What follows belongs to an exercise in optimizing a design on an open flow; a production flow would make more cautious choices.
Only simulation tests tie the RTL to the original design; equivalence was not proved.
Not every run is shown, and edits may drop behaviour that the tests do not exercise.

**config.mk**
```make
export PLATFORM = sky130hd
export DESIGN_NAME = JAM
export DESIGN_NICKNAME = JAM
export VERILOG_FILES = /design/flow/design.v
export SDC_FILE = /design/flow/constraint.sdc
export NUM_CORES = 4
export LEC_CHECK = 0
export CAP_MARGIN = 20
export CORE_MARGIN = 2
export CORE_UTILIZATION = 40
export SLEW_MARGIN = 20
```
**constraint.sdc**
```tcl
create_clock -name core_clock -period 6.2 [get_ports {CLK}]
set_input_delay 1.2400 -clock core_clock [delete_from_list [all_inputs] [get_ports {CLK}]]
set_output_delay 1.2400 -clock core_clock [all_outputs]
set_load 0.01 [all_outputs]
```
**design.v**
```verilog
module JAM (
input CLK,
input RST,
output reg [2:0] W,
output reg [2:0] J,
input [6:0] Cost,
output [3:0] MatchCount,
output [9:0] MinCost,
output Valid );
parameter INIT  = 4'b0000;
parameter COMP  = 4'b0001;
parameter CHAN  = 4'b0010;
parameter FIND  = 4'b0011;
parameter EXCH  = 4'b0100;
parameter REV   = 4'b0101;
parameter GIVE  = 4'b0110;
parameter COUNT = 4'b0111;
parameter VALID = 4'b1000;
reg [3:0] curr_state;
reg [3:0] next_state;
parameter [0:3*128-1] mapTbl = {3'd7, 3'd6, 3'd5, 3'd6, 3'd4, 3'd6, 3'd5, 3'd6, 3'd3, 3'd6, 3'd5, 3'd6, 3'd4, 3'd6, 3'd5, 3'd6,
                            	3'd2, 3'd6, 3'd5, 3'd6, 3'd4, 3'd6, 3'd5, 3'd6, 3'd3, 3'd6, 3'd5, 3'd6, 3'd4, 3'd6, 3'd5, 3'd6,
                            	3'd1, 3'd6, 3'd5, 3'd6, 3'd4, 3'd6, 3'd5, 3'd6, 3'd3, 3'd6, 3'd5, 3'd6, 3'd4, 3'd6, 3'd5, 3'd6,
                	            3'd2, 3'd6, 3'd5, 3'd6, 3'd4, 3'd6, 3'd5, 3'd6, 3'd3, 3'd6, 3'd5, 3'd6, 3'd4, 3'd6, 3'd5, 3'd6,
                		  	    3'd0, 3'd6, 3'd5, 3'd6, 3'd4, 3'd6, 3'd5, 3'd6, 3'd3, 3'd6, 3'd5, 3'd6, 3'd4, 3'd6, 3'd5, 3'd6,
                			    3'd2, 3'd6, 3'd5, 3'd6, 3'd4, 3'd6, 3'd5, 3'd6, 3'd3, 3'd6, 3'd5, 3'd6, 3'd4, 3'd6, 3'd5, 3'd6,
                			    3'd1, 3'd6, 3'd5, 3'd6, 3'd4, 3'd6, 3'd5, 3'd6, 3'd3, 3'd6, 3'd5, 3'd6, 3'd4, 3'd6, 3'd5, 3'd6,
                				3'd2, 3'd6, 3'd5, 3'd6, 3'd4, 3'd6, 3'd5, 3'd6, 3'd3, 3'd6, 3'd5, 3'd6, 3'd4, 3'd6, 3'd5, 3'd6};
reg [0:6] compare;
reg [3:0] permutation [0:7];
reg [3:0] permutation_rot [0:7];
reg [3:0] permutation_ex [0:7];
reg [1:0] FIND_count;
wire [2:0] rot;
wire done;
reg [3:0] matchcount;
reg [9:0] mincost;
always@(posedge CLK) begin
	if(RST) curr_state <= INIT;
	else    curr_state <= next_state; 
end 
always@(*)begin
	case (curr_state)
	INIT  : next_state = COMP;
	COMP  : next_state = CHAN;  
	CHAN  : next_state = FIND;  
	FIND  : if(FIND_count==2) next_state = EXCH;  
	        else next_state = FIND;
	EXCH  : next_state = REV;  
	REV   : next_state = GIVE;  
	GIVE  : next_state = COUNT;
	COUNT : if(done) next_state = VALID;
			else next_state = COMP;
	VALID : next_state =  INIT;
	default : next_state = INIT;
	endcase
end
reg [3:0] count;
reg [9:0] cost;
reg start;
always@(posedge CLK) begin
	if(RST) start <= 0;
	else if(~RST) start <= 1;
	else start <= start;
end 
always@(posedge CLK) begin
	if(RST) begin
		W <= 0;
		J <= 0;
		count <= 1;
	end
	else begin
		W <= count >= 8 ? 0 : count;
		J <= permutation[count >= 8 ? 0 : count];
		if(count == 10) begin
			count <= 2;
			W <= 1;
			J <= permutation[1];
		end
		else begin
			count <= count + 1;
		end
	end
end
always@(posedge CLK) begin
	if(curr_state==INIT) begin
		mincost <= 10'd1023;
		matchcount <= 0;
		cost <= 0;
	end
	else if(start)begin
		cost <= cost + Cost;
		if(count == 10) begin
			if(cost < mincost)begin
				mincost <= cost;
				matchcount <= 1;
			end
			else if(cost == mincost)begin
				matchcount <= matchcount + 1;
			end
			cost <= 0;
		end
	end
end
assign MatchCount = matchcount;
assign MinCost = mincost;
always@(posedge CLK)begin
	if(curr_state == COMP) begin
		compare[6] <= permutation[6] < permutation[7];
		compare[5] <= permutation[5] < permutation[6];
		compare[4] <= permutation[4] < permutation[5];
		compare[3] <= permutation[3] < permutation[4];
		compare[2] <= permutation[2] < permutation[3];
		compare[1] <= permutation[1] < permutation[2];
		compare[0] <= permutation[0] < permutation[1];
	end
end
assign rot = mapTbl[compare*3+:3];
always @(posedge CLK) begin
	if(curr_state == CHAN) begin
  		permutation_rot[0] <= 0<=rot || (0>rot && permutation[0]<permutation[rot]) ? 8 : permutation[0];
  		permutation_rot[1] <= 1<=rot || (1>rot && permutation[1]<permutation[rot]) ? 8 : permutation[1];
  		permutation_rot[2] <= 2<=rot || (2>rot && permutation[2]<permutation[rot]) ? 8 : permutation[2];
  		permutation_rot[3] <= 3<=rot || (3>rot && permutation[3]<permutation[rot]) ? 8 : permutation[3];
  		permutation_rot[4] <= 4<=rot || (4>rot && permutation[4]<permutation[rot]) ? 8 : permutation[4];
  		permutation_rot[5] <= 5<=rot || (5>rot && permutation[5]<permutation[rot]) ? 8 : permutation[5];
  		permutation_rot[6] <= 6<=rot || (6>rot && permutation[6]<permutation[rot]) ? 8 : permutation[6];
  		permutation_rot[7] <= 7<=rot || (7>rot && permutation[7]<permutation[rot]) ? 8 : permutation[7];
  	end
end
reg [2:0] minIdx1;
reg [2:0] minIdx2;
reg [2:0] minIdx3;
reg [2:0] minIdx4;
reg [2:0] minIdx11;
reg [2:0] minIdx22;
reg [2:0] minIdx;
always@(posedge CLK)begin
	if(curr_state==INIT) begin
		FIND_count <= 0;
	end
	if(curr_state==FIND && FIND_count==0)begin
		minIdx4 <= permutation_rot[7] > permutation_rot[6] ? 6 : 7;
		minIdx3 <= permutation_rot[5] > permutation_rot[4] ? 4 : 5;
		minIdx2 <= permutation_rot[3] > permutation_rot[2] ? 2 : 3;
		minIdx1 <= permutation_rot[1] > permutation_rot[0] ? 0 : 1;
		FIND_count <= 1;
	end
	else if(curr_state==FIND && FIND_count==1)begin
		minIdx22 <= permutation_rot[minIdx4] > permutation_rot[minIdx3] ? minIdx3 : minIdx4;
		minIdx11 <= permutation_rot[minIdx2] > permutation_rot[minIdx1] ? minIdx1 : minIdx2;
		FIND_count <= 2;
	end
	else if(curr_state==FIND && FIND_count==2)begin
		minIdx <= permutation_rot[minIdx22] > permutation_rot[minIdx11] ? minIdx11 : minIdx22;
		FIND_count <= 0;
	end
	else begin
		FIND_count <= 0;
	end
end
always@(posedge CLK) begin
	if(curr_state==COMP) begin
		permutation_ex[0] <= permutation[0];
		permutation_ex[1] <= permutation[1];
		permutation_ex[2] <= permutation[2];
		permutation_ex[3] <= permutation[3];
		permutation_ex[4] <= permutation[4];
		permutation_ex[5] <= permutation[5];
		permutation_ex[6] <= permutation[6];
		permutation_ex[7] <= permutation[7];
	end
	else if(curr_state==EXCH) begin
		permutation_ex[rot] <= permutation[minIdx];
		permutation_ex[minIdx] <= permutation[rot];
	end
	else if(curr_state == REV)begin
		if(0>rot)
			permutation_ex[0] <= permutation_ex[7-(0-rot-1)];
		if(1>rot)
			permutation_ex[1] <= permutation_ex[7-(1-rot-1)];
		if(2>rot)
			permutation_ex[2] <= permutation_ex[7-(2-rot-1)];
		if(3>rot)
			permutation_ex[3] <= permutation_ex[7-(3-rot-1)];
		if(4>rot)
			permutation_ex[4] <= permutation_ex[7-(4-rot-1)];
		if(5>rot)
			permutation_ex[5] <= permutation_ex[7-(5-rot-1)];
		if(6>rot)
			permutation_ex[6] <= permutation_ex[7-(6-rot-1)];
		if(7>rot)
			permutation_ex[7] <= permutation_ex[7-(7-rot-1)];
	end
end
always@(posedge CLK)begin
	if(curr_state == INIT) begin
		permutation[0] <= 0;
		permutation[1] <= 1;
		permutation[2] <= 2;
		permutation[3] <= 3;
		permutation[4] <= 4;
		permutation[5] <= 5;
		permutation[6] <= 6;
		permutation[7] <= 7;
	end
	else if(curr_state == GIVE) begin
		permutation[0] <= permutation_ex[0];
		permutation[1] <= permutation_ex[1];
		permutation[2] <= permutation_ex[2];
		permutation[3] <= permutation_ex[3];
		permutation[4] <= permutation_ex[4];
		permutation[5] <= permutation_ex[5];
		permutation[6] <= permutation_ex[6];
		permutation[7] <= permutation_ex[7];
	end
end
assign done = compare==0;
assign Valid = (curr_state == VALID);
endmodule
```
**run.sh**
```bash
#!/bin/bash
# synth_recipe.tcl (not shown) runs the flow's synth.tcl, then flattens the netlist and writes it again
# the make line also repeats each setting of config.mk as NAME=value (left out here)
make -C /OpenROAD-flow-scripts/flow DESIGN_CONFIG=/design/flow/config.mk WORK_HOME=/design/flow/orfs CLKGATE_MAP_FILE= SYNTH_SCRIPT=/design/flow/synth_recipe.tcl finish
```
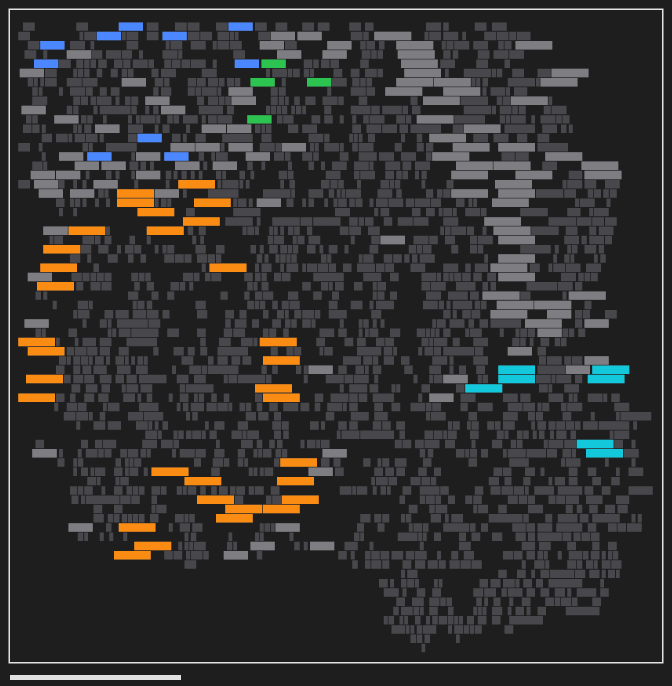
Fig. 1. Sequential cells coloured by netlist name (run 1).
Bar = 50 um. Other sequential cells in the stronger grey, the rest of the logic in the fainter grey.
- green: count (sequential cells 4; where north)
- orange: permutation_ex (sequential cells 32)
- blue: mincost (sequential cells 10; where north-west)
- cyan: compare (sequential cells 7; where east)
sequential share of cell area: 0.242
FF+latch area: 3920 um^2
Final Util: 0.469

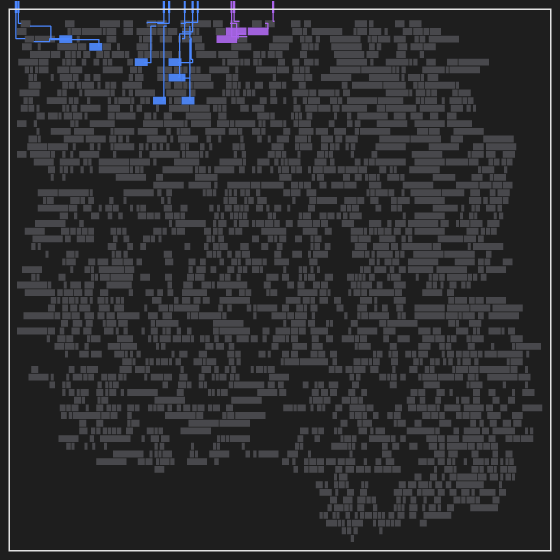
Fig. 2. I/O nets highlighted (run 1).
- blue: Cost (bits 7; direction input; end cells 8; buffers 7; wire 222 um)
- purple: J (bits 3; direction output; end cells 3; buffers 3; wire 39.8 um)
number of port buffers: 29
I/O Pins: 30

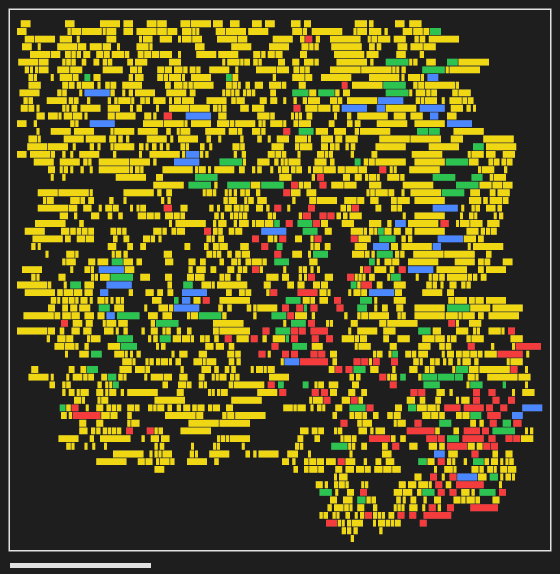
Fig. 3. Cell sizes after repair (run 1).
Bar = 50 um.
- yellow: x1 and smaller (cells 1477; share 85%)
- red: x3 and x4 (cells 135; share 7.8%)
- green: x2 (cells 92; share 5.3%)
- blue: x6 and larger (cells 32; share 1.8%)
Area Growth Syn to Fin: 15.6%
non-clock buffer count: 142
post-route setup slack: 0.149 ns
design area: 16200 um^2

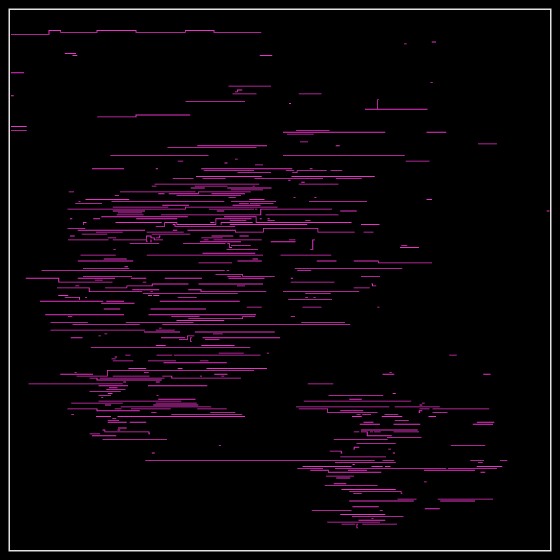
Fig. 4. M3 wires (run 1).
- wire length on this layer: 4590 um
- main direction: horizontal
- longest straight run: 81.0 um
final wirelength: 52200 um
routed via count: 13800
GR Util met3: 0.0525

==> impl_metrics.py, run 1 <==
metrics = {
    "critical_path": {
        "r2r_slack_ns": 0.15,
        "cp-end-kind": "flip-flop",
        "critPathBufInv": 5,
        "critPathMostFrequentCell": "ha_1",
        "arrival_ns": 6.24,
        "cpMaxStageDelayCell": "or4_1",
        "reg2reg_to": "permutation_rot[5][2]",
        "crit_fanout": 14,
        "startpoint_type": "flip-flop",
        "crit-reg2reg-launch": "compare[4]",
        "ff2ff_path_depth": 25,
        "cp_top_family": "compound AO/OA/AOI/OAI gates",
        "startpoint": "compare[4]",
        "crit_required_ns": 6.39,
        "path_depth": 25,
        "max_stage_delay_ns": 0.50,
        "critical_path_class": "reg -> reg",
    },
    "floorplanning": {
        "die_x_um": 191,
        "initial_core_util": 0.406,
        "dieArea_um2": 36600,
        "die_h_um": 191,
        "row_count": 68,
        "fp.coreArea_um2": 34500,
    },
    "clock_network": {
        "numCtsBuffers": 17,
        "htreeDepth": 4,
        "cts_sinks": 155,
        "clockBufferDepth": 2,
        "cts_tree": "done",
        "ctsHoldBuffers": 0,
        "insertion_delay_ns": 0.45,
        "cts.clk_slew.worst_paths_ns": 0.07,
        "clockRootBuffer": "clkbuf_16",
    },
    "logic_synthesis": {
        "syn_nets": 1789,
        "postSynthAreaPerCell_um2": 8.47,
        "async_flop_share": 0,
        "ys_ff_latch": 155,
        "netlist.area_leader.share": 0.176,
        "synth_cell_types": 101,
        "seq_area_frac_synth": 0.280,
        "synth_warnings": 3,
        "synth_top_cell_by_area": "edfxtp_1",
        "ys.flop_type": "edfxtp_1",
        "synth_edf_count": 82,
        "syn_area_um2": 14000,
        "synthesis.instances": 1655,
        "synth.area.top_cells": "edfxtp_1 18%, ha_1 11%, dfxtp_1 10%",
    },
    "sta": {
        "finClkSkew_ns": 0.0131,
        "slew_viol_final": 0,
        "period_needed_ns": 6.05,
        "worstMarginPinSlew_ns": 1.09,
        "period_share": 0.976,
        "hold_viol_final": 0,
        "slew_headroom": 0.270,
        "max_freq_mhz": 165,
        "setup_viol": 0,
    },
    "grt": {
        "grt_max_degree": 39,
        "grt_use_total": 0.285,
        "grt_pass1_wl_um": 79100,
        "grt-ovfl-total": 0,
        "antenna_found_initial": 0,
        "grt_pass1_vias": 13100,
    },
    "detailed_routing": {
        "vias_per_cell": 6.31,
        "drc": 0,
        "ant_nets": 0,
        "drt-initial-drc-count": 1409,
        "dr.pass1.iters": 6,
        "wl_per_cell_um": 23.8,
    },
    "status": {
        "outcome": "timing/DRC/antenna clean",
    },
    "placed_design": {
        "dp_hpwl_um": 38600,
        "dpl.cell_count": 2148,
        "globalplace.congestion": 1.00,
        "placed_area_um2": 15400,
        "post-place-ws_ns": 0.0163,
    },
    "hold_path": {
        "whs_endpoint": "FIND_count[1]",
        "hp-start": "FIND_count[0]",
        "hold_class": "reg -> reg",
        "hold-path-cell-count": 1,
    },
    "run": {
        "max_cap_violations": 0,
    },
    "finish": {
        "nNetsFinal": 1857,
        "diodes": 0,
        "drive_above_1_share": 0.149,
        "fill_cells": 3404,
        "stdcell_count": 2191,
        "multi_input_area_um2": 9570,
    },
}
-- run 1: synthesized netlist by cell type, types with 7 or more instances --
library cell	n
nand2_1	184
a21oi_1	136
ha_1	122
nor2_1	106
inv_1	99
edfxtp_1	82
o21ai_0	76
dfxtp_1	73
clkbuf_1	61
mux2i_1	57
nand3_1	43
nand2b_1	37
o211ai_1	35
a21o_1	30
nor3_1	28
a211oi_1	27
nor2b_1	20
o22ai_1	20
or3_1	18
buf_2	17
mux4_2	17
nand4_1	17
o21a_1	17
a22oi_1	16
and2_1	16
a31oi_1	14
nor4_1	14
mux2_2	12
and3_1	11
o31ai_1	11
xnor2_1	11
o31a_1	10
or2_2	10
a21boi_0	9
a41o_1	9
o221ai_1	9
a221oi_1	8
xor2_1	8
a2111oi_0	7
o2111ai_1	7
-- run 1: flip-flops by register name, summed over array words and instances, names as in the netlist, 7 cells and up --
register and cells:
permutation 32, permutation_ex 32, permutation_rot 32, cost 10, mincost 10, compare 7
-- run 1: metrics by stage --
stage | setup TNS, ns | hold slack (ns) | util
2_1_floorplan | 0 | 0.459 | -
3_3_place_gp | 0 | 0.471 | 0.445
4_1_cts | 0 | 0.488 | 0.461
3_5_place_dp | 0 | 0.484 | 0.445
6_report | 0 | 0.485 | 0.469
5_1_grt | -0.715 | 0.508 | 0.469
-- run 1: final cells by class --
| type | instances | area share |
|---|---|---|
| Clock buffer | 19 | 0.0273 |
| Clock inverter | 13 | 0.00742 |
| Inverter | 103 | 0.0241 |
| Multi-Input combinational cell | 1304 | 0.591 |
| Sequential cell | 155 | 0.242 |
| Tap cell | 455 | 0.0351 |
| Timing Repair Buffer | 142 | 0.0728 |
-- run 1: worst register-to-register path: cells and delay by family (launching register included) --
kind	cells	cell delay, ns
xor+xnor	1	0.22
buf+inv	5	0.46
flops	1	0.35
fa+ha+maj	4	0.99
simple gates	4	1.14
compound gates	11	2.65
-- run 1: cells in the final DEF (no fill, tap or decap), types with 29 or more instances in the layout --
cell,count
ha_1,115
o211ai_1,35
inv_1,98
edfxtp_1,82
dfxtp_1,73
nand3_1,43
buf_4,107
a21o_1,29
o21ai_0,71
nor2_1,103
clkdlybuf4s50_1,29
mux2i_1,57
nand2b_1,36
nand2_1,183
a21oi_1,136
-- run 1: cell families after synthesis --
kind of cell               Yosys count  share of synthesized area
DFF                                155                      0.280
buffers and inverters              196                     0.0571
xor gates and xnor gates            24                     0.0177
and+or+nand+nor                    536                      0.186
muxes                               88                     0.0793
adders and majority gates          125                      0.113
AOI/OAI and AO/OA                  531                      0.266
-- run 1: metal layers --
metal,up-vias,track usage,share of wire
li1,6382,-,-
met1,6603,0.390,0.43
met2,700,0.439,0.44
met3,150,0.0525,0.088
met4,0,0.122,0.043
met5,-,0,0
-- run 1: repair_timing --
action,CTS,global route
pin swaps,0,14
buffers inserted,0,11
resized for setup,1,46
hold endpoints to repair,0,0
endpoints found under the setup margin,2,32
-- run 1: worst max path at each step --
stage                            endpoint
floorplan           permutation_rot[4][1]
global placement    permutation_rot[4][2]
detailed placement  permutation_rot[4][2]
CTS                 permutation_rot[4][2]
global route        permutation_rot[3][1]
finish              permutation_rot[5][2]
--- run 2 (changed files replaced; the others as in run 1) ---
==> design.v <==
module JAM (
input CLK,
input RST,
output [2:0] W,
output [2:0] J,
input [6:0] Cost,
output [3:0] MatchCount,
output [9:0] MinCost,
output Valid );
reg  [7:0] c;
always @(posedge CLK) begin
	if (RST)            c <= 8'd0;
	else if (~c[7] | ~c[3]) c <= c + 8'd1;  
end
assign W = c[5:3];
assign J = c[2:0];
wire loading = ~c[7] & ~c[6];
reg [6:0] t0_0, t0_1, t0_2, t0_3, t0_4, t0_5, t0_6, t0_7;
reg [6:0] t1_0, t1_1, t1_2, t1_3, t1_4, t1_5, t1_6, t1_7;
reg [6:0] t2_0, t2_1, t2_2, t2_3, t2_4, t2_5, t2_6, t2_7;
reg [6:0] t3_0, t3_1, t3_2, t3_3, t3_4, t3_5, t3_6, t3_7;
reg [6:0] t4_0, t4_1, t4_2, t4_3, t4_4, t4_5, t4_6, t4_7;
reg [6:0] t5_0, t5_1, t5_2, t5_3, t5_4, t5_5, t5_6, t5_7;
reg [6:0] t6_0, t6_1, t6_2, t6_3, t6_4, t6_5, t6_6, t6_7;
reg [6:0] t7_0, t7_1, t7_2, t7_3, t7_4, t7_5, t7_6, t7_7;
always @(posedge CLK) begin
	t0_0 <= t0_1;
	t0_1 <= t0_2;
	t0_2 <= t0_3;
	t0_3 <= t0_4;
	t0_4 <= t0_5;
	t0_5 <= t0_6;
	t0_6 <= t0_7;
	t0_7 <= (loading && c[5:3] == 3'd0) ? Cost : t0_0;
	t1_0 <= t1_1;
	t1_1 <= t1_2;
	t1_2 <= t1_3;
	t1_3 <= t1_4;
	t1_4 <= t1_5;
	t1_5 <= t1_6;
	t1_6 <= t1_7;
	t1_7 <= (loading && c[5:3] == 3'd1) ? Cost : t1_0;
	t2_0 <= t2_1;
	t2_1 <= t2_2;
	t2_2 <= t2_3;
	t2_3 <= t2_4;
	t2_4 <= t2_5;
	t2_5 <= t2_6;
	t2_6 <= t2_7;
	t2_7 <= (loading && c[5:3] == 3'd2) ? Cost : t2_0;
	t3_0 <= t3_1;
	t3_1 <= t3_2;
	t3_2 <= t3_3;
	t3_3 <= t3_4;
	t3_4 <= t3_5;
	t3_5 <= t3_6;
	t3_6 <= t3_7;
	t3_7 <= (loading && c[5:3] == 3'd3) ? Cost : t3_0;
	t4_0 <= t4_1;
	t4_1 <= t4_2;
	t4_2 <= t4_3;
	t4_3 <= t4_4;
	t4_4 <= t4_5;
	t4_5 <= t4_6;
	t4_6 <= t4_7;
	t4_7 <= (loading && c[5:3] == 3'd4) ? Cost : t4_0;
	t5_0 <= t5_1;
	t5_1 <= t5_2;
	t5_2 <= t5_3;
	t5_3 <= t5_4;
	t5_4 <= t5_5;
	t5_5 <= t5_6;
	t5_6 <= t5_7;
	t5_7 <= (loading && c[5:3] == 3'd5) ? Cost : t5_0;
	t6_0 <= t6_1;
	t6_1 <= t6_2;
	t6_2 <= t6_3;
	t6_3 <= t6_4;
	t6_4 <= t6_5;
	t6_5 <= t6_6;
	t6_6 <= t6_7;
	t6_7 <= (loading && c[5:3] == 3'd6) ? Cost : t6_0;
	t7_0 <= t7_1;
	t7_1 <= t7_2;
	t7_2 <= t7_3;
	t7_3 <= t7_4;
	t7_4 <= t7_5;
	t7_5 <= t7_6;
	t7_6 <= t7_7;
	t7_7 <= (loading && c[5:3] == 3'd7) ? Cost : t7_0;
end
wire [3:0] o = c[7] ? {3'b100, c[2]} : {1'b0, c[5:3]};
wire [9:0] oh = 10'd1 << o;
wire q0_0 = oh[0] | oh[1] | oh[2] | oh[3] | oh[4] | oh[5] | oh[6];
wire q0_4 = oh[7] | oh[8] | oh[9];
wire q1_0 = oh[7] | oh[8] | oh[9];
wire q1_1 = oh[0] | oh[1] | oh[2] | oh[3] | oh[4] | oh[5] | oh[6];
wire q2_4 = oh[1] | oh[4];
wire q2_5 = oh[2] | oh[5] | oh[7];
wire q2_6 = oh[3] | oh[6] | oh[9];
wire q2_7 = oh[0] | oh[8];
wire q3_2 = oh[0] | oh[1] | oh[2] | oh[3] | oh[7] | oh[9];
wire q3_3 = oh[4] | oh[5] | oh[6] | oh[8];
wire q4_2 = oh[4] | oh[5] | oh[6] | oh[8];
wire q4_3 = oh[0] | oh[1] | oh[2] | oh[3] | oh[7] | oh[9];
wire q5_1 = oh[7] | oh[8] | oh[9];
wire q5_4 = oh[0] | oh[2] | oh[3] | oh[5] | oh[6];
wire q5_7 = oh[1] | oh[4];
wire q6_5 = oh[3] | oh[6] | oh[9];
wire q6_6 = oh[0] | oh[1] | oh[2] | oh[4] | oh[5] | oh[7] | oh[8];
wire q7_5 = oh[0] | oh[1] | oh[4] | oh[8];
wire q7_7 = oh[2] | oh[3] | oh[5] | oh[6] | oh[7] | oh[9];
wire [6:0] m00 = ({7{q0_0}} & t0_0) | ({7{q0_4}} & t0_4);
wire [6:0] m01 = ({7{q1_0}} & t0_0) | ({7{q1_1}} & t0_1);
wire [6:0] m02 = ({7{q2_4}} & t0_4) | ({7{q2_5}} & t0_5) | ({7{q2_6}} & t0_6) | ({7{q2_7}} & t0_7);
wire [6:0] m03 = ({7{q3_2}} & t0_2) | ({7{q3_3}} & t0_3);
wire [6:0] m10 = ({7{q0_0}} & t1_0) | ({7{q0_4}} & t1_4);
wire [6:0] m11 = ({7{q1_0}} & t1_0) | ({7{q1_1}} & t1_1);
wire [6:0] m12 = ({7{q2_4}} & t1_4) | ({7{q2_5}} & t1_5) | ({7{q2_6}} & t1_6) | ({7{q2_7}} & t1_7);
wire [6:0] m13 = ({7{q3_2}} & t1_2) | ({7{q3_3}} & t1_3);
wire [6:0] m20 = ({7{q0_0}} & t2_0) | ({7{q0_4}} & t2_4);
wire [6:0] m21 = ({7{q1_0}} & t2_0) | ({7{q1_1}} & t2_1);
wire [6:0] m22 = ({7{q2_4}} & t2_4) | ({7{q2_5}} & t2_5) | ({7{q2_6}} & t2_6) | ({7{q2_7}} & t2_7);
wire [6:0] m23 = ({7{q3_2}} & t2_2) | ({7{q3_3}} & t2_3);
wire [6:0] m30 = ({7{q0_0}} & t3_0) | ({7{q0_4}} & t3_4);
wire [6:0] m31 = ({7{q1_0}} & t3_0) | ({7{q1_1}} & t3_1);
wire [6:0] m32 = ({7{q2_4}} & t3_4) | ({7{q2_5}} & t3_5) | ({7{q2_6}} & t3_6) | ({7{q2_7}} & t3_7);
wire [6:0] m33 = ({7{q3_2}} & t3_2) | ({7{q3_3}} & t3_3);
wire [6:0] m40 = ({7{q4_2}} & t4_2) | ({7{q4_3}} & t4_3);
wire [6:0] m41 = ({7{q5_1}} & t4_1) | ({7{q5_4}} & t4_4) | ({7{q5_7}} & t4_7);
wire [6:0] m42 = ({7{q6_5}} & t4_5) | ({7{q6_6}} & t4_6);
wire [6:0] m43 = ({7{q7_5}} & t4_5) | ({7{q7_7}} & t4_7);
wire [6:0] m50 = ({7{q4_2}} & t5_2) | ({7{q4_3}} & t5_3);
wire [6:0] m51 = ({7{q5_1}} & t5_1) | ({7{q5_4}} & t5_4) | ({7{q5_7}} & t5_7);
wire [6:0] m52 = ({7{q6_5}} & t5_5) | ({7{q6_6}} & t5_6);
wire [6:0] m53 = ({7{q7_5}} & t5_5) | ({7{q7_7}} & t5_7);
wire [6:0] m60 = ({7{q4_2}} & t6_2) | ({7{q4_3}} & t6_3);
wire [6:0] m61 = ({7{q5_1}} & t6_1) | ({7{q5_4}} & t6_4) | ({7{q5_7}} & t6_7);
wire [6:0] m62 = ({7{q6_5}} & t6_5) | ({7{q6_6}} & t6_6);
wire [6:0] m63 = ({7{q7_5}} & t6_5) | ({7{q7_7}} & t6_7);
wire [6:0] m70 = ({7{q4_2}} & t7_2) | ({7{q4_3}} & t7_3);
wire [6:0] m71 = ({7{q5_1}} & t7_1) | ({7{q5_4}} & t7_4) | ({7{q5_7}} & t7_7);
wire [6:0] m72 = ({7{q6_5}} & t7_5) | ({7{q6_6}} & t7_6);
wire [6:0] m73 = ({7{q7_5}} & t7_5) | ({7{q7_7}} & t7_7);
function [12:0] mc9;           
	input [12:0] x, y;
	begin
		if (x[12:4] < y[12:4])      mc9 = x;
		else if (y[12:4] < x[12:4]) mc9 = y;
		else                        mc9 = {x[12:4], x[3:0] + y[3:0]};
	end
endfunction
function [8:0] blk2;
	input [6:0] ua, ub, va, vb;
	reg [7:0] p, q;
	begin
		p = ua + vb;
		q = ub + va;
		blk2 = {(p < q) ? p : q, p == q};
	end
endfunction
function [12:0] term;
	input [8:0] x, y;
	reg [1:0] e;
	begin
		e = x[0] + y[0];
		term = {{1'b0, x[8:1]} + {1'b0, y[8:1]}, 1'b0, e == 2'd2, e == 2'd1, e == 2'd0};
	end
endfunction
wire [6:0] a00 = m00, a01 = m01, a02 = m02, a03 = m03;
wire [6:0] a10 = m10, a11 = m11, a12 = m12, a13 = m13;
wire [6:0] a20 = m20, a21 = m21, a22 = m22, a23 = m23;
wire [6:0] a30 = m30, a31 = m31, a32 = m32, a33 = m33;
wire [6:0] b00 = m40, b01 = m41, b02 = m42, b03 = m43;
wire [6:0] b10 = m50, b11 = m51, b12 = m52, b13 = m53;
wire [6:0] b20 = m60, b21 = m61, b22 = m62, b23 = m63;
wire [6:0] b30 = m70, b31 = m71, b32 = m72, b33 = m73;
wire [12:0] ta0 = term(blk2(a00,a01,a10,a11), blk2(a22,a23,a32,a33));
wire [12:0] ta1 = term(blk2(a00,a02,a10,a12), blk2(a21,a23,a31,a33));
wire [12:0] ta2 = term(blk2(a00,a03,a10,a13), blk2(a21,a22,a31,a32));
wire [12:0] ta3 = term(blk2(a01,a02,a11,a12), blk2(a20,a23,a30,a33));
wire [12:0] ta4 = term(blk2(a01,a03,a11,a13), blk2(a20,a22,a30,a32));
wire [12:0] ta5 = term(blk2(a02,a03,a12,a13), blk2(a20,a21,a30,a31));
wire [12:0] tb0 = term(blk2(b00,b01,b10,b11), blk2(b22,b23,b32,b33));
wire [12:0] tb1 = term(blk2(b00,b02,b10,b12), blk2(b21,b23,b31,b33));
wire [12:0] tb2 = term(blk2(b00,b03,b10,b13), blk2(b21,b22,b31,b32));
wire [12:0] tb3 = term(blk2(b01,b02,b11,b12), blk2(b20,b23,b30,b33));
wire [12:0] tb4 = term(blk2(b01,b03,b11,b13), blk2(b20,b22,b30,b32));
wire [12:0] tb5 = term(blk2(b02,b03,b12,b13), blk2(b20,b21,b30,b31));
reg [12:0] pa0, pa1, pa2, pb0, pb1, pb2;
reg v1, v2;
always @(posedge CLK) begin
	pa0 <= mc9(ta0, ta1); pa1 <= mc9(ta2, ta3); pa2 <= mc9(ta4, ta5);
	pb0 <= mc9(tb0, tb1); pb1 <= mc9(tb2, tb3); pb2 <= mc9(tb4, tb5);
	v1  <= c >= 8'd64 && c <= 8'd133;
end
wire [12:0] fa = mc9(mc9(pa0, pa1), pa2);
wire [12:0] fb = mc9(mc9(pb0, pb1), pb2);
wire [3:0]  pc = fa[3:0] * fb[3:0];
reg  [13:0] tr;    
always @(posedge CLK) begin
	tr <= {{1'b0, fa[12:4]} + {1'b0, fb[12:4]}, pc};
	v2 <= v1;
end
reg [9:0] mincost;
reg [3:0] matchcount;
always @(posedge CLK) begin
	if (RST) begin
		mincost    <= 10'd1023;
		matchcount <= 4'd0;
	end else if (v2) begin
		if (tr[13:4] < mincost) begin
			mincost    <= tr[13:4];
			matchcount <= tr[3:0];
		end else if (tr[13:4] == mincost) begin
			matchcount <= matchcount + tr[3:0];
		end
	end
end
assign MinCost    = mincost;
assign MatchCount = matchcount;
assign Valid      = c == 8'd136;
endmodule
==> run 2 against run 1 <==
Now fails the layout checks on negative setup slack. Maximum frequency shrank 15%. Sequential cell count grew 409. Die area grew to 3.0 times the previous value. Utilization grew 11 points. Critical path type unchanged. Worst hold slack lost 0.18 ns.
==> impl_metrics.py, run 2 <==
metrics = {
    "status": {
        "outcome": "finished with violations",
        "so.violations": "negative setup slack",
    },
    "clock_network": {
        "numCtsBuffers": 61,
        "cts.clk_slew.worst_paths_ns": 0.07,
        "htreeDepth": 2,
        "cts_sinks": 564,
        "clockRootBuffer": "clkbuf_16",
        "ctsHoldBuffers": 0,
        "insertion_delay_ns": 0.71,
        "clockBufferDepth": 3,
        "cts_tree": "done",
    },
    "logic_synthesis": {
        "synth_top_cell_by_area": "dfxtp_1",
        "ys_ff_latch": 564,
        "seq_area_frac_synth": 0.264,
        "synth_commonest_cells": "793 x ha_1, 564 x dfxtp_1, 510 x inv_1",
        "synth_edf_count": 0,
        "syn_nets": 5462,
        "syn_area_um2": 42800,
        "synthesis.instances": 4590,
        "async_flop_share": 0,
        "synth.most_common_cell": "ha_1",
        "netlist.area_leader.share": 0.264,
        "synth_warnings": 1,
        "synth_cell_types": 71,
        "postSynthAreaPerCell_um2": 9.31,
        "synth.area.top_cells": "dfxtp_1 26%, ha_1 23%, mux2_2 6.9%",
        "ys.flop_type": "dfxtp_1",
    },
    "finish": {
        "nNetsFinal": 6902,
        "areaGrowthSynthToFinish_pct": 42.9,
        "largest_reg_flops": 14,
        "layout_common_cells": "1343 x buf_4, 712 x ha_1, 560 x dfxtp_1",
        "mostFrequentLayoutCell": "buf_4",
        "top_register": "tr",
        "diodes": 0,
        "fill_cells": 9076,
        "drive_above_1_share": 0.395,
    },
    "grt": {
        "grt-ovfl-total": 0,
        "grt_max_degree": 26,
        "grt_pass1_vias": 39000,
        "antenna_found_initial": 0,
        "grt_pass1_wl_um": 217000,
    },
    "floorplanning": {
        "row_count": 119,
        "die_x_um": 331,
        "die_h_um": 331,
        "ios": 30,
        "dieArea_um2": 110000,
        "fp.coreArea_um2": 106000,
        "initial_core_util": 0.404,
    },
    "placed_design": {
        "globalplace.congestion": 0.955,
        "post-place-ws_ns": -1.21,
        "io_buffer_count": 29,
        "dp_hpwl_um": 114000,
    },
    "sta": {
        "period_share": 1.14,
        "setup_viol": 78,
        "finClkSkew_ns": 0.0620,
        "hold_viol_final": 0,
        "rsz0062_at_grt": "yes",
        "slew_headroom": 0.327,
        "max_freq_mhz": 141,
        "period_needed_ns": 7.08,
        "slew_viol_final": 0,
        "timing.final.ws_setup_ns": -0.879,
        "worstMarginPinSlew_ns": 1.01,
    },
    "hold_path": {
        "hold_class": "reg -> reg",
    },
    "critical_path": {
        "cp-end-kind": "flip-flop",
        "crit_fanout": 13,
        "max_stage_delay_ns": 0.59,
        "cpMaxStageDelayCell": "fa_2",
        "arrival_ns": 7.62,
        "critPathMostFrequentCell": "o21a_1",
        "startpoint_type": "flip-flop",
        "crit_required_ns": 6.74,
        "critical_path_class": "reg -> reg",
    },
    "detailed_routing": {
        "num_vias": 38200,
        "drc": 0,
        "vias_per_cell": 5.11,
        "dr.pass1.iters": 9,
        "drt-initial-drc-count": 2014,
        "wl_per_cell_um": 19.1,
        "ant_nets": 0,
        "routed_wl_um": 143000,
    },
    "run": {
        "max_cap_violations": 0,
    },
}
run 2: changes by cell type after synthesis, sizes merged, moves of 119 or more:
cell    delta
a21oi    +334
o21bai   +190
xnor2    +275
a21o     +142
ha       +671
dfxtp    +491
inv      +413
nand2    +119
mux2     +250
run 2: routing by layer:
metal	global-route usage	vias up	routed length (um)	part of all wire
li1	-	19000	-	-
met1	0.316	18100	61000	0.43
met2	0.446	756	67200	0.47
met3	0.0252	296	5650	0.040
met4	0.136	0	8650	0.061
met5	0	-	0	0
run 2: kinds of logic after synthesis:
group,Yosys count,synth area share
compound gates,1140,0.172
flops,564,0.264
xor+xnor,352,0.0725
buf+inv,617,0.0553
mux,372,0.0952
fa+ha+maj,869,0.266
simple gates,676,0.0742
run 2: worst max-delay path, delay by kind of cell, from the launching register on:
family                     cells  cell delay, ns
AOI/OAI and AO/OA             19            3.23
DFF                            1            0.37
xor gates and xnor gates       1            0.18
and+or+nand+nor                1            0.12
adders and majority gates      6            1.90
buffers and inverters          8            1.07
run 2: what timing repair did:
item / CTS / global route
setup endpoints to repair: 78 / 78
pin swaps: 199 / 228
setup buffers: 147 / 60
gates resized for setup: 414 / 195
gates cloned: 9 / 0
run 2: worst paths after layout:
kind	slack (ns)	to	cells past startpoint	startpoint
setup / recovery	-0.88	pb0[10]	35	c[7]
hold / removal	0.30	t5_0[0]	0	t5_1[0]
setup reg to reg	-0.88	pb0[10]	35	c[7]
hold reg to reg	0.30	t5_0[0]	0	t5_1[0]
run 2: final cells by class:
class	count	area, um^2	area share
multi-input cells	3411	32100	0.525
repair buffers	1477	11900	0.194
flip-flops and latches	564	11300	0.185
inverters	515	1940	0.0318
well taps	1391	1740	0.0285
clock buffers	74	1660	0.0271
clock inverters	42	552	0.00903
run 2: per-stage QoR:
stage	setup TNS [ns]	hold slack, ns	cell area, um^2	std cells
floorplan	-32.31	0.310	43500	4590
global placement	-90.39	0.321	54400	7147
detailed placement	-84.55	0.320	54400	7148
CTS	-52.39	0.292	59600	7420
global route	-82.21	0.305	61100	7474
finish	-59.16	0.304	61100	7474
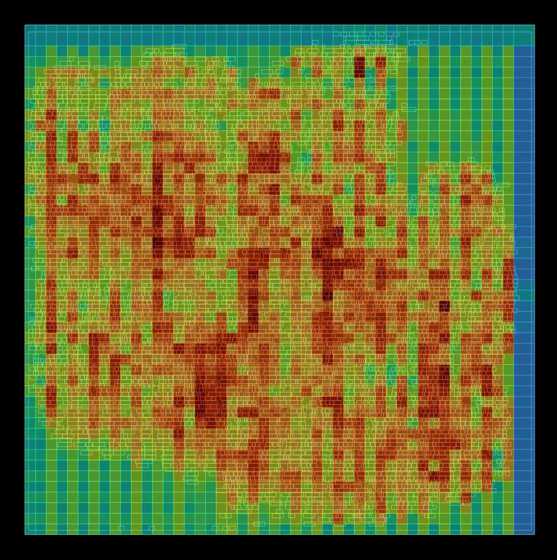
Fig. 5. Routing congestion map (run 2).
grt peak-use layer: met2
met1 usage: 0.316
GRT Total Usage: 0.258
Final Util: 0.578
GR Util met3: 0.0252

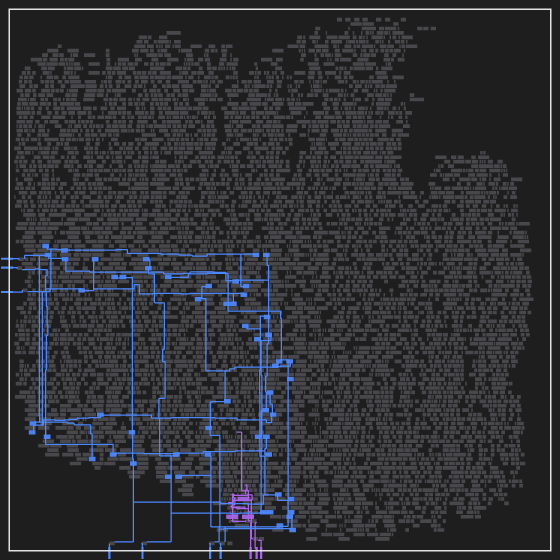
Fig. 6. I/O nets highlighted (run 2).
- blue: Cost (bits 7; direction input; end cells 56; buffers 7; wire 2870 um)
- purple: J (bits 3; direction output; end cells 3; buffers 5; wire 235 um)

## Run 3: files that changed since run 2, shown whole
==> design.v <==
module JAM (
input CLK,
input RST,
output [2:0] W,
output [2:0] J,
input [6:0] Cost,
output [3:0] MatchCount,
output [9:0] MinCost,
output Valid );
reg  [7:0] c;
always @(posedge CLK) begin
	if (RST)                 c <= 8'd0;
	else if (c != 8'd138)    c <= c + 8'd1;
end
assign W = c[5:3];
assign J = c[2:0];
assign Valid = c == 8'd138;
wire loading = ~c[7] & ~c[6];
reg [6:0] t0_0, t0_1, t0_2, t0_3, t0_4, t0_5, t0_6, t0_7;
reg [6:0] t1_0, t1_1, t1_2, t1_3, t1_4, t1_5, t1_6, t1_7;
reg [6:0] t2_0, t2_1, t2_2, t2_3, t2_4, t2_5, t2_6, t2_7;
reg [6:0] t3_0, t3_1, t3_2, t3_3, t3_4, t3_5, t3_6, t3_7;
reg [6:0] t4_0, t4_1, t4_2, t4_3, t4_4, t4_5, t4_6, t4_7;
reg [6:0] t5_0, t5_1, t5_2, t5_3, t5_4, t5_5, t5_6, t5_7;
reg [6:0] t6_0, t6_1, t6_2, t6_3, t6_4, t6_5, t6_6, t6_7;
reg [6:0] t7_0, t7_1, t7_2, t7_3, t7_4, t7_5, t7_6, t7_7;
always @(posedge CLK) begin
	t0_0 <= t0_1;
	t0_1 <= t0_2;
	t0_2 <= t0_3;
	t0_3 <= t0_4;
	t0_4 <= t0_5;
	t0_5 <= t0_6;
	t0_6 <= t0_7;
	t0_7 <= (loading && c[5:3] == 3'd0) ? Cost : t0_0;
	t1_0 <= t1_1;
	t1_1 <= t1_2;
	t1_2 <= t1_3;
	t1_3 <= t1_4;
	t1_4 <= t1_5;
	t1_5 <= t1_6;
	t1_6 <= t1_7;
	t1_7 <= (loading && c[5:3] == 3'd1) ? Cost : t1_0;
	t2_0 <= t2_1;
	t2_1 <= t2_2;
	t2_2 <= t2_3;
	t2_3 <= t2_4;
	t2_4 <= t2_5;
	t2_5 <= t2_6;
	t2_6 <= t2_7;
	t2_7 <= (loading && c[5:3] == 3'd2) ? Cost : t2_0;
	t3_0 <= t3_1;
	t3_1 <= t3_2;
	t3_2 <= t3_3;
	t3_3 <= t3_4;
	t3_4 <= t3_5;
	t3_5 <= t3_6;
	t3_6 <= t3_7;
	t3_7 <= (loading && c[5:3] == 3'd3) ? Cost : t3_0;
	t4_0 <= t4_1;
	t4_1 <= t4_2;
	t4_2 <= t4_3;
	t4_3 <= t4_4;
	t4_4 <= t4_5;
	t4_5 <= t4_6;
	t4_6 <= t4_7;
	t4_7 <= (loading && c[5:3] == 3'd4) ? Cost : t4_0;
	t5_0 <= t5_1;
	t5_1 <= t5_2;
	t5_2 <= t5_3;
	t5_3 <= t5_4;
	t5_4 <= t5_5;
	t5_5 <= t5_6;
	t5_6 <= t5_7;
	t5_7 <= (loading && c[5:3] == 3'd5) ? Cost : t5_0;
	t6_0 <= t6_1;
	t6_1 <= t6_2;
	t6_2 <= t6_3;
	t6_3 <= t6_4;
	t6_4 <= t6_5;
	t6_5 <= t6_6;
	t6_6 <= t6_7;
	t6_7 <= (loading && c[5:3] == 3'd6) ? Cost : t6_0;
	t7_0 <= t7_1;
	t7_1 <= t7_2;
	t7_2 <= t7_3;
	t7_3 <= t7_4;
	t7_4 <= t7_5;
	t7_5 <= t7_6;
	t7_6 <= t7_7;
	t7_7 <= (loading && c[5:3] == 3'd7) ? Cost : t7_0;
end
wire [7:0] cn = c + 8'd1;
wire [3:0] on = cn[7] ? {3'b100, cn[2]} : {1'b0, cn[5:3]};
wire [9:0] ohn = 10'd1 << on;
reg  q0_0;
always @(posedge CLK) q0_0 <= ohn[0] | ohn[1] | ohn[2] | ohn[3] | ohn[4] | ohn[5] | ohn[6];
reg  q0_4;
always @(posedge CLK) q0_4 <= ohn[7] | ohn[8] | ohn[9];
reg  q1_0;
always @(posedge CLK) q1_0 <= ohn[7] | ohn[8] | ohn[9];
reg  q1_1;
always @(posedge CLK) q1_1 <= ohn[0] | ohn[1] | ohn[2] | ohn[3] | ohn[4] | ohn[5] | ohn[6];
reg  q2_4;
always @(posedge CLK) q2_4 <= ohn[1] | ohn[4];
reg  q2_5;
always @(posedge CLK) q2_5 <= ohn[2] | ohn[5] | ohn[7];
reg  q2_6;
always @(posedge CLK) q2_6 <= ohn[3] | ohn[6] | ohn[9];
reg  q2_7;
always @(posedge CLK) q2_7 <= ohn[0] | ohn[8];
reg  q3_2;
always @(posedge CLK) q3_2 <= ohn[0] | ohn[1] | ohn[2] | ohn[3] | ohn[7] | ohn[9];
reg  q3_3;
always @(posedge CLK) q3_3 <= ohn[4] | ohn[5] | ohn[6] | ohn[8];
reg  q4_2;
always @(posedge CLK) q4_2 <= ohn[4] | ohn[5] | ohn[6] | ohn[8];
reg  q4_3;
always @(posedge CLK) q4_3 <= ohn[0] | ohn[1] | ohn[2] | ohn[3] | ohn[7] | ohn[9];
reg  q5_1;
always @(posedge CLK) q5_1 <= ohn[7] | ohn[8] | ohn[9];
reg  q5_4;
always @(posedge CLK) q5_4 <= ohn[0] | ohn[2] | ohn[3] | ohn[5] | ohn[6];
reg  q5_7;
always @(posedge CLK) q5_7 <= ohn[1] | ohn[4];
reg  q6_5;
always @(posedge CLK) q6_5 <= ohn[3] | ohn[6] | ohn[9];
reg  q6_6;
always @(posedge CLK) q6_6 <= ohn[0] | ohn[1] | ohn[2] | ohn[4] | ohn[5] | ohn[7] | ohn[8];
reg  q7_5;
always @(posedge CLK) q7_5 <= ohn[0] | ohn[1] | ohn[4] | ohn[8];
reg  q7_7;
always @(posedge CLK) q7_7 <= ohn[2] | ohn[3] | ohn[5] | ohn[6] | ohn[7] | ohn[9];
wire [6:0] m00 = ({7{q0_0}} & t0_0) | ({7{q0_4}} & t0_4);
wire [6:0] m01 = ({7{q1_0}} & t0_0) | ({7{q1_1}} & t0_1);
wire [6:0] m02 = ({7{q2_4}} & t0_4) | ({7{q2_5}} & t0_5) | ({7{q2_6}} & t0_6) | ({7{q2_7}} & t0_7);
wire [6:0] m03 = ({7{q3_2}} & t0_2) | ({7{q3_3}} & t0_3);
wire [6:0] m10 = ({7{q0_0}} & t1_0) | ({7{q0_4}} & t1_4);
wire [6:0] m11 = ({7{q1_0}} & t1_0) | ({7{q1_1}} & t1_1);
wire [6:0] m12 = ({7{q2_4}} & t1_4) | ({7{q2_5}} & t1_5) | ({7{q2_6}} & t1_6) | ({7{q2_7}} & t1_7);
wire [6:0] m13 = ({7{q3_2}} & t1_2) | ({7{q3_3}} & t1_3);
wire [6:0] m20 = ({7{q0_0}} & t2_0) | ({7{q0_4}} & t2_4);
wire [6:0] m21 = ({7{q1_0}} & t2_0) | ({7{q1_1}} & t2_1);
wire [6:0] m22 = ({7{q2_4}} & t2_4) | ({7{q2_5}} & t2_5) | ({7{q2_6}} & t2_6) | ({7{q2_7}} & t2_7);
wire [6:0] m23 = ({7{q3_2}} & t2_2) | ({7{q3_3}} & t2_3);
wire [6:0] m30 = ({7{q0_0}} & t3_0) | ({7{q0_4}} & t3_4);
wire [6:0] m31 = ({7{q1_0}} & t3_0) | ({7{q1_1}} & t3_1);
wire [6:0] m32 = ({7{q2_4}} & t3_4) | ({7{q2_5}} & t3_5) | ({7{q2_6}} & t3_6) | ({7{q2_7}} & t3_7);
wire [6:0] m33 = ({7{q3_2}} & t3_2) | ({7{q3_3}} & t3_3);
wire [6:0] m40 = ({7{q4_2}} & t4_2) | ({7{q4_3}} & t4_3);
wire [6:0] m41 = ({7{q5_1}} & t4_1) | ({7{q5_4}} & t4_4) | ({7{q5_7}} & t4_7);
wire [6:0] m42 = ({7{q6_5}} & t4_5) | ({7{q6_6}} & t4_6);
wire [6:0] m43 = ({7{q7_5}} & t4_5) | ({7{q7_7}} & t4_7);
wire [6:0] m50 = ({7{q4_2}} & t5_2) | ({7{q4_3}} & t5_3);
wire [6:0] m51 = ({7{q5_1}} & t5_1) | ({7{q5_4}} & t5_4) | ({7{q5_7}} & t5_7);
wire [6:0] m52 = ({7{q6_5}} & t5_5) | ({7{q6_6}} & t5_6);
wire [6:0] m53 = ({7{q7_5}} & t5_5) | ({7{q7_7}} & t5_7);
wire [6:0] m60 = ({7{q4_2}} & t6_2) | ({7{q4_3}} & t6_3);
wire [6:0] m61 = ({7{q5_1}} & t6_1) | ({7{q5_4}} & t6_4) | ({7{q5_7}} & t6_7);
wire [6:0] m62 = ({7{q6_5}} & t6_5) | ({7{q6_6}} & t6_6);
wire [6:0] m63 = ({7{q7_5}} & t6_5) | ({7{q7_7}} & t6_7);
wire [6:0] m70 = ({7{q4_2}} & t7_2) | ({7{q4_3}} & t7_3);
wire [6:0] m71 = ({7{q5_1}} & t7_1) | ({7{q5_4}} & t7_4) | ({7{q5_7}} & t7_7);
wire [6:0] m72 = ({7{q6_5}} & t7_5) | ({7{q6_6}} & t7_6);
wire [6:0] m73 = ({7{q7_5}} & t7_5) | ({7{q7_7}} & t7_7);
function [7:0] add7;   
	input [6:0] a, b;
	add7 = a + b;
endfunction
function [9:0] add9;   
	input [8:0] a, b;
	add9 = a + b;
endfunction
function lt10;   
	input [9:0] a, b;
	integer i;
	reg l;
	begin
		l = 1'b0;
		for (i = 0; i < 10; i = i + 1)
			l = (~a[i] & b[i]) | (~(a[i] ^ b[i]) & l);
		lt10 = l;
	end
endfunction
function [12:0] mc9;           
	input [12:0] x, y;
	begin
		if (x[12:4] == y[12:4])                          mc9 = {x[12:4], x[3:0] + y[3:0]};
		else if (lt10({1'b0, x[12:4]}, {1'b0, y[12:4]})) mc9 = x;
		else                                             mc9 = y;
	end
endfunction
function [8:0] blk2;
	input [6:0] ua, ub, va, vb;
	reg [7:0] p, q;
	begin
		p = add7(ua, vb);
		q = add7(ub, va);
		blk2 = {lt10({2'b0, p}, {2'b0, q}) ? p : q, p == q};
	end
endfunction
function [12:0] term;
	input [8:0] x, y;
	reg [1:0] e;
	begin
		e = x[0] + y[0];
		term = {add9({1'b0, x[8:1]}, {1'b0, y[8:1]}), 1'b0, e == 2'd2, e == 2'd1, e == 2'd0};
	end
endfunction
reg  [8:0] xa01;
always @(posedge CLK) xa01 <= blk2(m00, m01, m10, m11);
reg  [8:0] ya01;
always @(posedge CLK) ya01 <= blk2(m20, m21, m30, m31);
reg  [8:0] xa02;
always @(posedge CLK) xa02 <= blk2(m00, m02, m10, m12);
reg  [8:0] ya02;
always @(posedge CLK) ya02 <= blk2(m20, m22, m30, m32);
reg  [8:0] xa03;
always @(posedge CLK) xa03 <= blk2(m00, m03, m10, m13);
reg  [8:0] ya03;
always @(posedge CLK) ya03 <= blk2(m20, m23, m30, m33);
reg  [8:0] xa12;
always @(posedge CLK) xa12 <= blk2(m01, m02, m11, m12);
reg  [8:0] ya12;
always @(posedge CLK) ya12 <= blk2(m21, m22, m31, m32);
reg  [8:0] xa13;
always @(posedge CLK) xa13 <= blk2(m01, m03, m11, m13);
reg  [8:0] ya13;
always @(posedge CLK) ya13 <= blk2(m21, m23, m31, m33);
reg  [8:0] xa23;
always @(posedge CLK) xa23 <= blk2(m02, m03, m12, m13);
reg  [8:0] ya23;
always @(posedge CLK) ya23 <= blk2(m22, m23, m32, m33);
reg  [8:0] xb01;
always @(posedge CLK) xb01 <= blk2(m40, m41, m50, m51);
reg  [8:0] yb01;
always @(posedge CLK) yb01 <= blk2(m60, m61, m70, m71);
reg  [8:0] xb02;
always @(posedge CLK) xb02 <= blk2(m40, m42, m50, m52);
reg  [8:0] yb02;
always @(posedge CLK) yb02 <= blk2(m60, m62, m70, m72);
reg  [8:0] xb03;
always @(posedge CLK) xb03 <= blk2(m40, m43, m50, m53);
reg  [8:0] yb03;
always @(posedge CLK) yb03 <= blk2(m60, m63, m70, m73);
reg  [8:0] xb12;
always @(posedge CLK) xb12 <= blk2(m41, m42, m51, m52);
reg  [8:0] yb12;
always @(posedge CLK) yb12 <= blk2(m61, m62, m71, m72);
reg  [8:0] xb13;
always @(posedge CLK) xb13 <= blk2(m41, m43, m51, m53);
reg  [8:0] yb13;
always @(posedge CLK) yb13 <= blk2(m61, m63, m71, m73);
reg  [8:0] xb23;
always @(posedge CLK) xb23 <= blk2(m42, m43, m52, m53);
reg  [8:0] yb23;
always @(posedge CLK) yb23 <= blk2(m62, m63, m72, m73);
wire [12:0] ta0 = term(xa01, ya23);
wire [12:0] ta1 = term(xa02, ya13);
wire [12:0] ta2 = term(xa03, ya12);
wire [12:0] ta3 = term(xa12, ya03);
wire [12:0] ta4 = term(xa13, ya02);
wire [12:0] ta5 = term(xa23, ya01);
wire [12:0] tb0 = term(xb01, yb23);
wire [12:0] tb1 = term(xb02, yb13);
wire [12:0] tb2 = term(xb03, yb12);
wire [12:0] tb3 = term(xb12, yb03);
wire [12:0] tb4 = term(xb13, yb02);
wire [12:0] tb5 = term(xb23, yb01);
reg  [12:0] pa0;
always @(posedge CLK) pa0 <= mc9(ta0, ta1);
reg  [12:0] pa1;
always @(posedge CLK) pa1 <= mc9(ta2, ta3);
reg  [12:0] pa2;
always @(posedge CLK) pa2 <= mc9(ta4, ta5);
reg  [12:0] fa;
always @(posedge CLK) fa <= mc9(mc9(pa0, pa1), pa2);
reg  [12:0] pb0;
always @(posedge CLK) pb0 <= mc9(tb0, tb1);
reg  [12:0] pb1;
always @(posedge CLK) pb1 <= mc9(tb2, tb3);
reg  [12:0] pb2;
always @(posedge CLK) pb2 <= mc9(tb4, tb5);
reg  [12:0] fb;
always @(posedge CLK) fb <= mc9(mc9(pb0, pb1), pb2);
wire [3:0] pc = fa[3:0] * fb[3:0];
reg  [13:0] tr;
always @(posedge CLK) tr <= {add9(fa[12:4], fb[12:4]), pc};
wire trv = c >= 8'd68 && c <= 8'd137;
reg [9:0] mincost;
reg [3:0] matchcount;
always @(posedge CLK) begin
	if (RST) begin
		mincost    <= 10'd1023;
		matchcount <= 4'd0;
	end else if (trv) begin
		if (lt10(tr[13:4], mincost)) begin
			mincost    <= tr[13:4];
			matchcount <= tr[3:0];
		end else if (tr[13:4] == mincost) begin
			matchcount <= matchcount + tr[3:0];
		end
	end
end
assign MinCost    = mincost;
assign MatchCount = matchcount;
endmodule
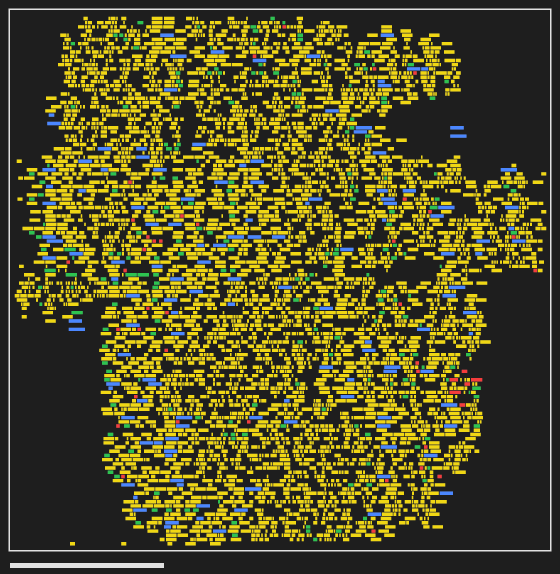
Fig. 7. Cell sizes after repair (run 3).
Bar = 100 um.
- red: x3 and x4 (cells 43; share 0.88%)
- blue: x6 and larger (cells 133; share 2.7%)
- yellow: x1 and smaller (cells 4527; share 92%)
- green: x2 (cells 210; share 4.3%)
non-clock buffer count: 57
Area Growth Syn to Fin: 11.1%

==> run 3 against run 2 <==
Highest routed layer is now met5. Clock-buffer cell count rose by 41. Cell count fell by 14%. Synthesized area rose by 12%. Critical endpoint is now yb13[1]. The run now finishes clean.
==> impl_metrics.py, run 3 <==
metrics = {
    "critical_path": {
        "reg2reg_to": "yb13[1]",
        "max_stage_delay_ns": 0.79,
        "cp-end-kind": "flip-flop",
        "critical_path_class": "reg -> reg",
        "crit_fanout": 25,
        "path_depth": 14,
        "cpMaxStageDelayCell": "a222oi_1",
        "ff2ff_path_depth": 14,
        "crit-reg2reg-launch": "q5_7",
        "critPathBufInv": 2,
        "crit_required_ns": 6.76,
        "path_cells": "buf_4, a222oi_1, inv_1, ha_1, a21o_1, a21oi_1, o21bai_1, a21oi_1, o21bai_1, a21oi_1, ha_1, a21oi_1, nand2_1, mux2_2",
        "r2r_slack_ns": 1.42,
        "startpoint": "q5_7",
        "crit_end": "yb13[1]",
        "cp_top_family": "compound AO/OA/AOI/OAI gates",
        "startpoint_type": "flip-flop",
        "arrival_ns": 5.34,
        "critPathMostFrequentCell": "a21oi_1",
    },
    "logic_synthesis": {
        "synth.most_common_cell": "ha_1",
        "synth_commonest_cells": "833 x ha_1, 816 x dfxtp_1, 482 x inv_1",
        "synth_top_cell_by_area": "dfxtp_1",
        "postSynthAreaPerCell_um2": 9.99,
        "synth_edf_count": 0,
        "syn_nets": 5694,
        "netlist.area_leader.share": 0.342,
        "synthesis.instances": 4780,
        "syn_area_um2": 47800,
        "synth.area.top_cells": "dfxtp_1 34%, ha_1 22%, a21oi_1 4.4%",
        "seq_area_frac_synth": 0.342,
        "ys.flop_type": "dfxtp_1",
        "synth_cell_types": 69,
        "ys_ff_latch": 816,
        "async_flop_share": 0,
        "synth_warnings": 1,
    },
    "sta": {
        "slew_viol_final": 0,
        "finClkSkew_ns": 0.0486,
        "period_needed_ns": 4.78,
        "hold_viol_final": 0,
        "rsz0062_at_grt": "no",
        "slew_headroom": 0.198,
        "period_share": 0.771,
        "fin_tns_setup_ns": 0,
        "worstMarginPinSlew_ns": 1.19,
        "setup_viol": 0,
        "max_freq_mhz": 209,
        "hold_ws_ns": 0.319,
    },
    "grt": {
        "grt_util_met3": 0.0298,
        "gr-usage-met2": 0.331,
        "antenna_found_initial": 14,
        "grt_pass1_vias": 33300,
        "busiest_layer": "met2",
        "grt_use_total": 0.215,
        "grt_pass1_wl_um": 200000,
        "grt_max_degree": 65,
        "met1_usage": 0.313,
        "grt-ovfl-total": 0,
    },
    "floorplanning": {
        "row_count": 126,
        "dieArea_um2": 122000,
        "die_h_um": 350,
        "ios": 30,
        "initial_core_util": 0.404,
        "fp.coreArea_um2": 118000,
        "die_x_um": 350,
    },
    "detailed_routing": {
        "routed_wl_um": 132000,
        "drt-initial-drc-count": 2543,
        "drc": 0,
        "wl_per_cell_um": 20.4,
        "dr.pass1.iters": 7,
        "ant_nets": 0,
        "num_vias": 34400,
        "vias_per_cell": 5.33,
    },
    "clock_network": {
        "cts_setup_buffers": 0,
        "cts_sinks": 816,
        "cts_tree": "done",
        "cts_resized": 0,
        "numCtsBuffers": 88,
        "clockRootBuffer": "clkbuf_16",
        "cts.clk_slew.worst_paths_ns": 0.07,
        "ctsHoldBuffers": 0,
        "htreeDepth": 3,
        "insertion_delay_ns": 0.69,
        "clockBufferDepth": 3,
    },
    "placed_design": {
        "dp_hpwl_um": 107000,
        "io_buffer_count": 29,
        "globalplace.congestion": 0.936,
    },
    "run": {
        "max_cap_violations": 0,
    },
    "finish": {
        "nNetsFinal": 5755,
        "mostFrequentLayoutCell": "ha_1",
        "largest_reg_flops": 14,
        "top_register": "tr",
        "layout_common_cells": "833 x ha_1, 810 x dfxtp_1, 482 x inv_1",
        "drive_above_1_share": 0.0786,
    },
    "hold_path": {
        "hold_class": "reg -> reg",
        "hp-start": "t3_3[1]",
    },
    "status": {
        "outcome": "timing/DRC/antenna clean",
    },
}
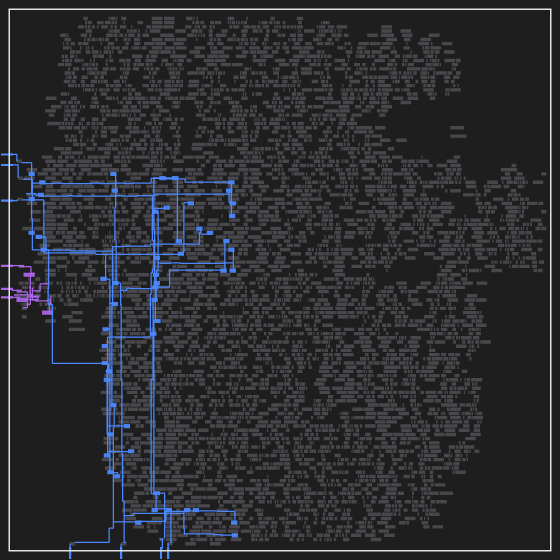
Fig. 8. I/O nets highlighted (run 3).
- blue: Cost (bits 7; direction input; end cells 56; buffers 7; wire 2680 um)
- purple: J (bits 3; direction output; end cells 3; buffers 3; wire 165 um)

==> run 3: cell count changes in the layout (fill, tap and decap cells not counted), sizes merged, moves of 55 or more <==
cell	previous run	this run
buf	1446	28
dfxtp	564	816
a22o	0	169
mux2	264	106
nand2	304	161
xnor2	291	220
xor2	61	126
nor2	121	180
a22oi	0	57
mux2i	108	163
==> run 3: worst min-delay path by stage <==
stage | to | cells after the start | slack (ns)
finish | t3_2[1] | 0 | 0.32
global route | t3_0[1] | 0 | 0.33
CTS | t3_0[4] | 0 | 0.32
detailed placement | t2_4[0] | 0 | 0.34
global placement | t5_0[2] | 0 | 0.33
floorplan | t7_0[6] | 0 | 0.33
==> run 3: layout make-up <==
class	count	area, um^2
Antenna cell	5	12.5
Clock buffer	115	2480
Clock inverter	47	704
Fill cell	11100	65200
Inverter	483	1810
Multi-Input combinational cell	3395	29300
Sequential cell	816	16300
Tap cell	1536	1920
Timing Repair Buffer	57	517
==> run 3: metal layers <==
metal	vias to the layer above	share of wire
met1	16200	0.49
met4	4	0.024
met3	185	0.060
met5	-	0.00018
li1	17100	-
met2	854	0.43
==> run 3: worst register-to-register path: stages (launching register included) <==
cell and delay [ns]:
dfxtp_2 0.51, buf_4 0.31, a222oi_1 0.80, inv_1 0.29, ha_1 0.36, a21o_1 0.18
a21oi_1 0.21, o21bai_1 0.10, a21oi_1 0.25, o21bai_1 0.09, a21oi_1 0.24, ha_1 0.30
a21oi_1 0.42, nand2_1 0.27, mux2_2 0.33
==> run 3: per-stage QoR <==
step / cells / util / setup slack (ns) / instance area, um^2
after floorplan: 4780 / - / 2.44 / 47800
after global placement: 6286 / 0.422 / 1.53 / 49800
after detailed placement: 6287 / 0.422 / 1.49 / 49900
after CTS: 6449 / 0.449 / 1.49 / 53000
after global routing: 6449 / 0.449 / 1.08 / 53000
final: 6454 / 0.449 / 1.42 / 53100
==> run 3: kinds of logic after synthesis <==
group	share of synthesized area
buffers and inverters	0.0454
flip-flops	0.342
adder cells (fa/ha/maj)	0.248
AO/OA/AOI/OAI	0.176
XOR/XNOR	0.0635
multiplexers	0.0592
AND/OR/NAND/NOR	0.0656
## Run 4: what changed since run 3
--- a/design.v
+++ b/design.v
@@ -175,10 +175,3 @@
 	input [9:0] a, b;
-	integer i;
-	reg l;
-	begin
-		l = 1'b0;
-		for (i = 0; i < 10; i = i + 1)
-			l = (~a[i] & b[i]) | (~(a[i] ^ b[i]) & l);
-		lt10 = l;
-	end
+	lt10 = a < b;
 endfunction
==> run 4 against run 3 <==
Still clean. Global-route usage up 0.65 points. Routed wire length up 2.1%. Clock skew up 0.029 ns. Critical path type unchanged. Largest cell class unchanged.
==> impl_metrics.py, run 4 <==
metrics = {
    "status": {
        "outcome": "timing/DRC/antenna clean",
    },
    "placed_design": {
        "globalplace.congestion": 0.958,
        "dpl.cell_count": 6336,
        "dp_hpwl_um": 110000,
        "io_buffer_count": 29,
    },
    "detailed_routing": {
        "drt-initial-drc-count": 2431,
        "vias_per_cell": 5.33,
        "ant_nets": 0,
        "dr.pass1.iters": 6,
        "routed_wl_um": 135000,
        "drc": 0,
        "wl_per_cell_um": 20.7,
        "num_vias": 34600,
    },
    "critical_path": {
        "crit-reg2reg-launch": "q2_4",
        "ff2ff_path_depth": 17,
        "reg2reg_to": "xb01[5]",
        "arrival_ns": 5.51,
        "r2r_slack_ns": 1.23,
        "crit_required_ns": 6.74,
        "cp-end-kind": "flip-flop",
        "crit_fanout": 33,
        "critical_path_class": "reg -> reg",
        "startpoint_type": "flip-flop",
    },
    "finish": {
        "finalCoreUtilization": 0.447,
        "stdcell_count": 6496,
        "fill_cells": 11200,
        "areaGrowthSynthToFinish_pct": 11.2,
        "layout_common_cells": "810 x dfxtp_1, 799 x ha_1, 486 x inv_1",
        "drive_above_1_share": 0.0696,
        "top_register": "tr",
        "nNetsFinal": 5771,
        "mostFrequentLayoutCell": "dfxtp_1",
        "largest_reg_flops": 14,
    },
    "sta": {
        "hold_ws_ns": 0.311,
        "period_needed_ns": 4.97,
        "max_freq_mhz": 201,
        "period_share": 0.802,
        "slew_viol_final": 0,
        "setup_viol": 0,
        "rsz0062_at_grt": "no",
        "slew_headroom": 0.323,
        "worstMarginPinSlew_ns": 1.01,
        "finClkSkew_ns": 0.0772,
        "fin_tns_setup_ns": 0,
        "hold_viol_final": 0,
    },
    "logic_synthesis": {
        "synth_top_cell_by_area": "dfxtp_1",
        "synth.most_common_cell": "dfxtp_1",
        "syn_nets": 5719,
        "synth_edf_count": 0,
        "synth_commonest_cells": "816 x dfxtp_1, 799 x ha_1, 486 x inv_1",
        "synth.area.top_cells": "dfxtp_1 35%, ha_1 21%, a21oi_1 4.7%",
        "seq_area_frac_synth": 0.346,
        "synthesis.instances": 4839,
        "syn_area_um2": 47300,
        "postSynthAreaPerCell_um2": 9.77,
        "async_flop_share": 0,
        "synth_warnings": 1,
        "netlist.area_leader.share": 0.346,
        "ys_ff_latch": 816,
        "synth_cell_types": 69,
        "ys.flop_type": "dfxtp_1",
    },
    "clock_network": {
        "cts_sinks": 816,
        "clockBufferDepth": 3,
        "numCtsBuffers": 88,
        "htreeDepth": 3,
        "cts_setup_buffers": 0,
        "cts_tree": "done",
        "cts_resized": 0,
        "ctsHoldBuffers": 0,
        "clockRootBuffer": "clkbuf_16",
        "cts.clk_slew.worst_paths_ns": 0.06,
    },
    "grt": {
        "grt_pass1_wl_um": 205000,
        "grt-ovfl-total": 0,
        "grt_use_total": 0.222,
        "antenna_found_initial": 6,
        "grt_max_degree": 64,
        "grt_pass1_vias": 34200,
    },
    "hold_path": {
        "hold_class": "reg -> reg",
        "hold-path-cell-count": 0,
        "hp-start": "t7_4[0]",
        "whs_endpoint": "t7_3[0]",
    },
    "floorplanning": {
        "die_x_um": 348,
        "row_count": 126,
        "ios": 30,
        "die_h_um": 348,
        "fp.coreArea_um2": 118000,
        "initial_core_util": 0.402,
        "dieArea_um2": 121000,
    },
    "run": {
        "max_cap_violations": 0,
    },
}
## run 4: cell types whose count changed after synthesis, moves of 39 or more
cell / change
o21ai_0: +99
o21bai_1: -97
nand2_1: +51
nor2_1: +47
a31o_2: -39
o21a_1: +43
## run 4: worst max-delay path by stage
stage	endpoint	slack, ns	startpoint	cells after the start
2_1_floorplan	xb12[3]	2.33	q2_4	18
3_3_place_gp	yb12[5]	1.32	q2_4	16
3_5_place_dp	yb13[5]	1.27	q2_4	16
4_1_cts	yb13[5]	1.18	q2_4	16
5_1_grt	xb01[5]	0.89	q2_4	17
6_report	xb01[5]	1.23	q2_4	17
## run 4: per-stage QoR
stage	setup WS [ns]	cell area [um^2]
detailed placement	1.27	49400
global placement	1.32	49400
finish	1.23	52600
floorplan	2.33	47300
CTS	1.18	52500
global route	0.892	52500
## run 4: kinds of logic (layout without fill, tap and decap cells)
family,count (synthesis),count (layout),synth area share
muxes,257,257,0.0577
and+or+nand+nor,662,662,0.0646
buffers and inverters,600,720,0.0487
xor gates and xnor gates,335,335,0.0621
other,0,1,0
DFF,816,816,0.346
AOI/OAI and AO/OA,1298,1298,0.179
adders and majority gates,871,871,0.242
## run 4: layout make-up
class	count	area, um^2	area share
Multi-Input combinational cell	3423	28600	0.545
Sequential cell	816	16300	0.311
Clock buffer	112	2430	0.0463
Tap cell	1536	1920	0.0366
Inverter	486	1820	0.0347
Clock inverter	46	737	0.0140
Timing Repair Buffer	76	653	0.0124
Antenna cell	1	2.50	0.0000476
## run 4: metal layers
layer / up-vias / track usage / wire (um)
li1: 17200 / - / -
met1: 16400 / 0.305 / 63200
met2: 827 / 0.362 / 60300
met3: 163 / 0.0293 / 7890
met4: 0 / 0.0622 / 3310
met5: - / 0 / 0
## run 4: critical path: stages, from the launching register on
cell and delay, ns:
dfxtp_2 0.56, buf_4 0.37, a222oi_1 0.72, inv_1 0.34, ha_1 0.38, a21o_1 0.19, a21oi_1 0.23, o21ai_0 0.12
a21oi_1 0.22, xor2_1 0.24, inv_1 0.07, ha_1 0.31, a21o_1 0.19, a21o_1 0.18, a21oi_1 0.12, o21ai_0 0.09
buf_4 0.18, mux2_2 0.27
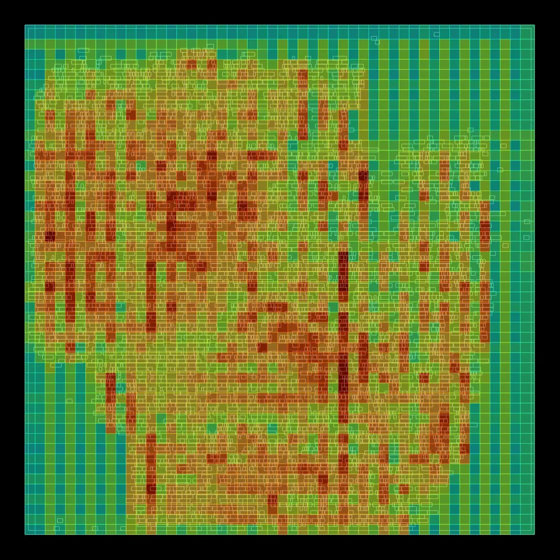
Fig. 9. Routing congestion map (run 4).
GR Util met3: 0.0293
met1 usage: 0.305

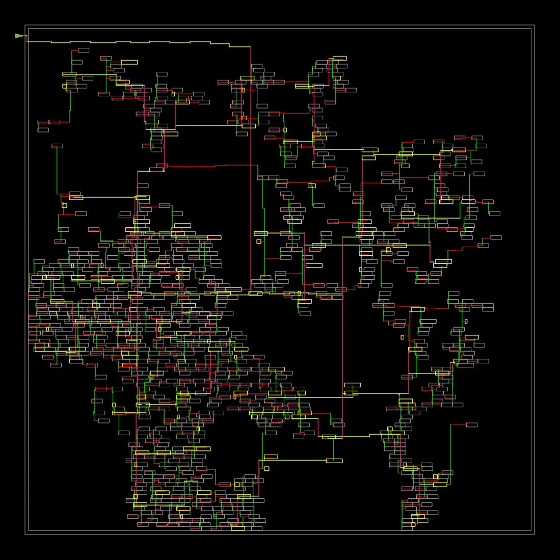
Fig. 10. Clock nets (run 4).
clock latency (worst-skew pair): 0.70 ns
clkbuf count: 112

## Run 5: files that changed since run 4, shown whole
==> design.v <==
module JAM (
input CLK,
input RST,
output [2:0] W,
output [2:0] J,
input [6:0] Cost,
output [3:0] MatchCount,
output [9:0] MinCost,
output Valid );
reg  [7:0] c;
always @(posedge CLK) begin
	if (RST)                 c <= 8'd0;
	else if (c != 8'd138)    c <= c + 8'd1;
end
assign W = c[5:3];
assign J = c[2:0];
assign Valid = c == 8'd138;
wire loading = ~c[7] & ~c[6];
reg [6:0] t0_0, t0_1, t0_2, t0_3, t0_4, t0_5, t0_6, t0_7;
reg [6:0] t1_0, t1_1, t1_2, t1_3, t1_4, t1_5, t1_6, t1_7;
reg [6:0] t2_0, t2_1, t2_2, t2_3, t2_4, t2_5, t2_6, t2_7;
reg [6:0] t3_0, t3_1, t3_2, t3_3, t3_4, t3_5, t3_6, t3_7;
reg [6:0] t4_0, t4_1, t4_2, t4_3, t4_4, t4_5, t4_6, t4_7;
reg [6:0] t5_0, t5_1, t5_2, t5_3, t5_4, t5_5, t5_6, t5_7;
reg [6:0] t6_0, t6_1, t6_2, t6_3, t6_4, t6_5, t6_6, t6_7;
reg [6:0] t7_0, t7_1, t7_2, t7_3, t7_4, t7_5, t7_6, t7_7;
always @(posedge CLK) begin
	t0_0 <= t0_1;
	t0_1 <= t0_2;
	t0_2 <= t0_3;
	t0_3 <= t0_4;
	t0_4 <= t0_5;
	t0_5 <= t0_6;
	t0_6 <= t0_7;
	t0_7 <= (loading && c[5:3] == 3'd0) ? Cost : t0_0;
	t1_0 <= t1_1;
	t1_1 <= t1_2;
	t1_2 <= t1_3;
	t1_3 <= t1_4;
	t1_4 <= t1_5;
	t1_5 <= t1_6;
	t1_6 <= t1_7;
	t1_7 <= (loading && c[5:3] == 3'd1) ? Cost : t1_0;
	t2_0 <= t2_1;
	t2_1 <= t2_2;
	t2_2 <= t2_3;
	t2_3 <= t2_4;
	t2_4 <= t2_5;
	t2_5 <= t2_6;
	t2_6 <= t2_7;
	t2_7 <= (loading && c[5:3] == 3'd2) ? Cost : t2_0;
	t3_0 <= t3_1;
	t3_1 <= t3_2;
	t3_2 <= t3_3;
	t3_3 <= t3_4;
	t3_4 <= t3_5;
	t3_5 <= t3_6;
	t3_6 <= t3_7;
	t3_7 <= (loading && c[5:3] == 3'd3) ? Cost : t3_0;
	t4_0 <= t4_1;
	t4_1 <= t4_2;
	t4_2 <= t4_3;
	t4_3 <= t4_4;
	t4_4 <= t4_5;
	t4_5 <= t4_6;
	t4_6 <= t4_7;
	t4_7 <= (loading && c[5:3] == 3'd4) ? Cost : t4_0;
	t5_0 <= t5_1;
	t5_1 <= t5_2;
	t5_2 <= t5_3;
	t5_3 <= t5_4;
	t5_4 <= t5_5;
	t5_5 <= t5_6;
	t5_6 <= t5_7;
	t5_7 <= (loading && c[5:3] == 3'd5) ? Cost : t5_0;
	t6_0 <= t6_1;
	t6_1 <= t6_2;
	t6_2 <= t6_3;
	t6_3 <= t6_4;
	t6_4 <= t6_5;
	t6_5 <= t6_6;
	t6_6 <= t6_7;
	t6_7 <= (loading && c[5:3] == 3'd6) ? Cost : t6_0;
	t7_0 <= t7_1;
	t7_1 <= t7_2;
	t7_2 <= t7_3;
	t7_3 <= t7_4;
	t7_4 <= t7_5;
	t7_5 <= t7_6;
	t7_6 <= t7_7;
	t7_7 <= (loading && c[5:3] == 3'd7) ? Cost : t7_0;
end
wire [7:0] cn = c + 8'd1;
wire [3:0] on = cn[7] ? {3'b100, cn[2]} : {1'b0, cn[5:3]};
wire [9:0] ohn = 10'd1 << on;
reg  q0_0_0;
always @(posedge CLK) q0_0_0 <= ohn[0] | ohn[1] | ohn[2] | ohn[3] | ohn[4] | ohn[5] | ohn[6];
reg  q0_4_0;
always @(posedge CLK) q0_4_0 <= ohn[7] | ohn[8] | ohn[9];
reg  q1_0_0;
always @(posedge CLK) q1_0_0 <= ohn[7] | ohn[8] | ohn[9];
reg  q1_1_0;
always @(posedge CLK) q1_1_0 <= ohn[0] | ohn[1] | ohn[2] | ohn[3] | ohn[4] | ohn[5] | ohn[6];
reg  q2_4_0;
always @(posedge CLK) q2_4_0 <= ohn[1] | ohn[4];
reg  q2_5_0;
always @(posedge CLK) q2_5_0 <= ohn[2] | ohn[5] | ohn[7];
reg  q2_6_0;
always @(posedge CLK) q2_6_0 <= ohn[3] | ohn[6] | ohn[9];
reg  q2_7_0;
always @(posedge CLK) q2_7_0 <= ohn[0] | ohn[8];
reg  q3_2_0;
always @(posedge CLK) q3_2_0 <= ohn[0] | ohn[1] | ohn[2] | ohn[3] | ohn[7] | ohn[9];
reg  q3_3_0;
always @(posedge CLK) q3_3_0 <= ohn[4] | ohn[5] | ohn[6] | ohn[8];
reg  q4_2_0;
always @(posedge CLK) q4_2_0 <= ohn[4] | ohn[5] | ohn[6] | ohn[8];
reg  q4_3_0;
always @(posedge CLK) q4_3_0 <= ohn[0] | ohn[1] | ohn[2] | ohn[3] | ohn[7] | ohn[9];
reg  q5_1_0;
always @(posedge CLK) q5_1_0 <= ohn[7] | ohn[8] | ohn[9];
reg  q5_4_0;
always @(posedge CLK) q5_4_0 <= ohn[0] | ohn[2] | ohn[3] | ohn[5] | ohn[6];
reg  q5_7_0;
always @(posedge CLK) q5_7_0 <= ohn[1] | ohn[4];
reg  q6_5_0;
always @(posedge CLK) q6_5_0 <= ohn[3] | ohn[6] | ohn[9];
reg  q6_6_0;
always @(posedge CLK) q6_6_0 <= ohn[0] | ohn[1] | ohn[2] | ohn[4] | ohn[5] | ohn[7] | ohn[8];
reg  q7_5_0;
always @(posedge CLK) q7_5_0 <= ohn[0] | ohn[1] | ohn[4] | ohn[8];
reg  q7_7_0;
always @(posedge CLK) q7_7_0 <= ohn[2] | ohn[3] | ohn[5] | ohn[6] | ohn[7] | ohn[9];
wire [6:0] m00 = ({7{q0_0_0}} & t0_0) | ({7{q0_4_0}} & t0_4);
wire [6:0] m01 = ({7{q1_0_0}} & t0_0) | ({7{q1_1_0}} & t0_1);
wire [6:0] m02 = ({7{q2_4_0}} & t0_4) | ({7{q2_5_0}} & t0_5) | ({7{q2_6_0}} & t0_6) | ({7{q2_7_0}} & t0_7);
wire [6:0] m03 = ({7{q3_2_0}} & t0_2) | ({7{q3_3_0}} & t0_3);
wire [6:0] m10 = ({7{q0_0_0}} & t1_0) | ({7{q0_4_0}} & t1_4);
wire [6:0] m11 = ({7{q1_0_0}} & t1_0) | ({7{q1_1_0}} & t1_1);
wire [6:0] m12 = ({7{q2_4_0}} & t1_4) | ({7{q2_5_0}} & t1_5) | ({7{q2_6_0}} & t1_6) | ({7{q2_7_0}} & t1_7);
wire [6:0] m13 = ({7{q3_2_0}} & t1_2) | ({7{q3_3_0}} & t1_3);
wire [6:0] m20 = ({7{q0_0_0}} & t2_0) | ({7{q0_4_0}} & t2_4);
wire [6:0] m21 = ({7{q1_0_0}} & t2_0) | ({7{q1_1_0}} & t2_1);
wire [6:0] m22 = ({7{q2_4_0}} & t2_4) | ({7{q2_5_0}} & t2_5) | ({7{q2_6_0}} & t2_6) | ({7{q2_7_0}} & t2_7);
wire [6:0] m23 = ({7{q3_2_0}} & t2_2) | ({7{q3_3_0}} & t2_3);
wire [6:0] m30 = ({7{q0_0_0}} & t3_0) | ({7{q0_4_0}} & t3_4);
wire [6:0] m31 = ({7{q1_0_0}} & t3_0) | ({7{q1_1_0}} & t3_1);
wire [6:0] m32 = ({7{q2_4_0}} & t3_4) | ({7{q2_5_0}} & t3_5) | ({7{q2_6_0}} & t3_6) | ({7{q2_7_0}} & t3_7);
wire [6:0] m33 = ({7{q3_2_0}} & t3_2) | ({7{q3_3_0}} & t3_3);
wire [6:0] m40 = ({7{q4_2_0}} & t4_2) | ({7{q4_3_0}} & t4_3);
wire [6:0] m41 = ({7{q5_1_0}} & t4_1) | ({7{q5_4_0}} & t4_4) | ({7{q5_7_0}} & t4_7);
wire [6:0] m42 = ({7{q6_5_0}} & t4_5) | ({7{q6_6_0}} & t4_6);
wire [6:0] m43 = ({7{q7_5_0}} & t4_5) | ({7{q7_7_0}} & t4_7);
wire [6:0] m50 = ({7{q4_2_0}} & t5_2) | ({7{q4_3_0}} & t5_3);
wire [6:0] m51 = ({7{q5_1_0}} & t5_1) | ({7{q5_4_0}} & t5_4) | ({7{q5_7_0}} & t5_7);
wire [6:0] m52 = ({7{q6_5_0}} & t5_5) | ({7{q6_6_0}} & t5_6);
wire [6:0] m53 = ({7{q7_5_0}} & t5_5) | ({7{q7_7_0}} & t5_7);
wire [6:0] m60 = ({7{q4_2_0}} & t6_2) | ({7{q4_3_0}} & t6_3);
wire [6:0] m61 = ({7{q5_1_0}} & t6_1) | ({7{q5_4_0}} & t6_4) | ({7{q5_7_0}} & t6_7);
wire [6:0] m62 = ({7{q6_5_0}} & t6_5) | ({7{q6_6_0}} & t6_6);
wire [6:0] m63 = ({7{q7_5_0}} & t6_5) | ({7{q7_7_0}} & t6_7);
wire [6:0] m70 = ({7{q4_2_0}} & t7_2) | ({7{q4_3_0}} & t7_3);
wire [6:0] m71 = ({7{q5_1_0}} & t7_1) | ({7{q5_4_0}} & t7_4) | ({7{q5_7_0}} & t7_7);
wire [6:0] m72 = ({7{q6_5_0}} & t7_5) | ({7{q6_6_0}} & t7_6);
wire [6:0] m73 = ({7{q7_5_0}} & t7_5) | ({7{q7_7_0}} & t7_7);
function [7:0] add7;   
	input [6:0] a, b;
	add7 = a + b;
endfunction
function [9:0] add9;   
	input [8:0] a, b;
	add9 = a + b;
endfunction
function lt10;   
	input [9:0] a, b;
	integer i;
	reg l;
	begin
		l = 1'b0;
		for (i = 0; i < 10; i = i + 1)
			l = (~a[i] & b[i]) | (~(a[i] ^ b[i]) & l);
		lt10 = l;
	end
endfunction
function [12:0] mc9;           
	input [12:0] x, y;
	begin
		if (x[12:4] == y[12:4])                          mc9 = {x[12:4], x[3:0] + y[3:0]};
		else if (lt10({1'b0, x[12:4]}, {1'b0, y[12:4]})) mc9 = x;
		else                                             mc9 = y;
	end
endfunction
function [8:0] blk2;
	input [6:0] ua, ub, va, vb;
	reg [7:0] p, q;
	begin
		p = add7(ua, vb);
		q = add7(ub, va);
		blk2 = {lt10({2'b0, p}, {2'b0, q}) ? p : q, p == q};
	end
endfunction
function [12:0] term;
	input [8:0] x, y;
	reg [1:0] e;
	begin
		e = x[0] + y[0];
		term = {add9({1'b0, x[8:1]}, {1'b0, y[8:1]}), 1'b0, e == 2'd2, e == 2'd1, e == 2'd0};
	end
endfunction
reg  [8:0] xa01;
always @(posedge CLK) xa01 <= blk2(m00, m01, m10, m11);
reg  [8:0] ya01;
always @(posedge CLK) ya01 <= blk2(m20, m21, m30, m31);
reg  [8:0] xa02;
always @(posedge CLK) xa02 <= blk2(m00, m02, m10, m12);
reg  [8:0] ya02;
always @(posedge CLK) ya02 <= blk2(m20, m22, m30, m32);
reg  [8:0] xa03;
always @(posedge CLK) xa03 <= blk2(m00, m03, m10, m13);
reg  [8:0] ya03;
always @(posedge CLK) ya03 <= blk2(m20, m23, m30, m33);
reg  [8:0] xa12;
always @(posedge CLK) xa12 <= blk2(m01, m02, m11, m12);
reg  [8:0] ya12;
always @(posedge CLK) ya12 <= blk2(m21, m22, m31, m32);
reg  [8:0] xa13;
always @(posedge CLK) xa13 <= blk2(m01, m03, m11, m13);
reg  [8:0] ya13;
always @(posedge CLK) ya13 <= blk2(m21, m23, m31, m33);
reg  [8:0] xa23;
always @(posedge CLK) xa23 <= blk2(m02, m03, m12, m13);
reg  [8:0] ya23;
always @(posedge CLK) ya23 <= blk2(m22, m23, m32, m33);
reg  [8:0] xb01;
always @(posedge CLK) xb01 <= blk2(m40, m41, m50, m51);
reg  [8:0] yb01;
always @(posedge CLK) yb01 <= blk2(m60, m61, m70, m71);
reg  [8:0] xb02;
always @(posedge CLK) xb02 <= blk2(m40, m42, m50, m52);
reg  [8:0] yb02;
always @(posedge CLK) yb02 <= blk2(m60, m62, m70, m72);
reg  [8:0] xb03;
always @(posedge CLK) xb03 <= blk2(m40, m43, m50, m53);
reg  [8:0] yb03;
always @(posedge CLK) yb03 <= blk2(m60, m63, m70, m73);
reg  [8:0] xb12;
always @(posedge CLK) xb12 <= blk2(m41, m42, m51, m52);
reg  [8:0] yb12;
always @(posedge CLK) yb12 <= blk2(m61, m62, m71, m72);
reg  [8:0] xb13;
always @(posedge CLK) xb13 <= blk2(m41, m43, m51, m53);
reg  [8:0] yb13;
always @(posedge CLK) yb13 <= blk2(m61, m63, m71, m73);
reg  [8:0] xb23;
always @(posedge CLK) xb23 <= blk2(m42, m43, m52, m53);
reg  [8:0] yb23;
always @(posedge CLK) yb23 <= blk2(m62, m63, m72, m73);
wire [12:0] ta0 = term(xa01, ya23);
wire [12:0] ta1 = term(xa02, ya13);
wire [12:0] ta2 = term(xa03, ya12);
wire [12:0] ta3 = term(xa12, ya03);
wire [12:0] ta4 = term(xa13, ya02);
wire [12:0] ta5 = term(xa23, ya01);
wire [12:0] tb0 = term(xb01, yb23);
wire [12:0] tb1 = term(xb02, yb13);
wire [12:0] tb2 = term(xb03, yb12);
wire [12:0] tb3 = term(xb12, yb03);
wire [12:0] tb4 = term(xb13, yb02);
wire [12:0] tb5 = term(xb23, yb01);
reg  [12:0] pa0;
always @(posedge CLK) pa0 <= mc9(ta0, ta1);
reg  [12:0] pa1;
always @(posedge CLK) pa1 <= mc9(ta2, ta3);
reg  [12:0] pa2;
always @(posedge CLK) pa2 <= mc9(ta4, ta5);
reg  [12:0] fa;
always @(posedge CLK) fa <= mc9(mc9(pa0, pa1), pa2);
reg  [12:0] pb0;
always @(posedge CLK) pb0 <= mc9(tb0, tb1);
reg  [12:0] pb1;
always @(posedge CLK) pb1 <= mc9(tb2, tb3);
reg  [12:0] pb2;
always @(posedge CLK) pb2 <= mc9(tb4, tb5);
reg  [12:0] fb;
always @(posedge CLK) fb <= mc9(mc9(pb0, pb1), pb2);
wire [3:0] pc = fa[3:0] * fb[3:0];
reg  [13:0] tr;
always @(posedge CLK) tr <= {add9(fa[12:4], fb[12:4]), pc};
wire trv = c >= 8'd68 && c <= 8'd137;
reg [9:0] mincost;
reg [3:0] matchcount;
always @(posedge CLK) begin
	if (RST) begin
		mincost    <= 10'd1023;
		matchcount <= 4'd0;
	end else if (trv) begin
		if (lt10(tr[13:4], mincost)) begin
			mincost    <= tr[13:4];
			matchcount <= tr[3:0];
		end else if (tr[13:4] == mincost) begin
			matchcount <= matchcount + tr[3:0];
		end
	end
end
assign MinCost    = mincost;
assign MatchCount = matchcount;
endmodule
==> config.mk <==
export PLATFORM = sky130hd
export DESIGN_NAME = JAM
export DESIGN_NICKNAME = JAM
export VERILOG_FILES = /design/flow/design.v
export SDC_FILE = /design/flow/constraint.sdc
export NUM_CORES = 4
export LEC_CHECK = 0
export ABC_CLOCK_PERIOD_IN_PS = 4000
export CAP_MARGIN = 20
export CORE_MARGIN = 2
export CORE_UTILIZATION = 40
export SETUP_SLACK_MARGIN = 2.0
export SLEW_MARGIN = 20
==> run 5 against run 4 <==
Register-to-register slack better by 0.88 ns. Via count decreased by 0.12%. Critical path depth decreased by 2. Worst setup slack improved by 0.88 ns. Utilization increased by 0.76 points.
==> impl_metrics.py, run 5 <==
metrics = {
    "status": {
        "outcome": "timing/DRC/antenna clean",
    },
    "logic_synthesis": {
        "ys_ff_latch": 816,
        "synth_warnings": 1,
        "synth_commonest_cells": "833 x ha_1, 816 x dfxtp_1, 482 x inv_1",
        "syn_area_um2": 47800,
        "async_flop_share": 0,
        "synth.most_common_cell": "ha_1",
        "synth_top_cell_by_area": "dfxtp_1",
        "synth_edf_count": 0,
        "synth.area.top_cells": "dfxtp_1 34%, ha_1 22%, a21oi_1 4.4%",
        "synthesis.instances": 4780,
        "seq_area_frac_synth": 0.342,
        "synth_cell_types": 69,
    },
    "sta": {
        "max_freq_mhz": 244,
        "setup_viol": 0,
        "rsz0062_at_grt": "yes",
        "fin_tns_setup_ns": 0,
        "slew_headroom": 0.218,
        "period_needed_ns": 4.09,
        "finClkSkew_ns": 0.0468,
        "hold_viol_final": 0,
        "slew_viol_final": 0,
    },
    "floorplanning": {
        "ios": 30,
        "initial_core_util": 0.404,
        "row_count": 126,
        "dieArea_um2": 122000,
        "die_h_um": 350,
        "fp.coreArea_um2": 118000,
        "die_x_um": 350,
    },
    "detailed_routing": {
        "vias_per_cell": 5.33,
        "dr.pass1.iters": 6,
        "drt-initial-drc-count": 2505,
        "ant_nets": 0,
        "drc": 0,
    },
    "critical_path": {
        "cp-end-kind": "flip-flop",
        "critical_path_class": "reg -> reg",
        "startpoint_type": "flip-flop",
        "arrival_ns": 4.60,
        "crit_fanout": 13,
        "crit_required_ns": 6.71,
    },
    "finish": {
        "largest_reg_flops": 14,
        "top_register": "tr",
        "stdcell_count": 6482,
        "drive_above_1_share": 0.0991,
        "design_area_um2": 53700,
        "areaGrowthSynthToFinish_pct": 12.5,
        "layout_common_cells": "833 x ha_1, 806 x dfxtp_1, 481 x inv_1",
        "nNetsFinal": 5786,
        "mostFrequentLayoutCell": "ha_1",
    },
    "clock_network": {
        "clockBufferDepth": 3,
        "htreeDepth": 3,
        "cts_sinks": 816,
        "numCtsBuffers": 88,
        "insertion_delay_ns": 0.69,
        "cts.clk_slew.worst_paths_ns": 0.07,
        "cts_tree": "done",
        "clockRootBuffer": "clkbuf_16",
        "ctsHoldBuffers": 0,
    },
    "placed_design": {
        "placed_area_um2": 49900,
        "dpl.cell_count": 6287,
        "globalplace.congestion": 0.936,
        "dp_hpwl_um": 107000,
        "io_buffer_count": 29,
    },
    "grt": {
        "grt_use_total": 0.216,
        "grt_pass1_vias": 33400,
        "grt-ovfl-total": 0,
        "antenna_found_initial": 14,
        "grt_max_degree": 65,
    },
    "hold_path": {
        "hold_class": "reg -> reg",
    },
    "run": {
        "max_cap_violations": 0,
    },
}
-- run 5: changes by cell type in the layout (fill, tap and decap cells not counted), sizes merged, moves of 27 or more --
cell,previous run,this run
o21a,50,7
o21bai,82,179
nand2,211,161
a31o,0,39
o21ai,223,126
xnor2,193,220
nor2,220,180
mux2i,135,163
ha,799,833
nor3,15,54
-- run 5: repair_timing --
item,4_1_cts,5_1_grt
pin swaps,5,11
gates resized for setup,33,74
gates cloned,0,1
buffers inserted,7,23
endpoints found under the setup margin,123,143
-- run 5: critical path: stages, from the launching register on --
cell and delay [ns]:
dfxtp_4 0.42, clkbuf_8 0.21, a22o_1 0.31, ha_1 0.27, fa_1 0.44, a21oi_1 0.15, nor2_1 0.05, nor2_1 0.15
o21bai_1 0.09, a21oi_1 0.17, xor2_1 0.20, inv_1 0.07, ha_1 0.27, nand2_1 0.08, o21ai_2 0.44, mux2i_1 0.59
-- run 5: through the flow --
step	utilization	hold slack [ns]	worst slack, ns
2_1_floorplan	-	0.330	2.44
6_report	0.454	0.322	2.11
5_1_grt	0.454	0.331	1.97
3_3_place_gp	0.422	0.332	1.53
4_1_cts	0.450	0.322	1.97
3_5_place_dp	0.422	0.337	1.49
-- run 5: path summary, 6_finish.rpt --
check        slack [ns]       to     from  depth (start not counted)
max                2.11  xb03[3]   q4_2_0                         15
min                0.32  t3_0[4]  t3_1[4]                          0
max reg2reg        2.11  xb03[3]   q4_2_0                         15
min reg2reg        0.32  t3_0[4]  t3_1[4]                          0
-- run 5: area by class of cell --
class | count | area [um^2]
tap | 1536 | 1920
inverter | 483 | 1810
timing repair buffer | 88 | 847
clock buffer | 115 | 2480
multi-input combinational | 3395 | 29600
antenna | 2 | 5.00
sequential | 816 | 16400
fill | 11100 | 64500
clock inverter | 47 | 704
-- run 5: cells by family after synthesis --
group	synth area share
XOR/XNOR	0.0635
adder cells (fa/ha/maj)	0.248
AO/OA/AOI/OAI	0.176
flip-flops	0.342
multiplexers	0.0592
AND/OR/NAND/NOR	0.0656
buffers and inverters	0.0454
-- run 5: per-layer routing --
layer	global-route usage	vias to the layer above	wire length, um
met5	0	-	24
met4	0.0579	4	3200
met3	0.0302	188	7130
met2	0.333	811	57400
met1	0.314	16400	66200
li1	-	17200	-
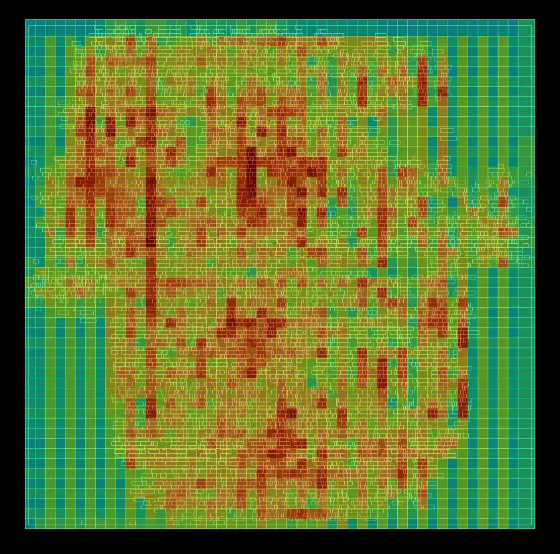
Fig. 11. Routing congestion map (run 5).
met1 usage: 0.314
met2 GRT Util: 0.333
GR Util met3: 0.0302
routed length per instance: 20.7 um

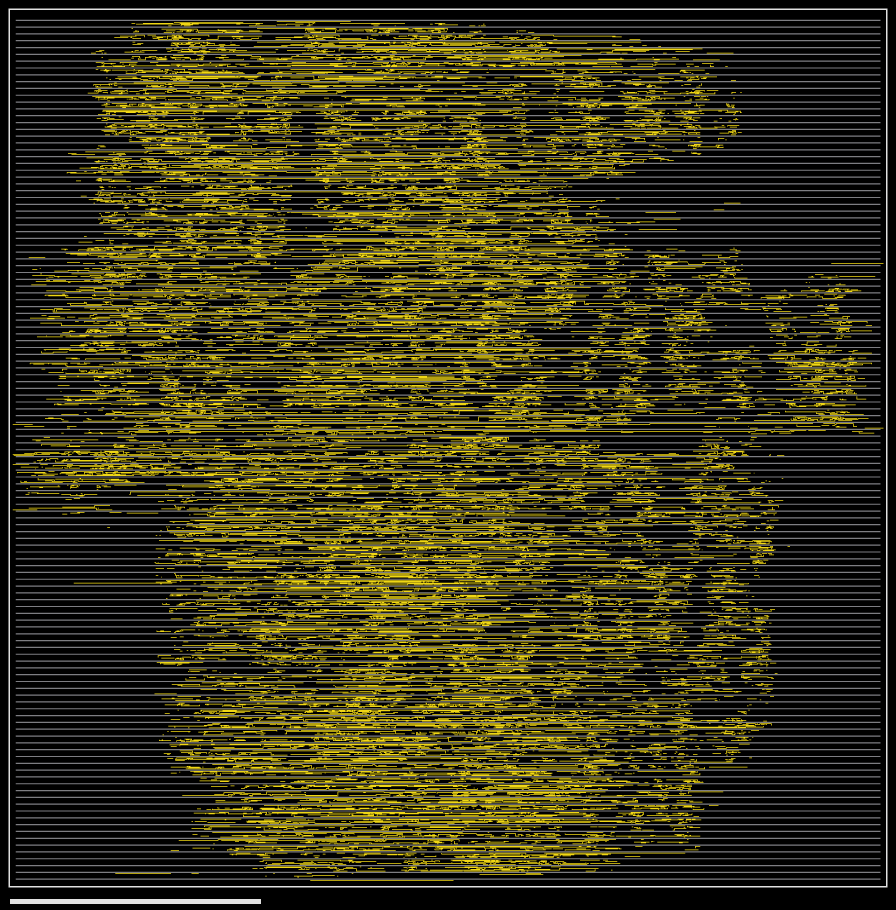
Fig. 12. Metal 1 (run 5).
Bar = 100 um. Supply wires on this layer in grey.
- share of all routed wire: 49%
- main direction: horizontal
- longest straight run: 170 um
routed via count: 34600
final wirelength: 134000 um

## Run 6: what changed since run 5
--- a/design.v
+++ b/design.v
@@ -12,3 +12,3 @@
 	if (RST)                 c <= 8'd0;
-	else if (c != 8'd138)    c <= c + 8'd1;
+	else if (c != 8'd137)    c <= c + 8'd1;
 end
@@ -16,3 +16,3 @@
 assign J = c[2:0];
-assign Valid = c == 8'd138;
+assign Valid = c == 8'd137;
 wire loading = ~c[7] & ~c[6];
@@ -97,38 +97,76 @@
 always @(posedge CLK) q0_0_0 <= ohn[0] | ohn[1] | ohn[2] | ohn[3] | ohn[4] | ohn[5] | ohn[6];
+reg  q0_0_1;
+always @(posedge CLK) q0_0_1 <= ohn[0] | ohn[1] | ohn[2] | ohn[3] | ohn[4] | ohn[5] | ohn[6];
 reg  q0_4_0;
 always @(posedge CLK) q0_4_0 <= ohn[7] | ohn[8] | ohn[9];
+reg  q0_4_1;
+always @(posedge CLK) q0_4_1 <= ohn[7] | ohn[8] | ohn[9];
 reg  q1_0_0;
 always @(posedge CLK) q1_0_0 <= ohn[7] | ohn[8] | ohn[9];
+reg  q1_0_1;
+always @(posedge CLK) q1_0_1 <= ohn[7] | ohn[8] | ohn[9];
 reg  q1_1_0;
 always @(posedge CLK) q1_1_0 <= ohn[0] | ohn[1] | ohn[2] | ohn[3] | ohn[4] | ohn[5] | ohn[6];
+reg  q1_1_1;
+always @(posedge CLK) q1_1_1 <= ohn[0] | ohn[1] | ohn[2] | ohn[3] | ohn[4] | ohn[5] | ohn[6];
 reg  q2_4_0;
 always @(posedge CLK) q2_4_0 <= ohn[1] | ohn[4];
+reg  q2_4_1;
+always @(posedge CLK) q2_4_1 <= ohn[1] | ohn[4];
 reg  q2_5_0;
 always @(posedge CLK) q2_5_0 <= ohn[2] | ohn[5] | ohn[7];
+reg  q2_5_1;
+always @(posedge CLK) q2_5_1 <= ohn[2] | ohn[5] | ohn[7];
 reg  q2_6_0;
 always @(posedge CLK) q2_6_0 <= ohn[3] | ohn[6] | ohn[9];
+reg  q2_6_1;
+always @(posedge CLK) q2_6_1 <= ohn[3] | ohn[6] | ohn[9];
 reg  q2_7_0;
 always @(posedge CLK) q2_7_0 <= ohn[0] | ohn[8];
+reg  q2_7_1;
+always @(posedge CLK) q2_7_1 <= ohn[0] | ohn[8];
 reg  q3_2_0;
 always @(posedge CLK) q3_2_0 <= ohn[0] | ohn[1] | ohn[2] | ohn[3] | ohn[7] | ohn[9];
+reg  q3_2_1;
+always @(posedge CLK) q3_2_1 <= ohn[0] | ohn[1] | ohn[2] | ohn[3] | ohn[7] | ohn[9];
 reg  q3_3_0;
 always @(posedge CLK) q3_3_0 <= ohn[4] | ohn[5] | ohn[6] | ohn[8];
+reg  q3_3_1;
+always @(posedge CLK) q3_3_1 <= ohn[4] | ohn[5] | ohn[6] | ohn[8];
 reg  q4_2_0;
 always @(posedge CLK) q4_2_0 <= ohn[4] | ohn[5] | ohn[6] | ohn[8];
+reg  q4_2_1;
+always @(posedge CLK) q4_2_1 <= ohn[4] | ohn[5] | ohn[6] | ohn[8];
 reg  q4_3_0;
 always @(posedge CLK) q4_3_0 <= ohn[0] | ohn[1] | ohn[2] | ohn[3] | ohn[7] | ohn[9];
+reg  q4_3_1;
+always @(posedge CLK) q4_3_1 <= ohn[0] | ohn[1] | ohn[2] | ohn[3] | ohn[7] | ohn[9];
 reg  q5_1_0;
 always @(posedge CLK) q5_1_0 <= ohn[7] | ohn[8] | ohn[9];
+reg  q5_1_1;
+always @(posedge CLK) q5_1_1 <= ohn[7] | ohn[8] | ohn[9];
 reg  q5_4_0;
 always @(posedge CLK) q5_4_0 <= ohn[0] | ohn[2] | ohn[3] | ohn[5] | ohn[6];
+reg  q5_4_1;
+always @(posedge CLK) q5_4_1 <= ohn[0] | ohn[2] | ohn[3] | ohn[5] | ohn[6];
 reg  q5_7_0;
 always @(posedge CLK) q5_7_0 <= ohn[1] | ohn[4];
+reg  q5_7_1;
+always @(posedge CLK) q5_7_1 <= ohn[1] | ohn[4];
 reg  q6_5_0;
 always @(posedge CLK) q6_5_0 <= ohn[3] | ohn[6] | ohn[9];
+reg  q6_5_1;
+always @(posedge CLK) q6_5_1 <= ohn[3] | ohn[6] | ohn[9];
 reg  q6_6_0;
 always @(posedge CLK) q6_6_0 <= ohn[0] | ohn[1] | ohn[2] | ohn[4] | ohn[5] | ohn[7] | ohn[8];
+reg  q6_6_1;
+always @(posedge CLK) q6_6_1 <= ohn[0] | ohn[1] | ohn[2] | ohn[4] | ohn[5] | ohn[7] | ohn[8];
 reg  q7_5_0;
 always @(posedge CLK) q7_5_0 <= ohn[0] | ohn[1] | ohn[4] | ohn[8];
+reg  q7_5_1;
+always @(posedge CLK) q7_5_1 <= ohn[0] | ohn[1] | ohn[4] | ohn[8];
 reg  q7_7_0;
 always @(posedge CLK) q7_7_0 <= ohn[2] | ohn[3] | ohn[5] | ohn[6] | ohn[7] | ohn[9];
+reg  q7_7_1;
+always @(posedge CLK) q7_7_1 <= ohn[2] | ohn[3] | ohn[5] | ohn[6] | ohn[7] | ohn[9];
 wire [6:0] m00 = ({7{q0_0_0}} & t0_0) | ({7{q0_4_0}} & t0_4);
@@ -141,10 +179,10 @@
 wire [6:0] m13 = ({7{q3_2_0}} & t1_2) | ({7{q3_3_0}} & t1_3);
-wire [6:0] m20 = ({7{q0_0_0}} & t2_0) | ({7{q0_4_0}} & t2_4);
-wire [6:0] m21 = ({7{q1_0_0}} & t2_0) | ({7{q1_1_0}} & t2_1);
-wire [6:0] m22 = ({7{q2_4_0}} & t2_4) | ({7{q2_5_0}} & t2_5) | ({7{q2_6_0}} & t2_6) | ({7{q2_7_0}} & t2_7);
-wire [6:0] m23 = ({7{q3_2_0}} & t2_2) | ({7{q3_3_0}} & t2_3);
-wire [6:0] m30 = ({7{q0_0_0}} & t3_0) | ({7{q0_4_0}} & t3_4);
-wire [6:0] m31 = ({7{q1_0_0}} & t3_0) | ({7{q1_1_0}} & t3_1);
-wire [6:0] m32 = ({7{q2_4_0}} & t3_4) | ({7{q2_5_0}} & t3_5) | ({7{q2_6_0}} & t3_6) | ({7{q2_7_0}} & t3_7);
-wire [6:0] m33 = ({7{q3_2_0}} & t3_2) | ({7{q3_3_0}} & t3_3);
+wire [6:0] m20 = ({7{q0_0_1}} & t2_0) | ({7{q0_4_1}} & t2_4);
+wire [6:0] m21 = ({7{q1_0_1}} & t2_0) | ({7{q1_1_1}} & t2_1);
+wire [6:0] m22 = ({7{q2_4_1}} & t2_4) | ({7{q2_5_1}} & t2_5) | ({7{q2_6_1}} & t2_6) | ({7{q2_7_1}} & t2_7);
+wire [6:0] m23 = ({7{q3_2_1}} & t2_2) | ({7{q3_3_1}} & t2_3);
+wire [6:0] m30 = ({7{q0_0_1}} & t3_0) | ({7{q0_4_1}} & t3_4);
+wire [6:0] m31 = ({7{q1_0_1}} & t3_0) | ({7{q1_1_1}} & t3_1);
+wire [6:0] m32 = ({7{q2_4_1}} & t3_4) | ({7{q2_5_1}} & t3_5) | ({7{q2_6_1}} & t3_6) | ({7{q2_7_1}} & t3_7);
+wire [6:0] m33 = ({7{q3_2_1}} & t3_2) | ({7{q3_3_1}} & t3_3);
 wire [6:0] m40 = ({7{q4_2_0}} & t4_2) | ({7{q4_3_0}} & t4_3);
@@ -157,10 +195,10 @@
 wire [6:0] m53 = ({7{q7_5_0}} & t5_5) | ({7{q7_7_0}} & t5_7);
-wire [6:0] m60 = ({7{q4_2_0}} & t6_2) | ({7{q4_3_0}} & t6_3);
-wire [6:0] m61 = ({7{q5_1_0}} & t6_1) | ({7{q5_4_0}} & t6_4) | ({7{q5_7_0}} & t6_7);
-wire [6:0] m62 = ({7{q6_5_0}} & t6_5) | ({7{q6_6_0}} & t6_6);
-wire [6:0] m63 = ({7{q7_5_0}} & t6_5) | ({7{q7_7_0}} & t6_7);
-wire [6:0] m70 = ({7{q4_2_0}} & t7_2) | ({7{q4_3_0}} & t7_3);
-wire [6:0] m71 = ({7{q5_1_0}} & t7_1) | ({7{q5_4_0}} & t7_4) | ({7{q5_7_0}} & t7_7);
-wire [6:0] m72 = ({7{q6_5_0}} & t7_5) | ({7{q6_6_0}} & t7_6);
-wire [6:0] m73 = ({7{q7_5_0}} & t7_5) | ({7{q7_7_0}} & t7_7);
+wire [6:0] m60 = ({7{q4_2_1}} & t6_2) | ({7{q4_3_1}} & t6_3);
+wire [6:0] m61 = ({7{q5_1_1}} & t6_1) | ({7{q5_4_1}} & t6_4) | ({7{q5_7_1}} & t6_7);
+wire [6:0] m62 = ({7{q6_5_1}} & t6_5) | ({7{q6_6_1}} & t6_6);
+wire [6:0] m63 = ({7{q7_5_1}} & t6_5) | ({7{q7_7_1}} & t6_7);
+wire [6:0] m70 = ({7{q4_2_1}} & t7_2) | ({7{q4_3_1}} & t7_3);
+wire [6:0] m71 = ({7{q5_1_1}} & t7_1) | ({7{q5_4_1}} & t7_4) | ({7{q5_7_1}} & t7_7);
+wire [6:0] m72 = ({7{q6_5_1}} & t7_5) | ({7{q6_6_1}} & t7_6);
+wire [6:0] m73 = ({7{q7_5_1}} & t7_5) | ({7{q7_7_1}} & t7_7);
 function [7:0] add7;   
@@ -286,5 +324,4 @@
 wire [3:0] pc = fa[3:0] * fb[3:0];
-reg  [13:0] tr;
-always @(posedge CLK) tr <= {add9(fa[12:4], fb[12:4]), pc};
-wire trv = c >= 8'd68 && c <= 8'd137;
+wire [13:0] tr = {add9(fa[12:4], fb[12:4]), pc};
+wire trv = c >= 8'd67 && c <= 8'd136;
 reg [9:0] mincost;
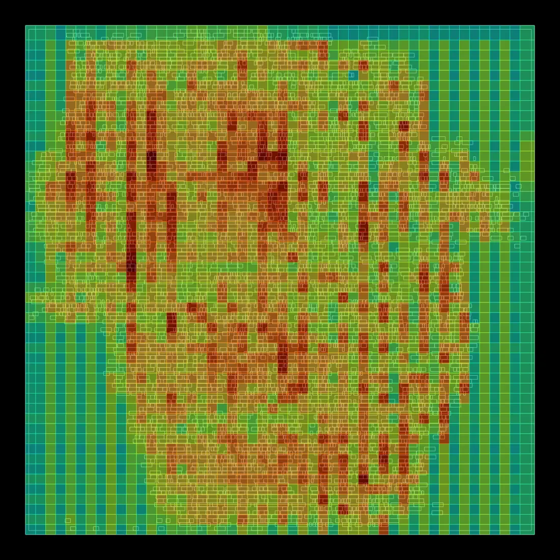
Fig. 13. Routing congestion map (run 6).
GR Util met3: 0.0252
met2 GRT Util: 0.333
routed length per instance: 20.4 um

==> run 6 against run 5 <==
Design area fell by 1.0%. Register-to-register slack about the same. Maximum frequency is 0.31% lower. Utilization fell by 0.28 points. Clock-buffer cell count grew 4. Synthesized cell count fell by 1.4%. Worst setup slack got worse by 0.013 ns. Via count is 1.5% lower. Critical endpoint is now yb13[1].
==> impl_metrics.py, run 6 <==
metrics = {
    "sta": {
        "rsz0062_at_grt": "yes",
        "slew_headroom": 0.376,
        "worstMarginPinSlew_ns": 0.934,
        "setup_viol": 0,
        "max_freq_mhz": 244,
        "hold_viol_final": 0,
        "fin_tns_setup_ns": 0,
        "period_share": 0.662,
        "timing.final.ws_setup_ns": 2.09,
        "period_needed_ns": 4.11,
        "slew_viol_final": 0,
        "finClkSkew_ns": 0.0444,
    },
    "detailed_routing": {
        "vias_per_cell": 5.31,
        "ant_nets": 0,
        "drc": 0,
        "dr.pass1.iters": 7,
        "drt-initial-drc-count": 2228,
    },
    "logic_synthesis": {
        "synth.most_common_cell": "ha_1",
        "syn_nets": 5623,
        "synthesis.instances": 4711,
        "ys_ff_latch": 802,
        "synth_edf_count": 0,
        "netlist.area_leader.share": 0.339,
        "synth_top_cell_by_area": "dfxtp_1",
        "postSynthAreaPerCell_um2": 10.0,
        "synth_warnings": 1,
        "synth_cell_types": 74,
        "async_flop_share": 0,
        "synth_commonest_cells": "831 x ha_1, 802 x dfxtp_1, 484 x inv_1",
        "syn_area_um2": 47300,
        "ys.flop_type": "dfxtp_1",
        "seq_area_frac_synth": 0.339,
        "synth.area.top_cells": "dfxtp_1 34%, ha_1 22%, a21oi_1 4.3%",
    },
    "critical_path": {
        "path_cells": "buf_4, a222oi_1, buf_4, inv_1, ha_1, a21o_1, a21oi_1, o21bai_1, a21oi_1, xor2_1, inv_1, ha_1, nand2_1, o21ai_0, nand3_1, nand2_2, mux2_2",
        "reg2reg_to": "yb13[1]",
        "startpoint_type": "flip-flop",
        "r2r_slack_ns": 2.09,
        "crit_fanout": 27,
        "cp-end-kind": "flip-flop",
        "ff2ff_path_depth": 17,
        "startpoint": "q5_4_1",
        "crit-reg2reg-launch": "q5_4_1",
        "critPathBufInv": 4,
        "crit_required_ns": 6.73,
        "crit_end": "yb13[1]",
        "max_stage_delay_ns": 0.35,
        "arrival_ns": 4.64,
        "critical_path_class": "reg -> reg",
        "cp_top_family": "compound AO/OA/AOI/OAI gates",
        "path_depth": 17,
        "cpMaxStageDelayCell": "mux2_2",
    },
    "placed_design": {
        "dp_hpwl_um": 107000,
        "io_buffer_count": 29,
        "dpl.cell_count": 6218,
        "post-place-ws_ns": 1.52,
        "globalplace.congestion": 0.925,
    },
    "clock_network": {
        "htreeDepth": 3,
        "ctsHoldBuffers": 0,
        "clockBufferDepth": 3,
        "numCtsBuffers": 88,
        "clockRootBuffer": "clkbuf_16",
        "cts.clk_slew.worst_paths_ns": 0.06,
        "cts_tree": "done",
        "insertion_delay_ns": 0.68,
        "cts_sinks": 802,
    },
    "floorplanning": {
        "initial_core_util": 0.402,
        "ios": 30,
        "row_count": 126,
        "die_h_um": 348,
        "dieArea_um2": 121000,
        "fp.coreArea_um2": 118000,
        "die_x_um": 348,
    },
    "finish": {
        "areaGrowthSynthToFinish_pct": 12.3,
        "nNetsFinal": 5717,
        "stdcell_count": 6415,
        "finalCoreUtilization": 0.452,
        "mostFrequentLayoutCell": "ha_1",
        "seq_area_um2": 16100,
        "drive_above_1_share": 0.0968,
        "layout_common_cells": "831 x ha_1, 791 x dfxtp_1, 484 x inv_1",
        "fill_cells": 10900,
        "multi_input_area_um2": 29400,
    },
    "hold_path": {
        "hold-path-cell-count": 0,
        "hold_class": "reg -> reg",
    },
    "grt": {
        "antenna_found_initial": 8,
        "grt_pass1_vias": 33400,
        "grt_use_total": 0.214,
        "grt_pass1_wl_um": 198000,
        "grt_max_degree": 67,
        "grt-ovfl-total": 0,
    },
    "status": {
        "outcome": "timing/DRC/antenna clean",
    },
    "run": {
        "max_cap_violations": 0,
    },
}
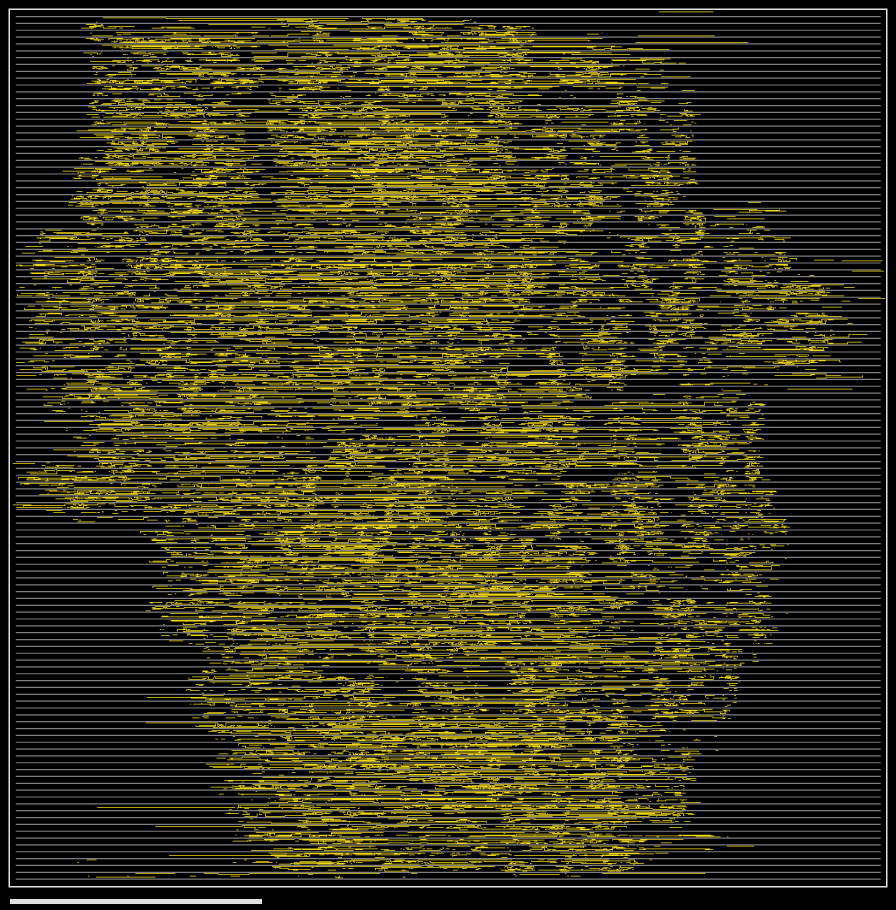
Fig. 14. Metal 1 (run 6).
Bar = 100 um. Supply wires on this layer in grey.
- main direction: horizontal
- longest straight run: 169 um
- share of all routed wire: 49%
- nets with wire on the layer: 5541
met1 usage: 0.310
final wirelength: 131000 um
routed via count: 34100

## run 6: changes by cell type in the layout (fill, tap and decap cells not counted), sizes merged, moves of 8 or more
cell,delta
nor3b,-12
a21oi,-15
o21ai,-16
mux2,+14
nor3,-17
dfxtp,-14
o21bai,-10
mux2i,+10
a31o,-8
o211ai,+14
nor2,-13
## run 6: worst min-delay path by stage
stage             from  slack, ns       to
4_1_cts        t7_2[1]       0.33  t7_1[1]
5_1_grt        t3_5[2]       0.34  t3_4[2]
6_report       t7_2[1]       0.34  t7_1[1]
3_3_place_gp   t3_5[1]       0.33  t3_4[1]
3_5_place_dp   t5_4[0]       0.34  t5_3[0]
2_1_floorplan  t7_1[6]       0.33  t7_0[6]
## run 6: area by class of cell
cell class | count | share of cell area
clock buffer | 119 | 0.0472
tap | 1536 | 0.0361
timing repair buffer | 89 | 0.0156
sequential | 802 | 0.303
clock inverter | 44 | 0.0107
antenna | 1 | 0.0000470
multi-input combinational | 3340 | 0.554
inverter | 484 | 0.0342
## run 6: worst reg2reg max path: stages, from the launching register on
cell and delay, ns:
dfxtp_1 0.31, buf_4 0.24, a222oi_1 0.31, buf_4 0.18
inv_1 0.15, ha_1 0.34, a21o_1 0.17, a21oi_1 0.23
o21bai_1 0.10, a21oi_1 0.23, xor2_1 0.25, inv_1 0.07
ha_1 0.32, nand2_1 0.06, o21ai_0 0.18, nand3_1 0.25
nand2_2 0.22, mux2_2 0.35
## run 6: cell families after synthesis
| kind of cell | Yosys count | synth area share |
|---|---|---|
| mux | 293 | 0.0655 |
| buf+inv | 569 | 0.0461 |
| xor+xnor | 347 | 0.0645 |
| fa+ha+maj | 903 | 0.250 |
| simple gates | 583 | 0.0594 |
| flops | 802 | 0.339 |
| compound gates | 1214 | 0.175 |
## run 6: timing repair
item	CTS	global route
pin swaps	4	11
cloned	0	0
endpoints found under the setup margin	177	174
setup buffers	7	26
resized for setup	32	69
## run 6: stage by stage
step / hold WS, ns / cell area [um^2]
2_1_floorplan: 0.330 / 47300
3_3_place_gp: 0.332 / 49400
3_5_place_dp: 0.336 / 49400
4_1_cts: 0.333 / 52700
5_1_grt: 0.343 / 53200
6_report: 0.339 / 53200
## run 6: per-layer routing
| layer | share of wire | GRT usage |
|---|---|---|
| met5 | 0.000099 | 0 |
| met4 | 0.027 | 0.0632 |
| met3 | 0.050 | 0.0252 |
| met2 | 0.43 | 0.333 |
| met1 | 0.49 | 0.310 |

==> layout pictures side by side <==
Clock nets.
image #1
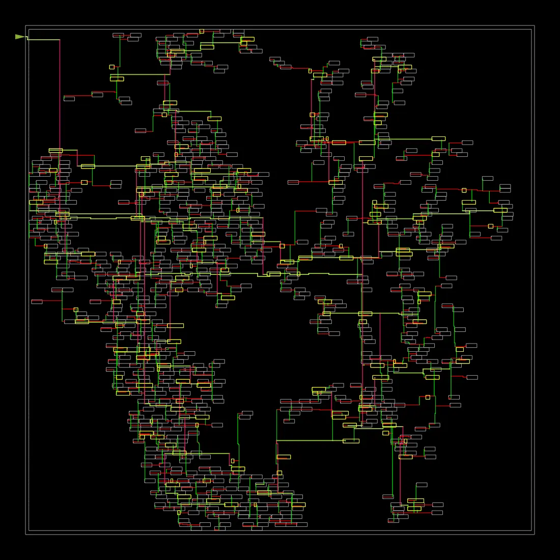
image #2
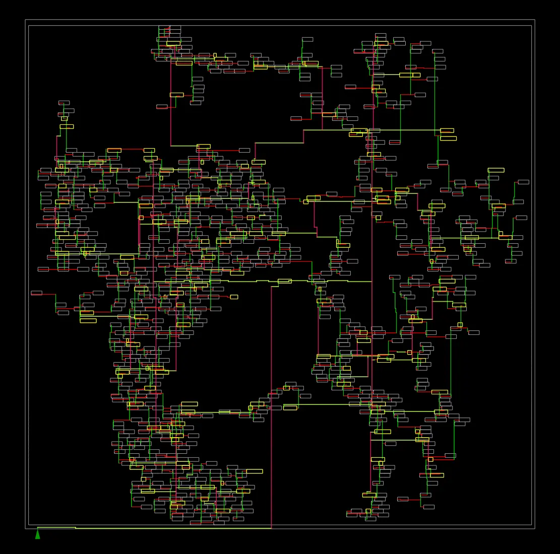
image #3
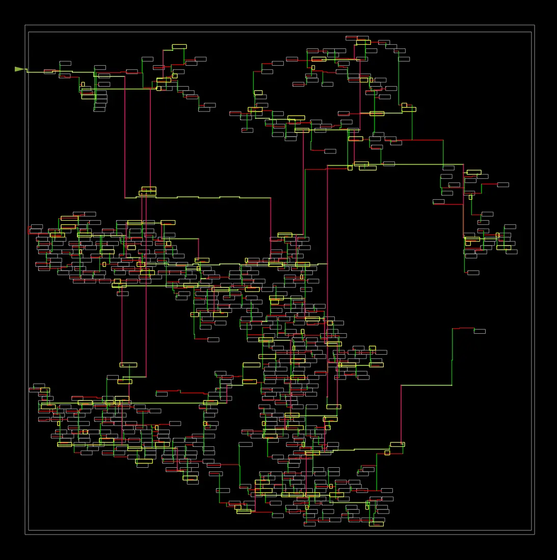
image #4
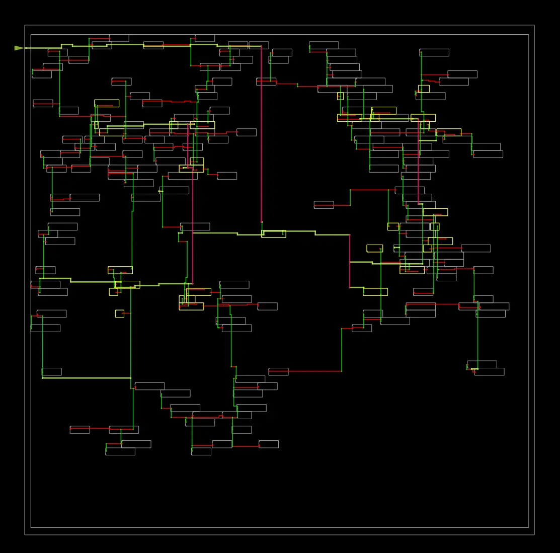
Of these, fewest sequential cells: image #4
run 6 -> image #1
run 3 -> image #2
run 2 -> image #3
run 1 -> image #4

what the ideal ports hide:
No port has a modelled driver above. Below, the same layouts with a new extraction and two added sets of constraints.
Step 1 assumes that a clkbuf_16 drives the clock port and a buf_2 every other input.
Step 2 adds t to the input delays and takes it off the output delays; t is the mean of the earliest and latest rising clock arrival at the registers after step 1. Input paths then give back, and output paths get back, about the clock's delay inside the block.
Slacks: ideal / step 1 / step 2; pairs: ideal / step 1.
run | t (ns) | slack for setup (ns) | hold WS [ns] | worst slew at a driven data input, ns | cell pins on the clock port's net
run 1 | 0.489 | 0.149 / 0.149 / 0.149 | 0.485 / 0.485 / 0.485 | 0.03 | 1
run 2 | 0.756 | -0.879 / -0.879 / -0.879 | 0.304 / 0.304 / 0.304 | 0.03 | 1
run 3 | 0.738 | 1.421 / 1.421 / 1.421 | 0.319 / 0.319 / 0.319 | 0.03 | 1
run 4 | 0.740 | 1.227 / 1.227 / 1.227 | 0.311 / 0.311 / 0.311 | 0.03 | 1
run 5 | 0.740 | 2.108 / 2.108 / 2.108 | 0.322 / 0.322 / 0.322 | 0.03 | 1
run 6 | 0.734 | 2.095 / 2.095 / 2.095 | 0.339 / 0.339 / 0.339 | 0.07 | 1
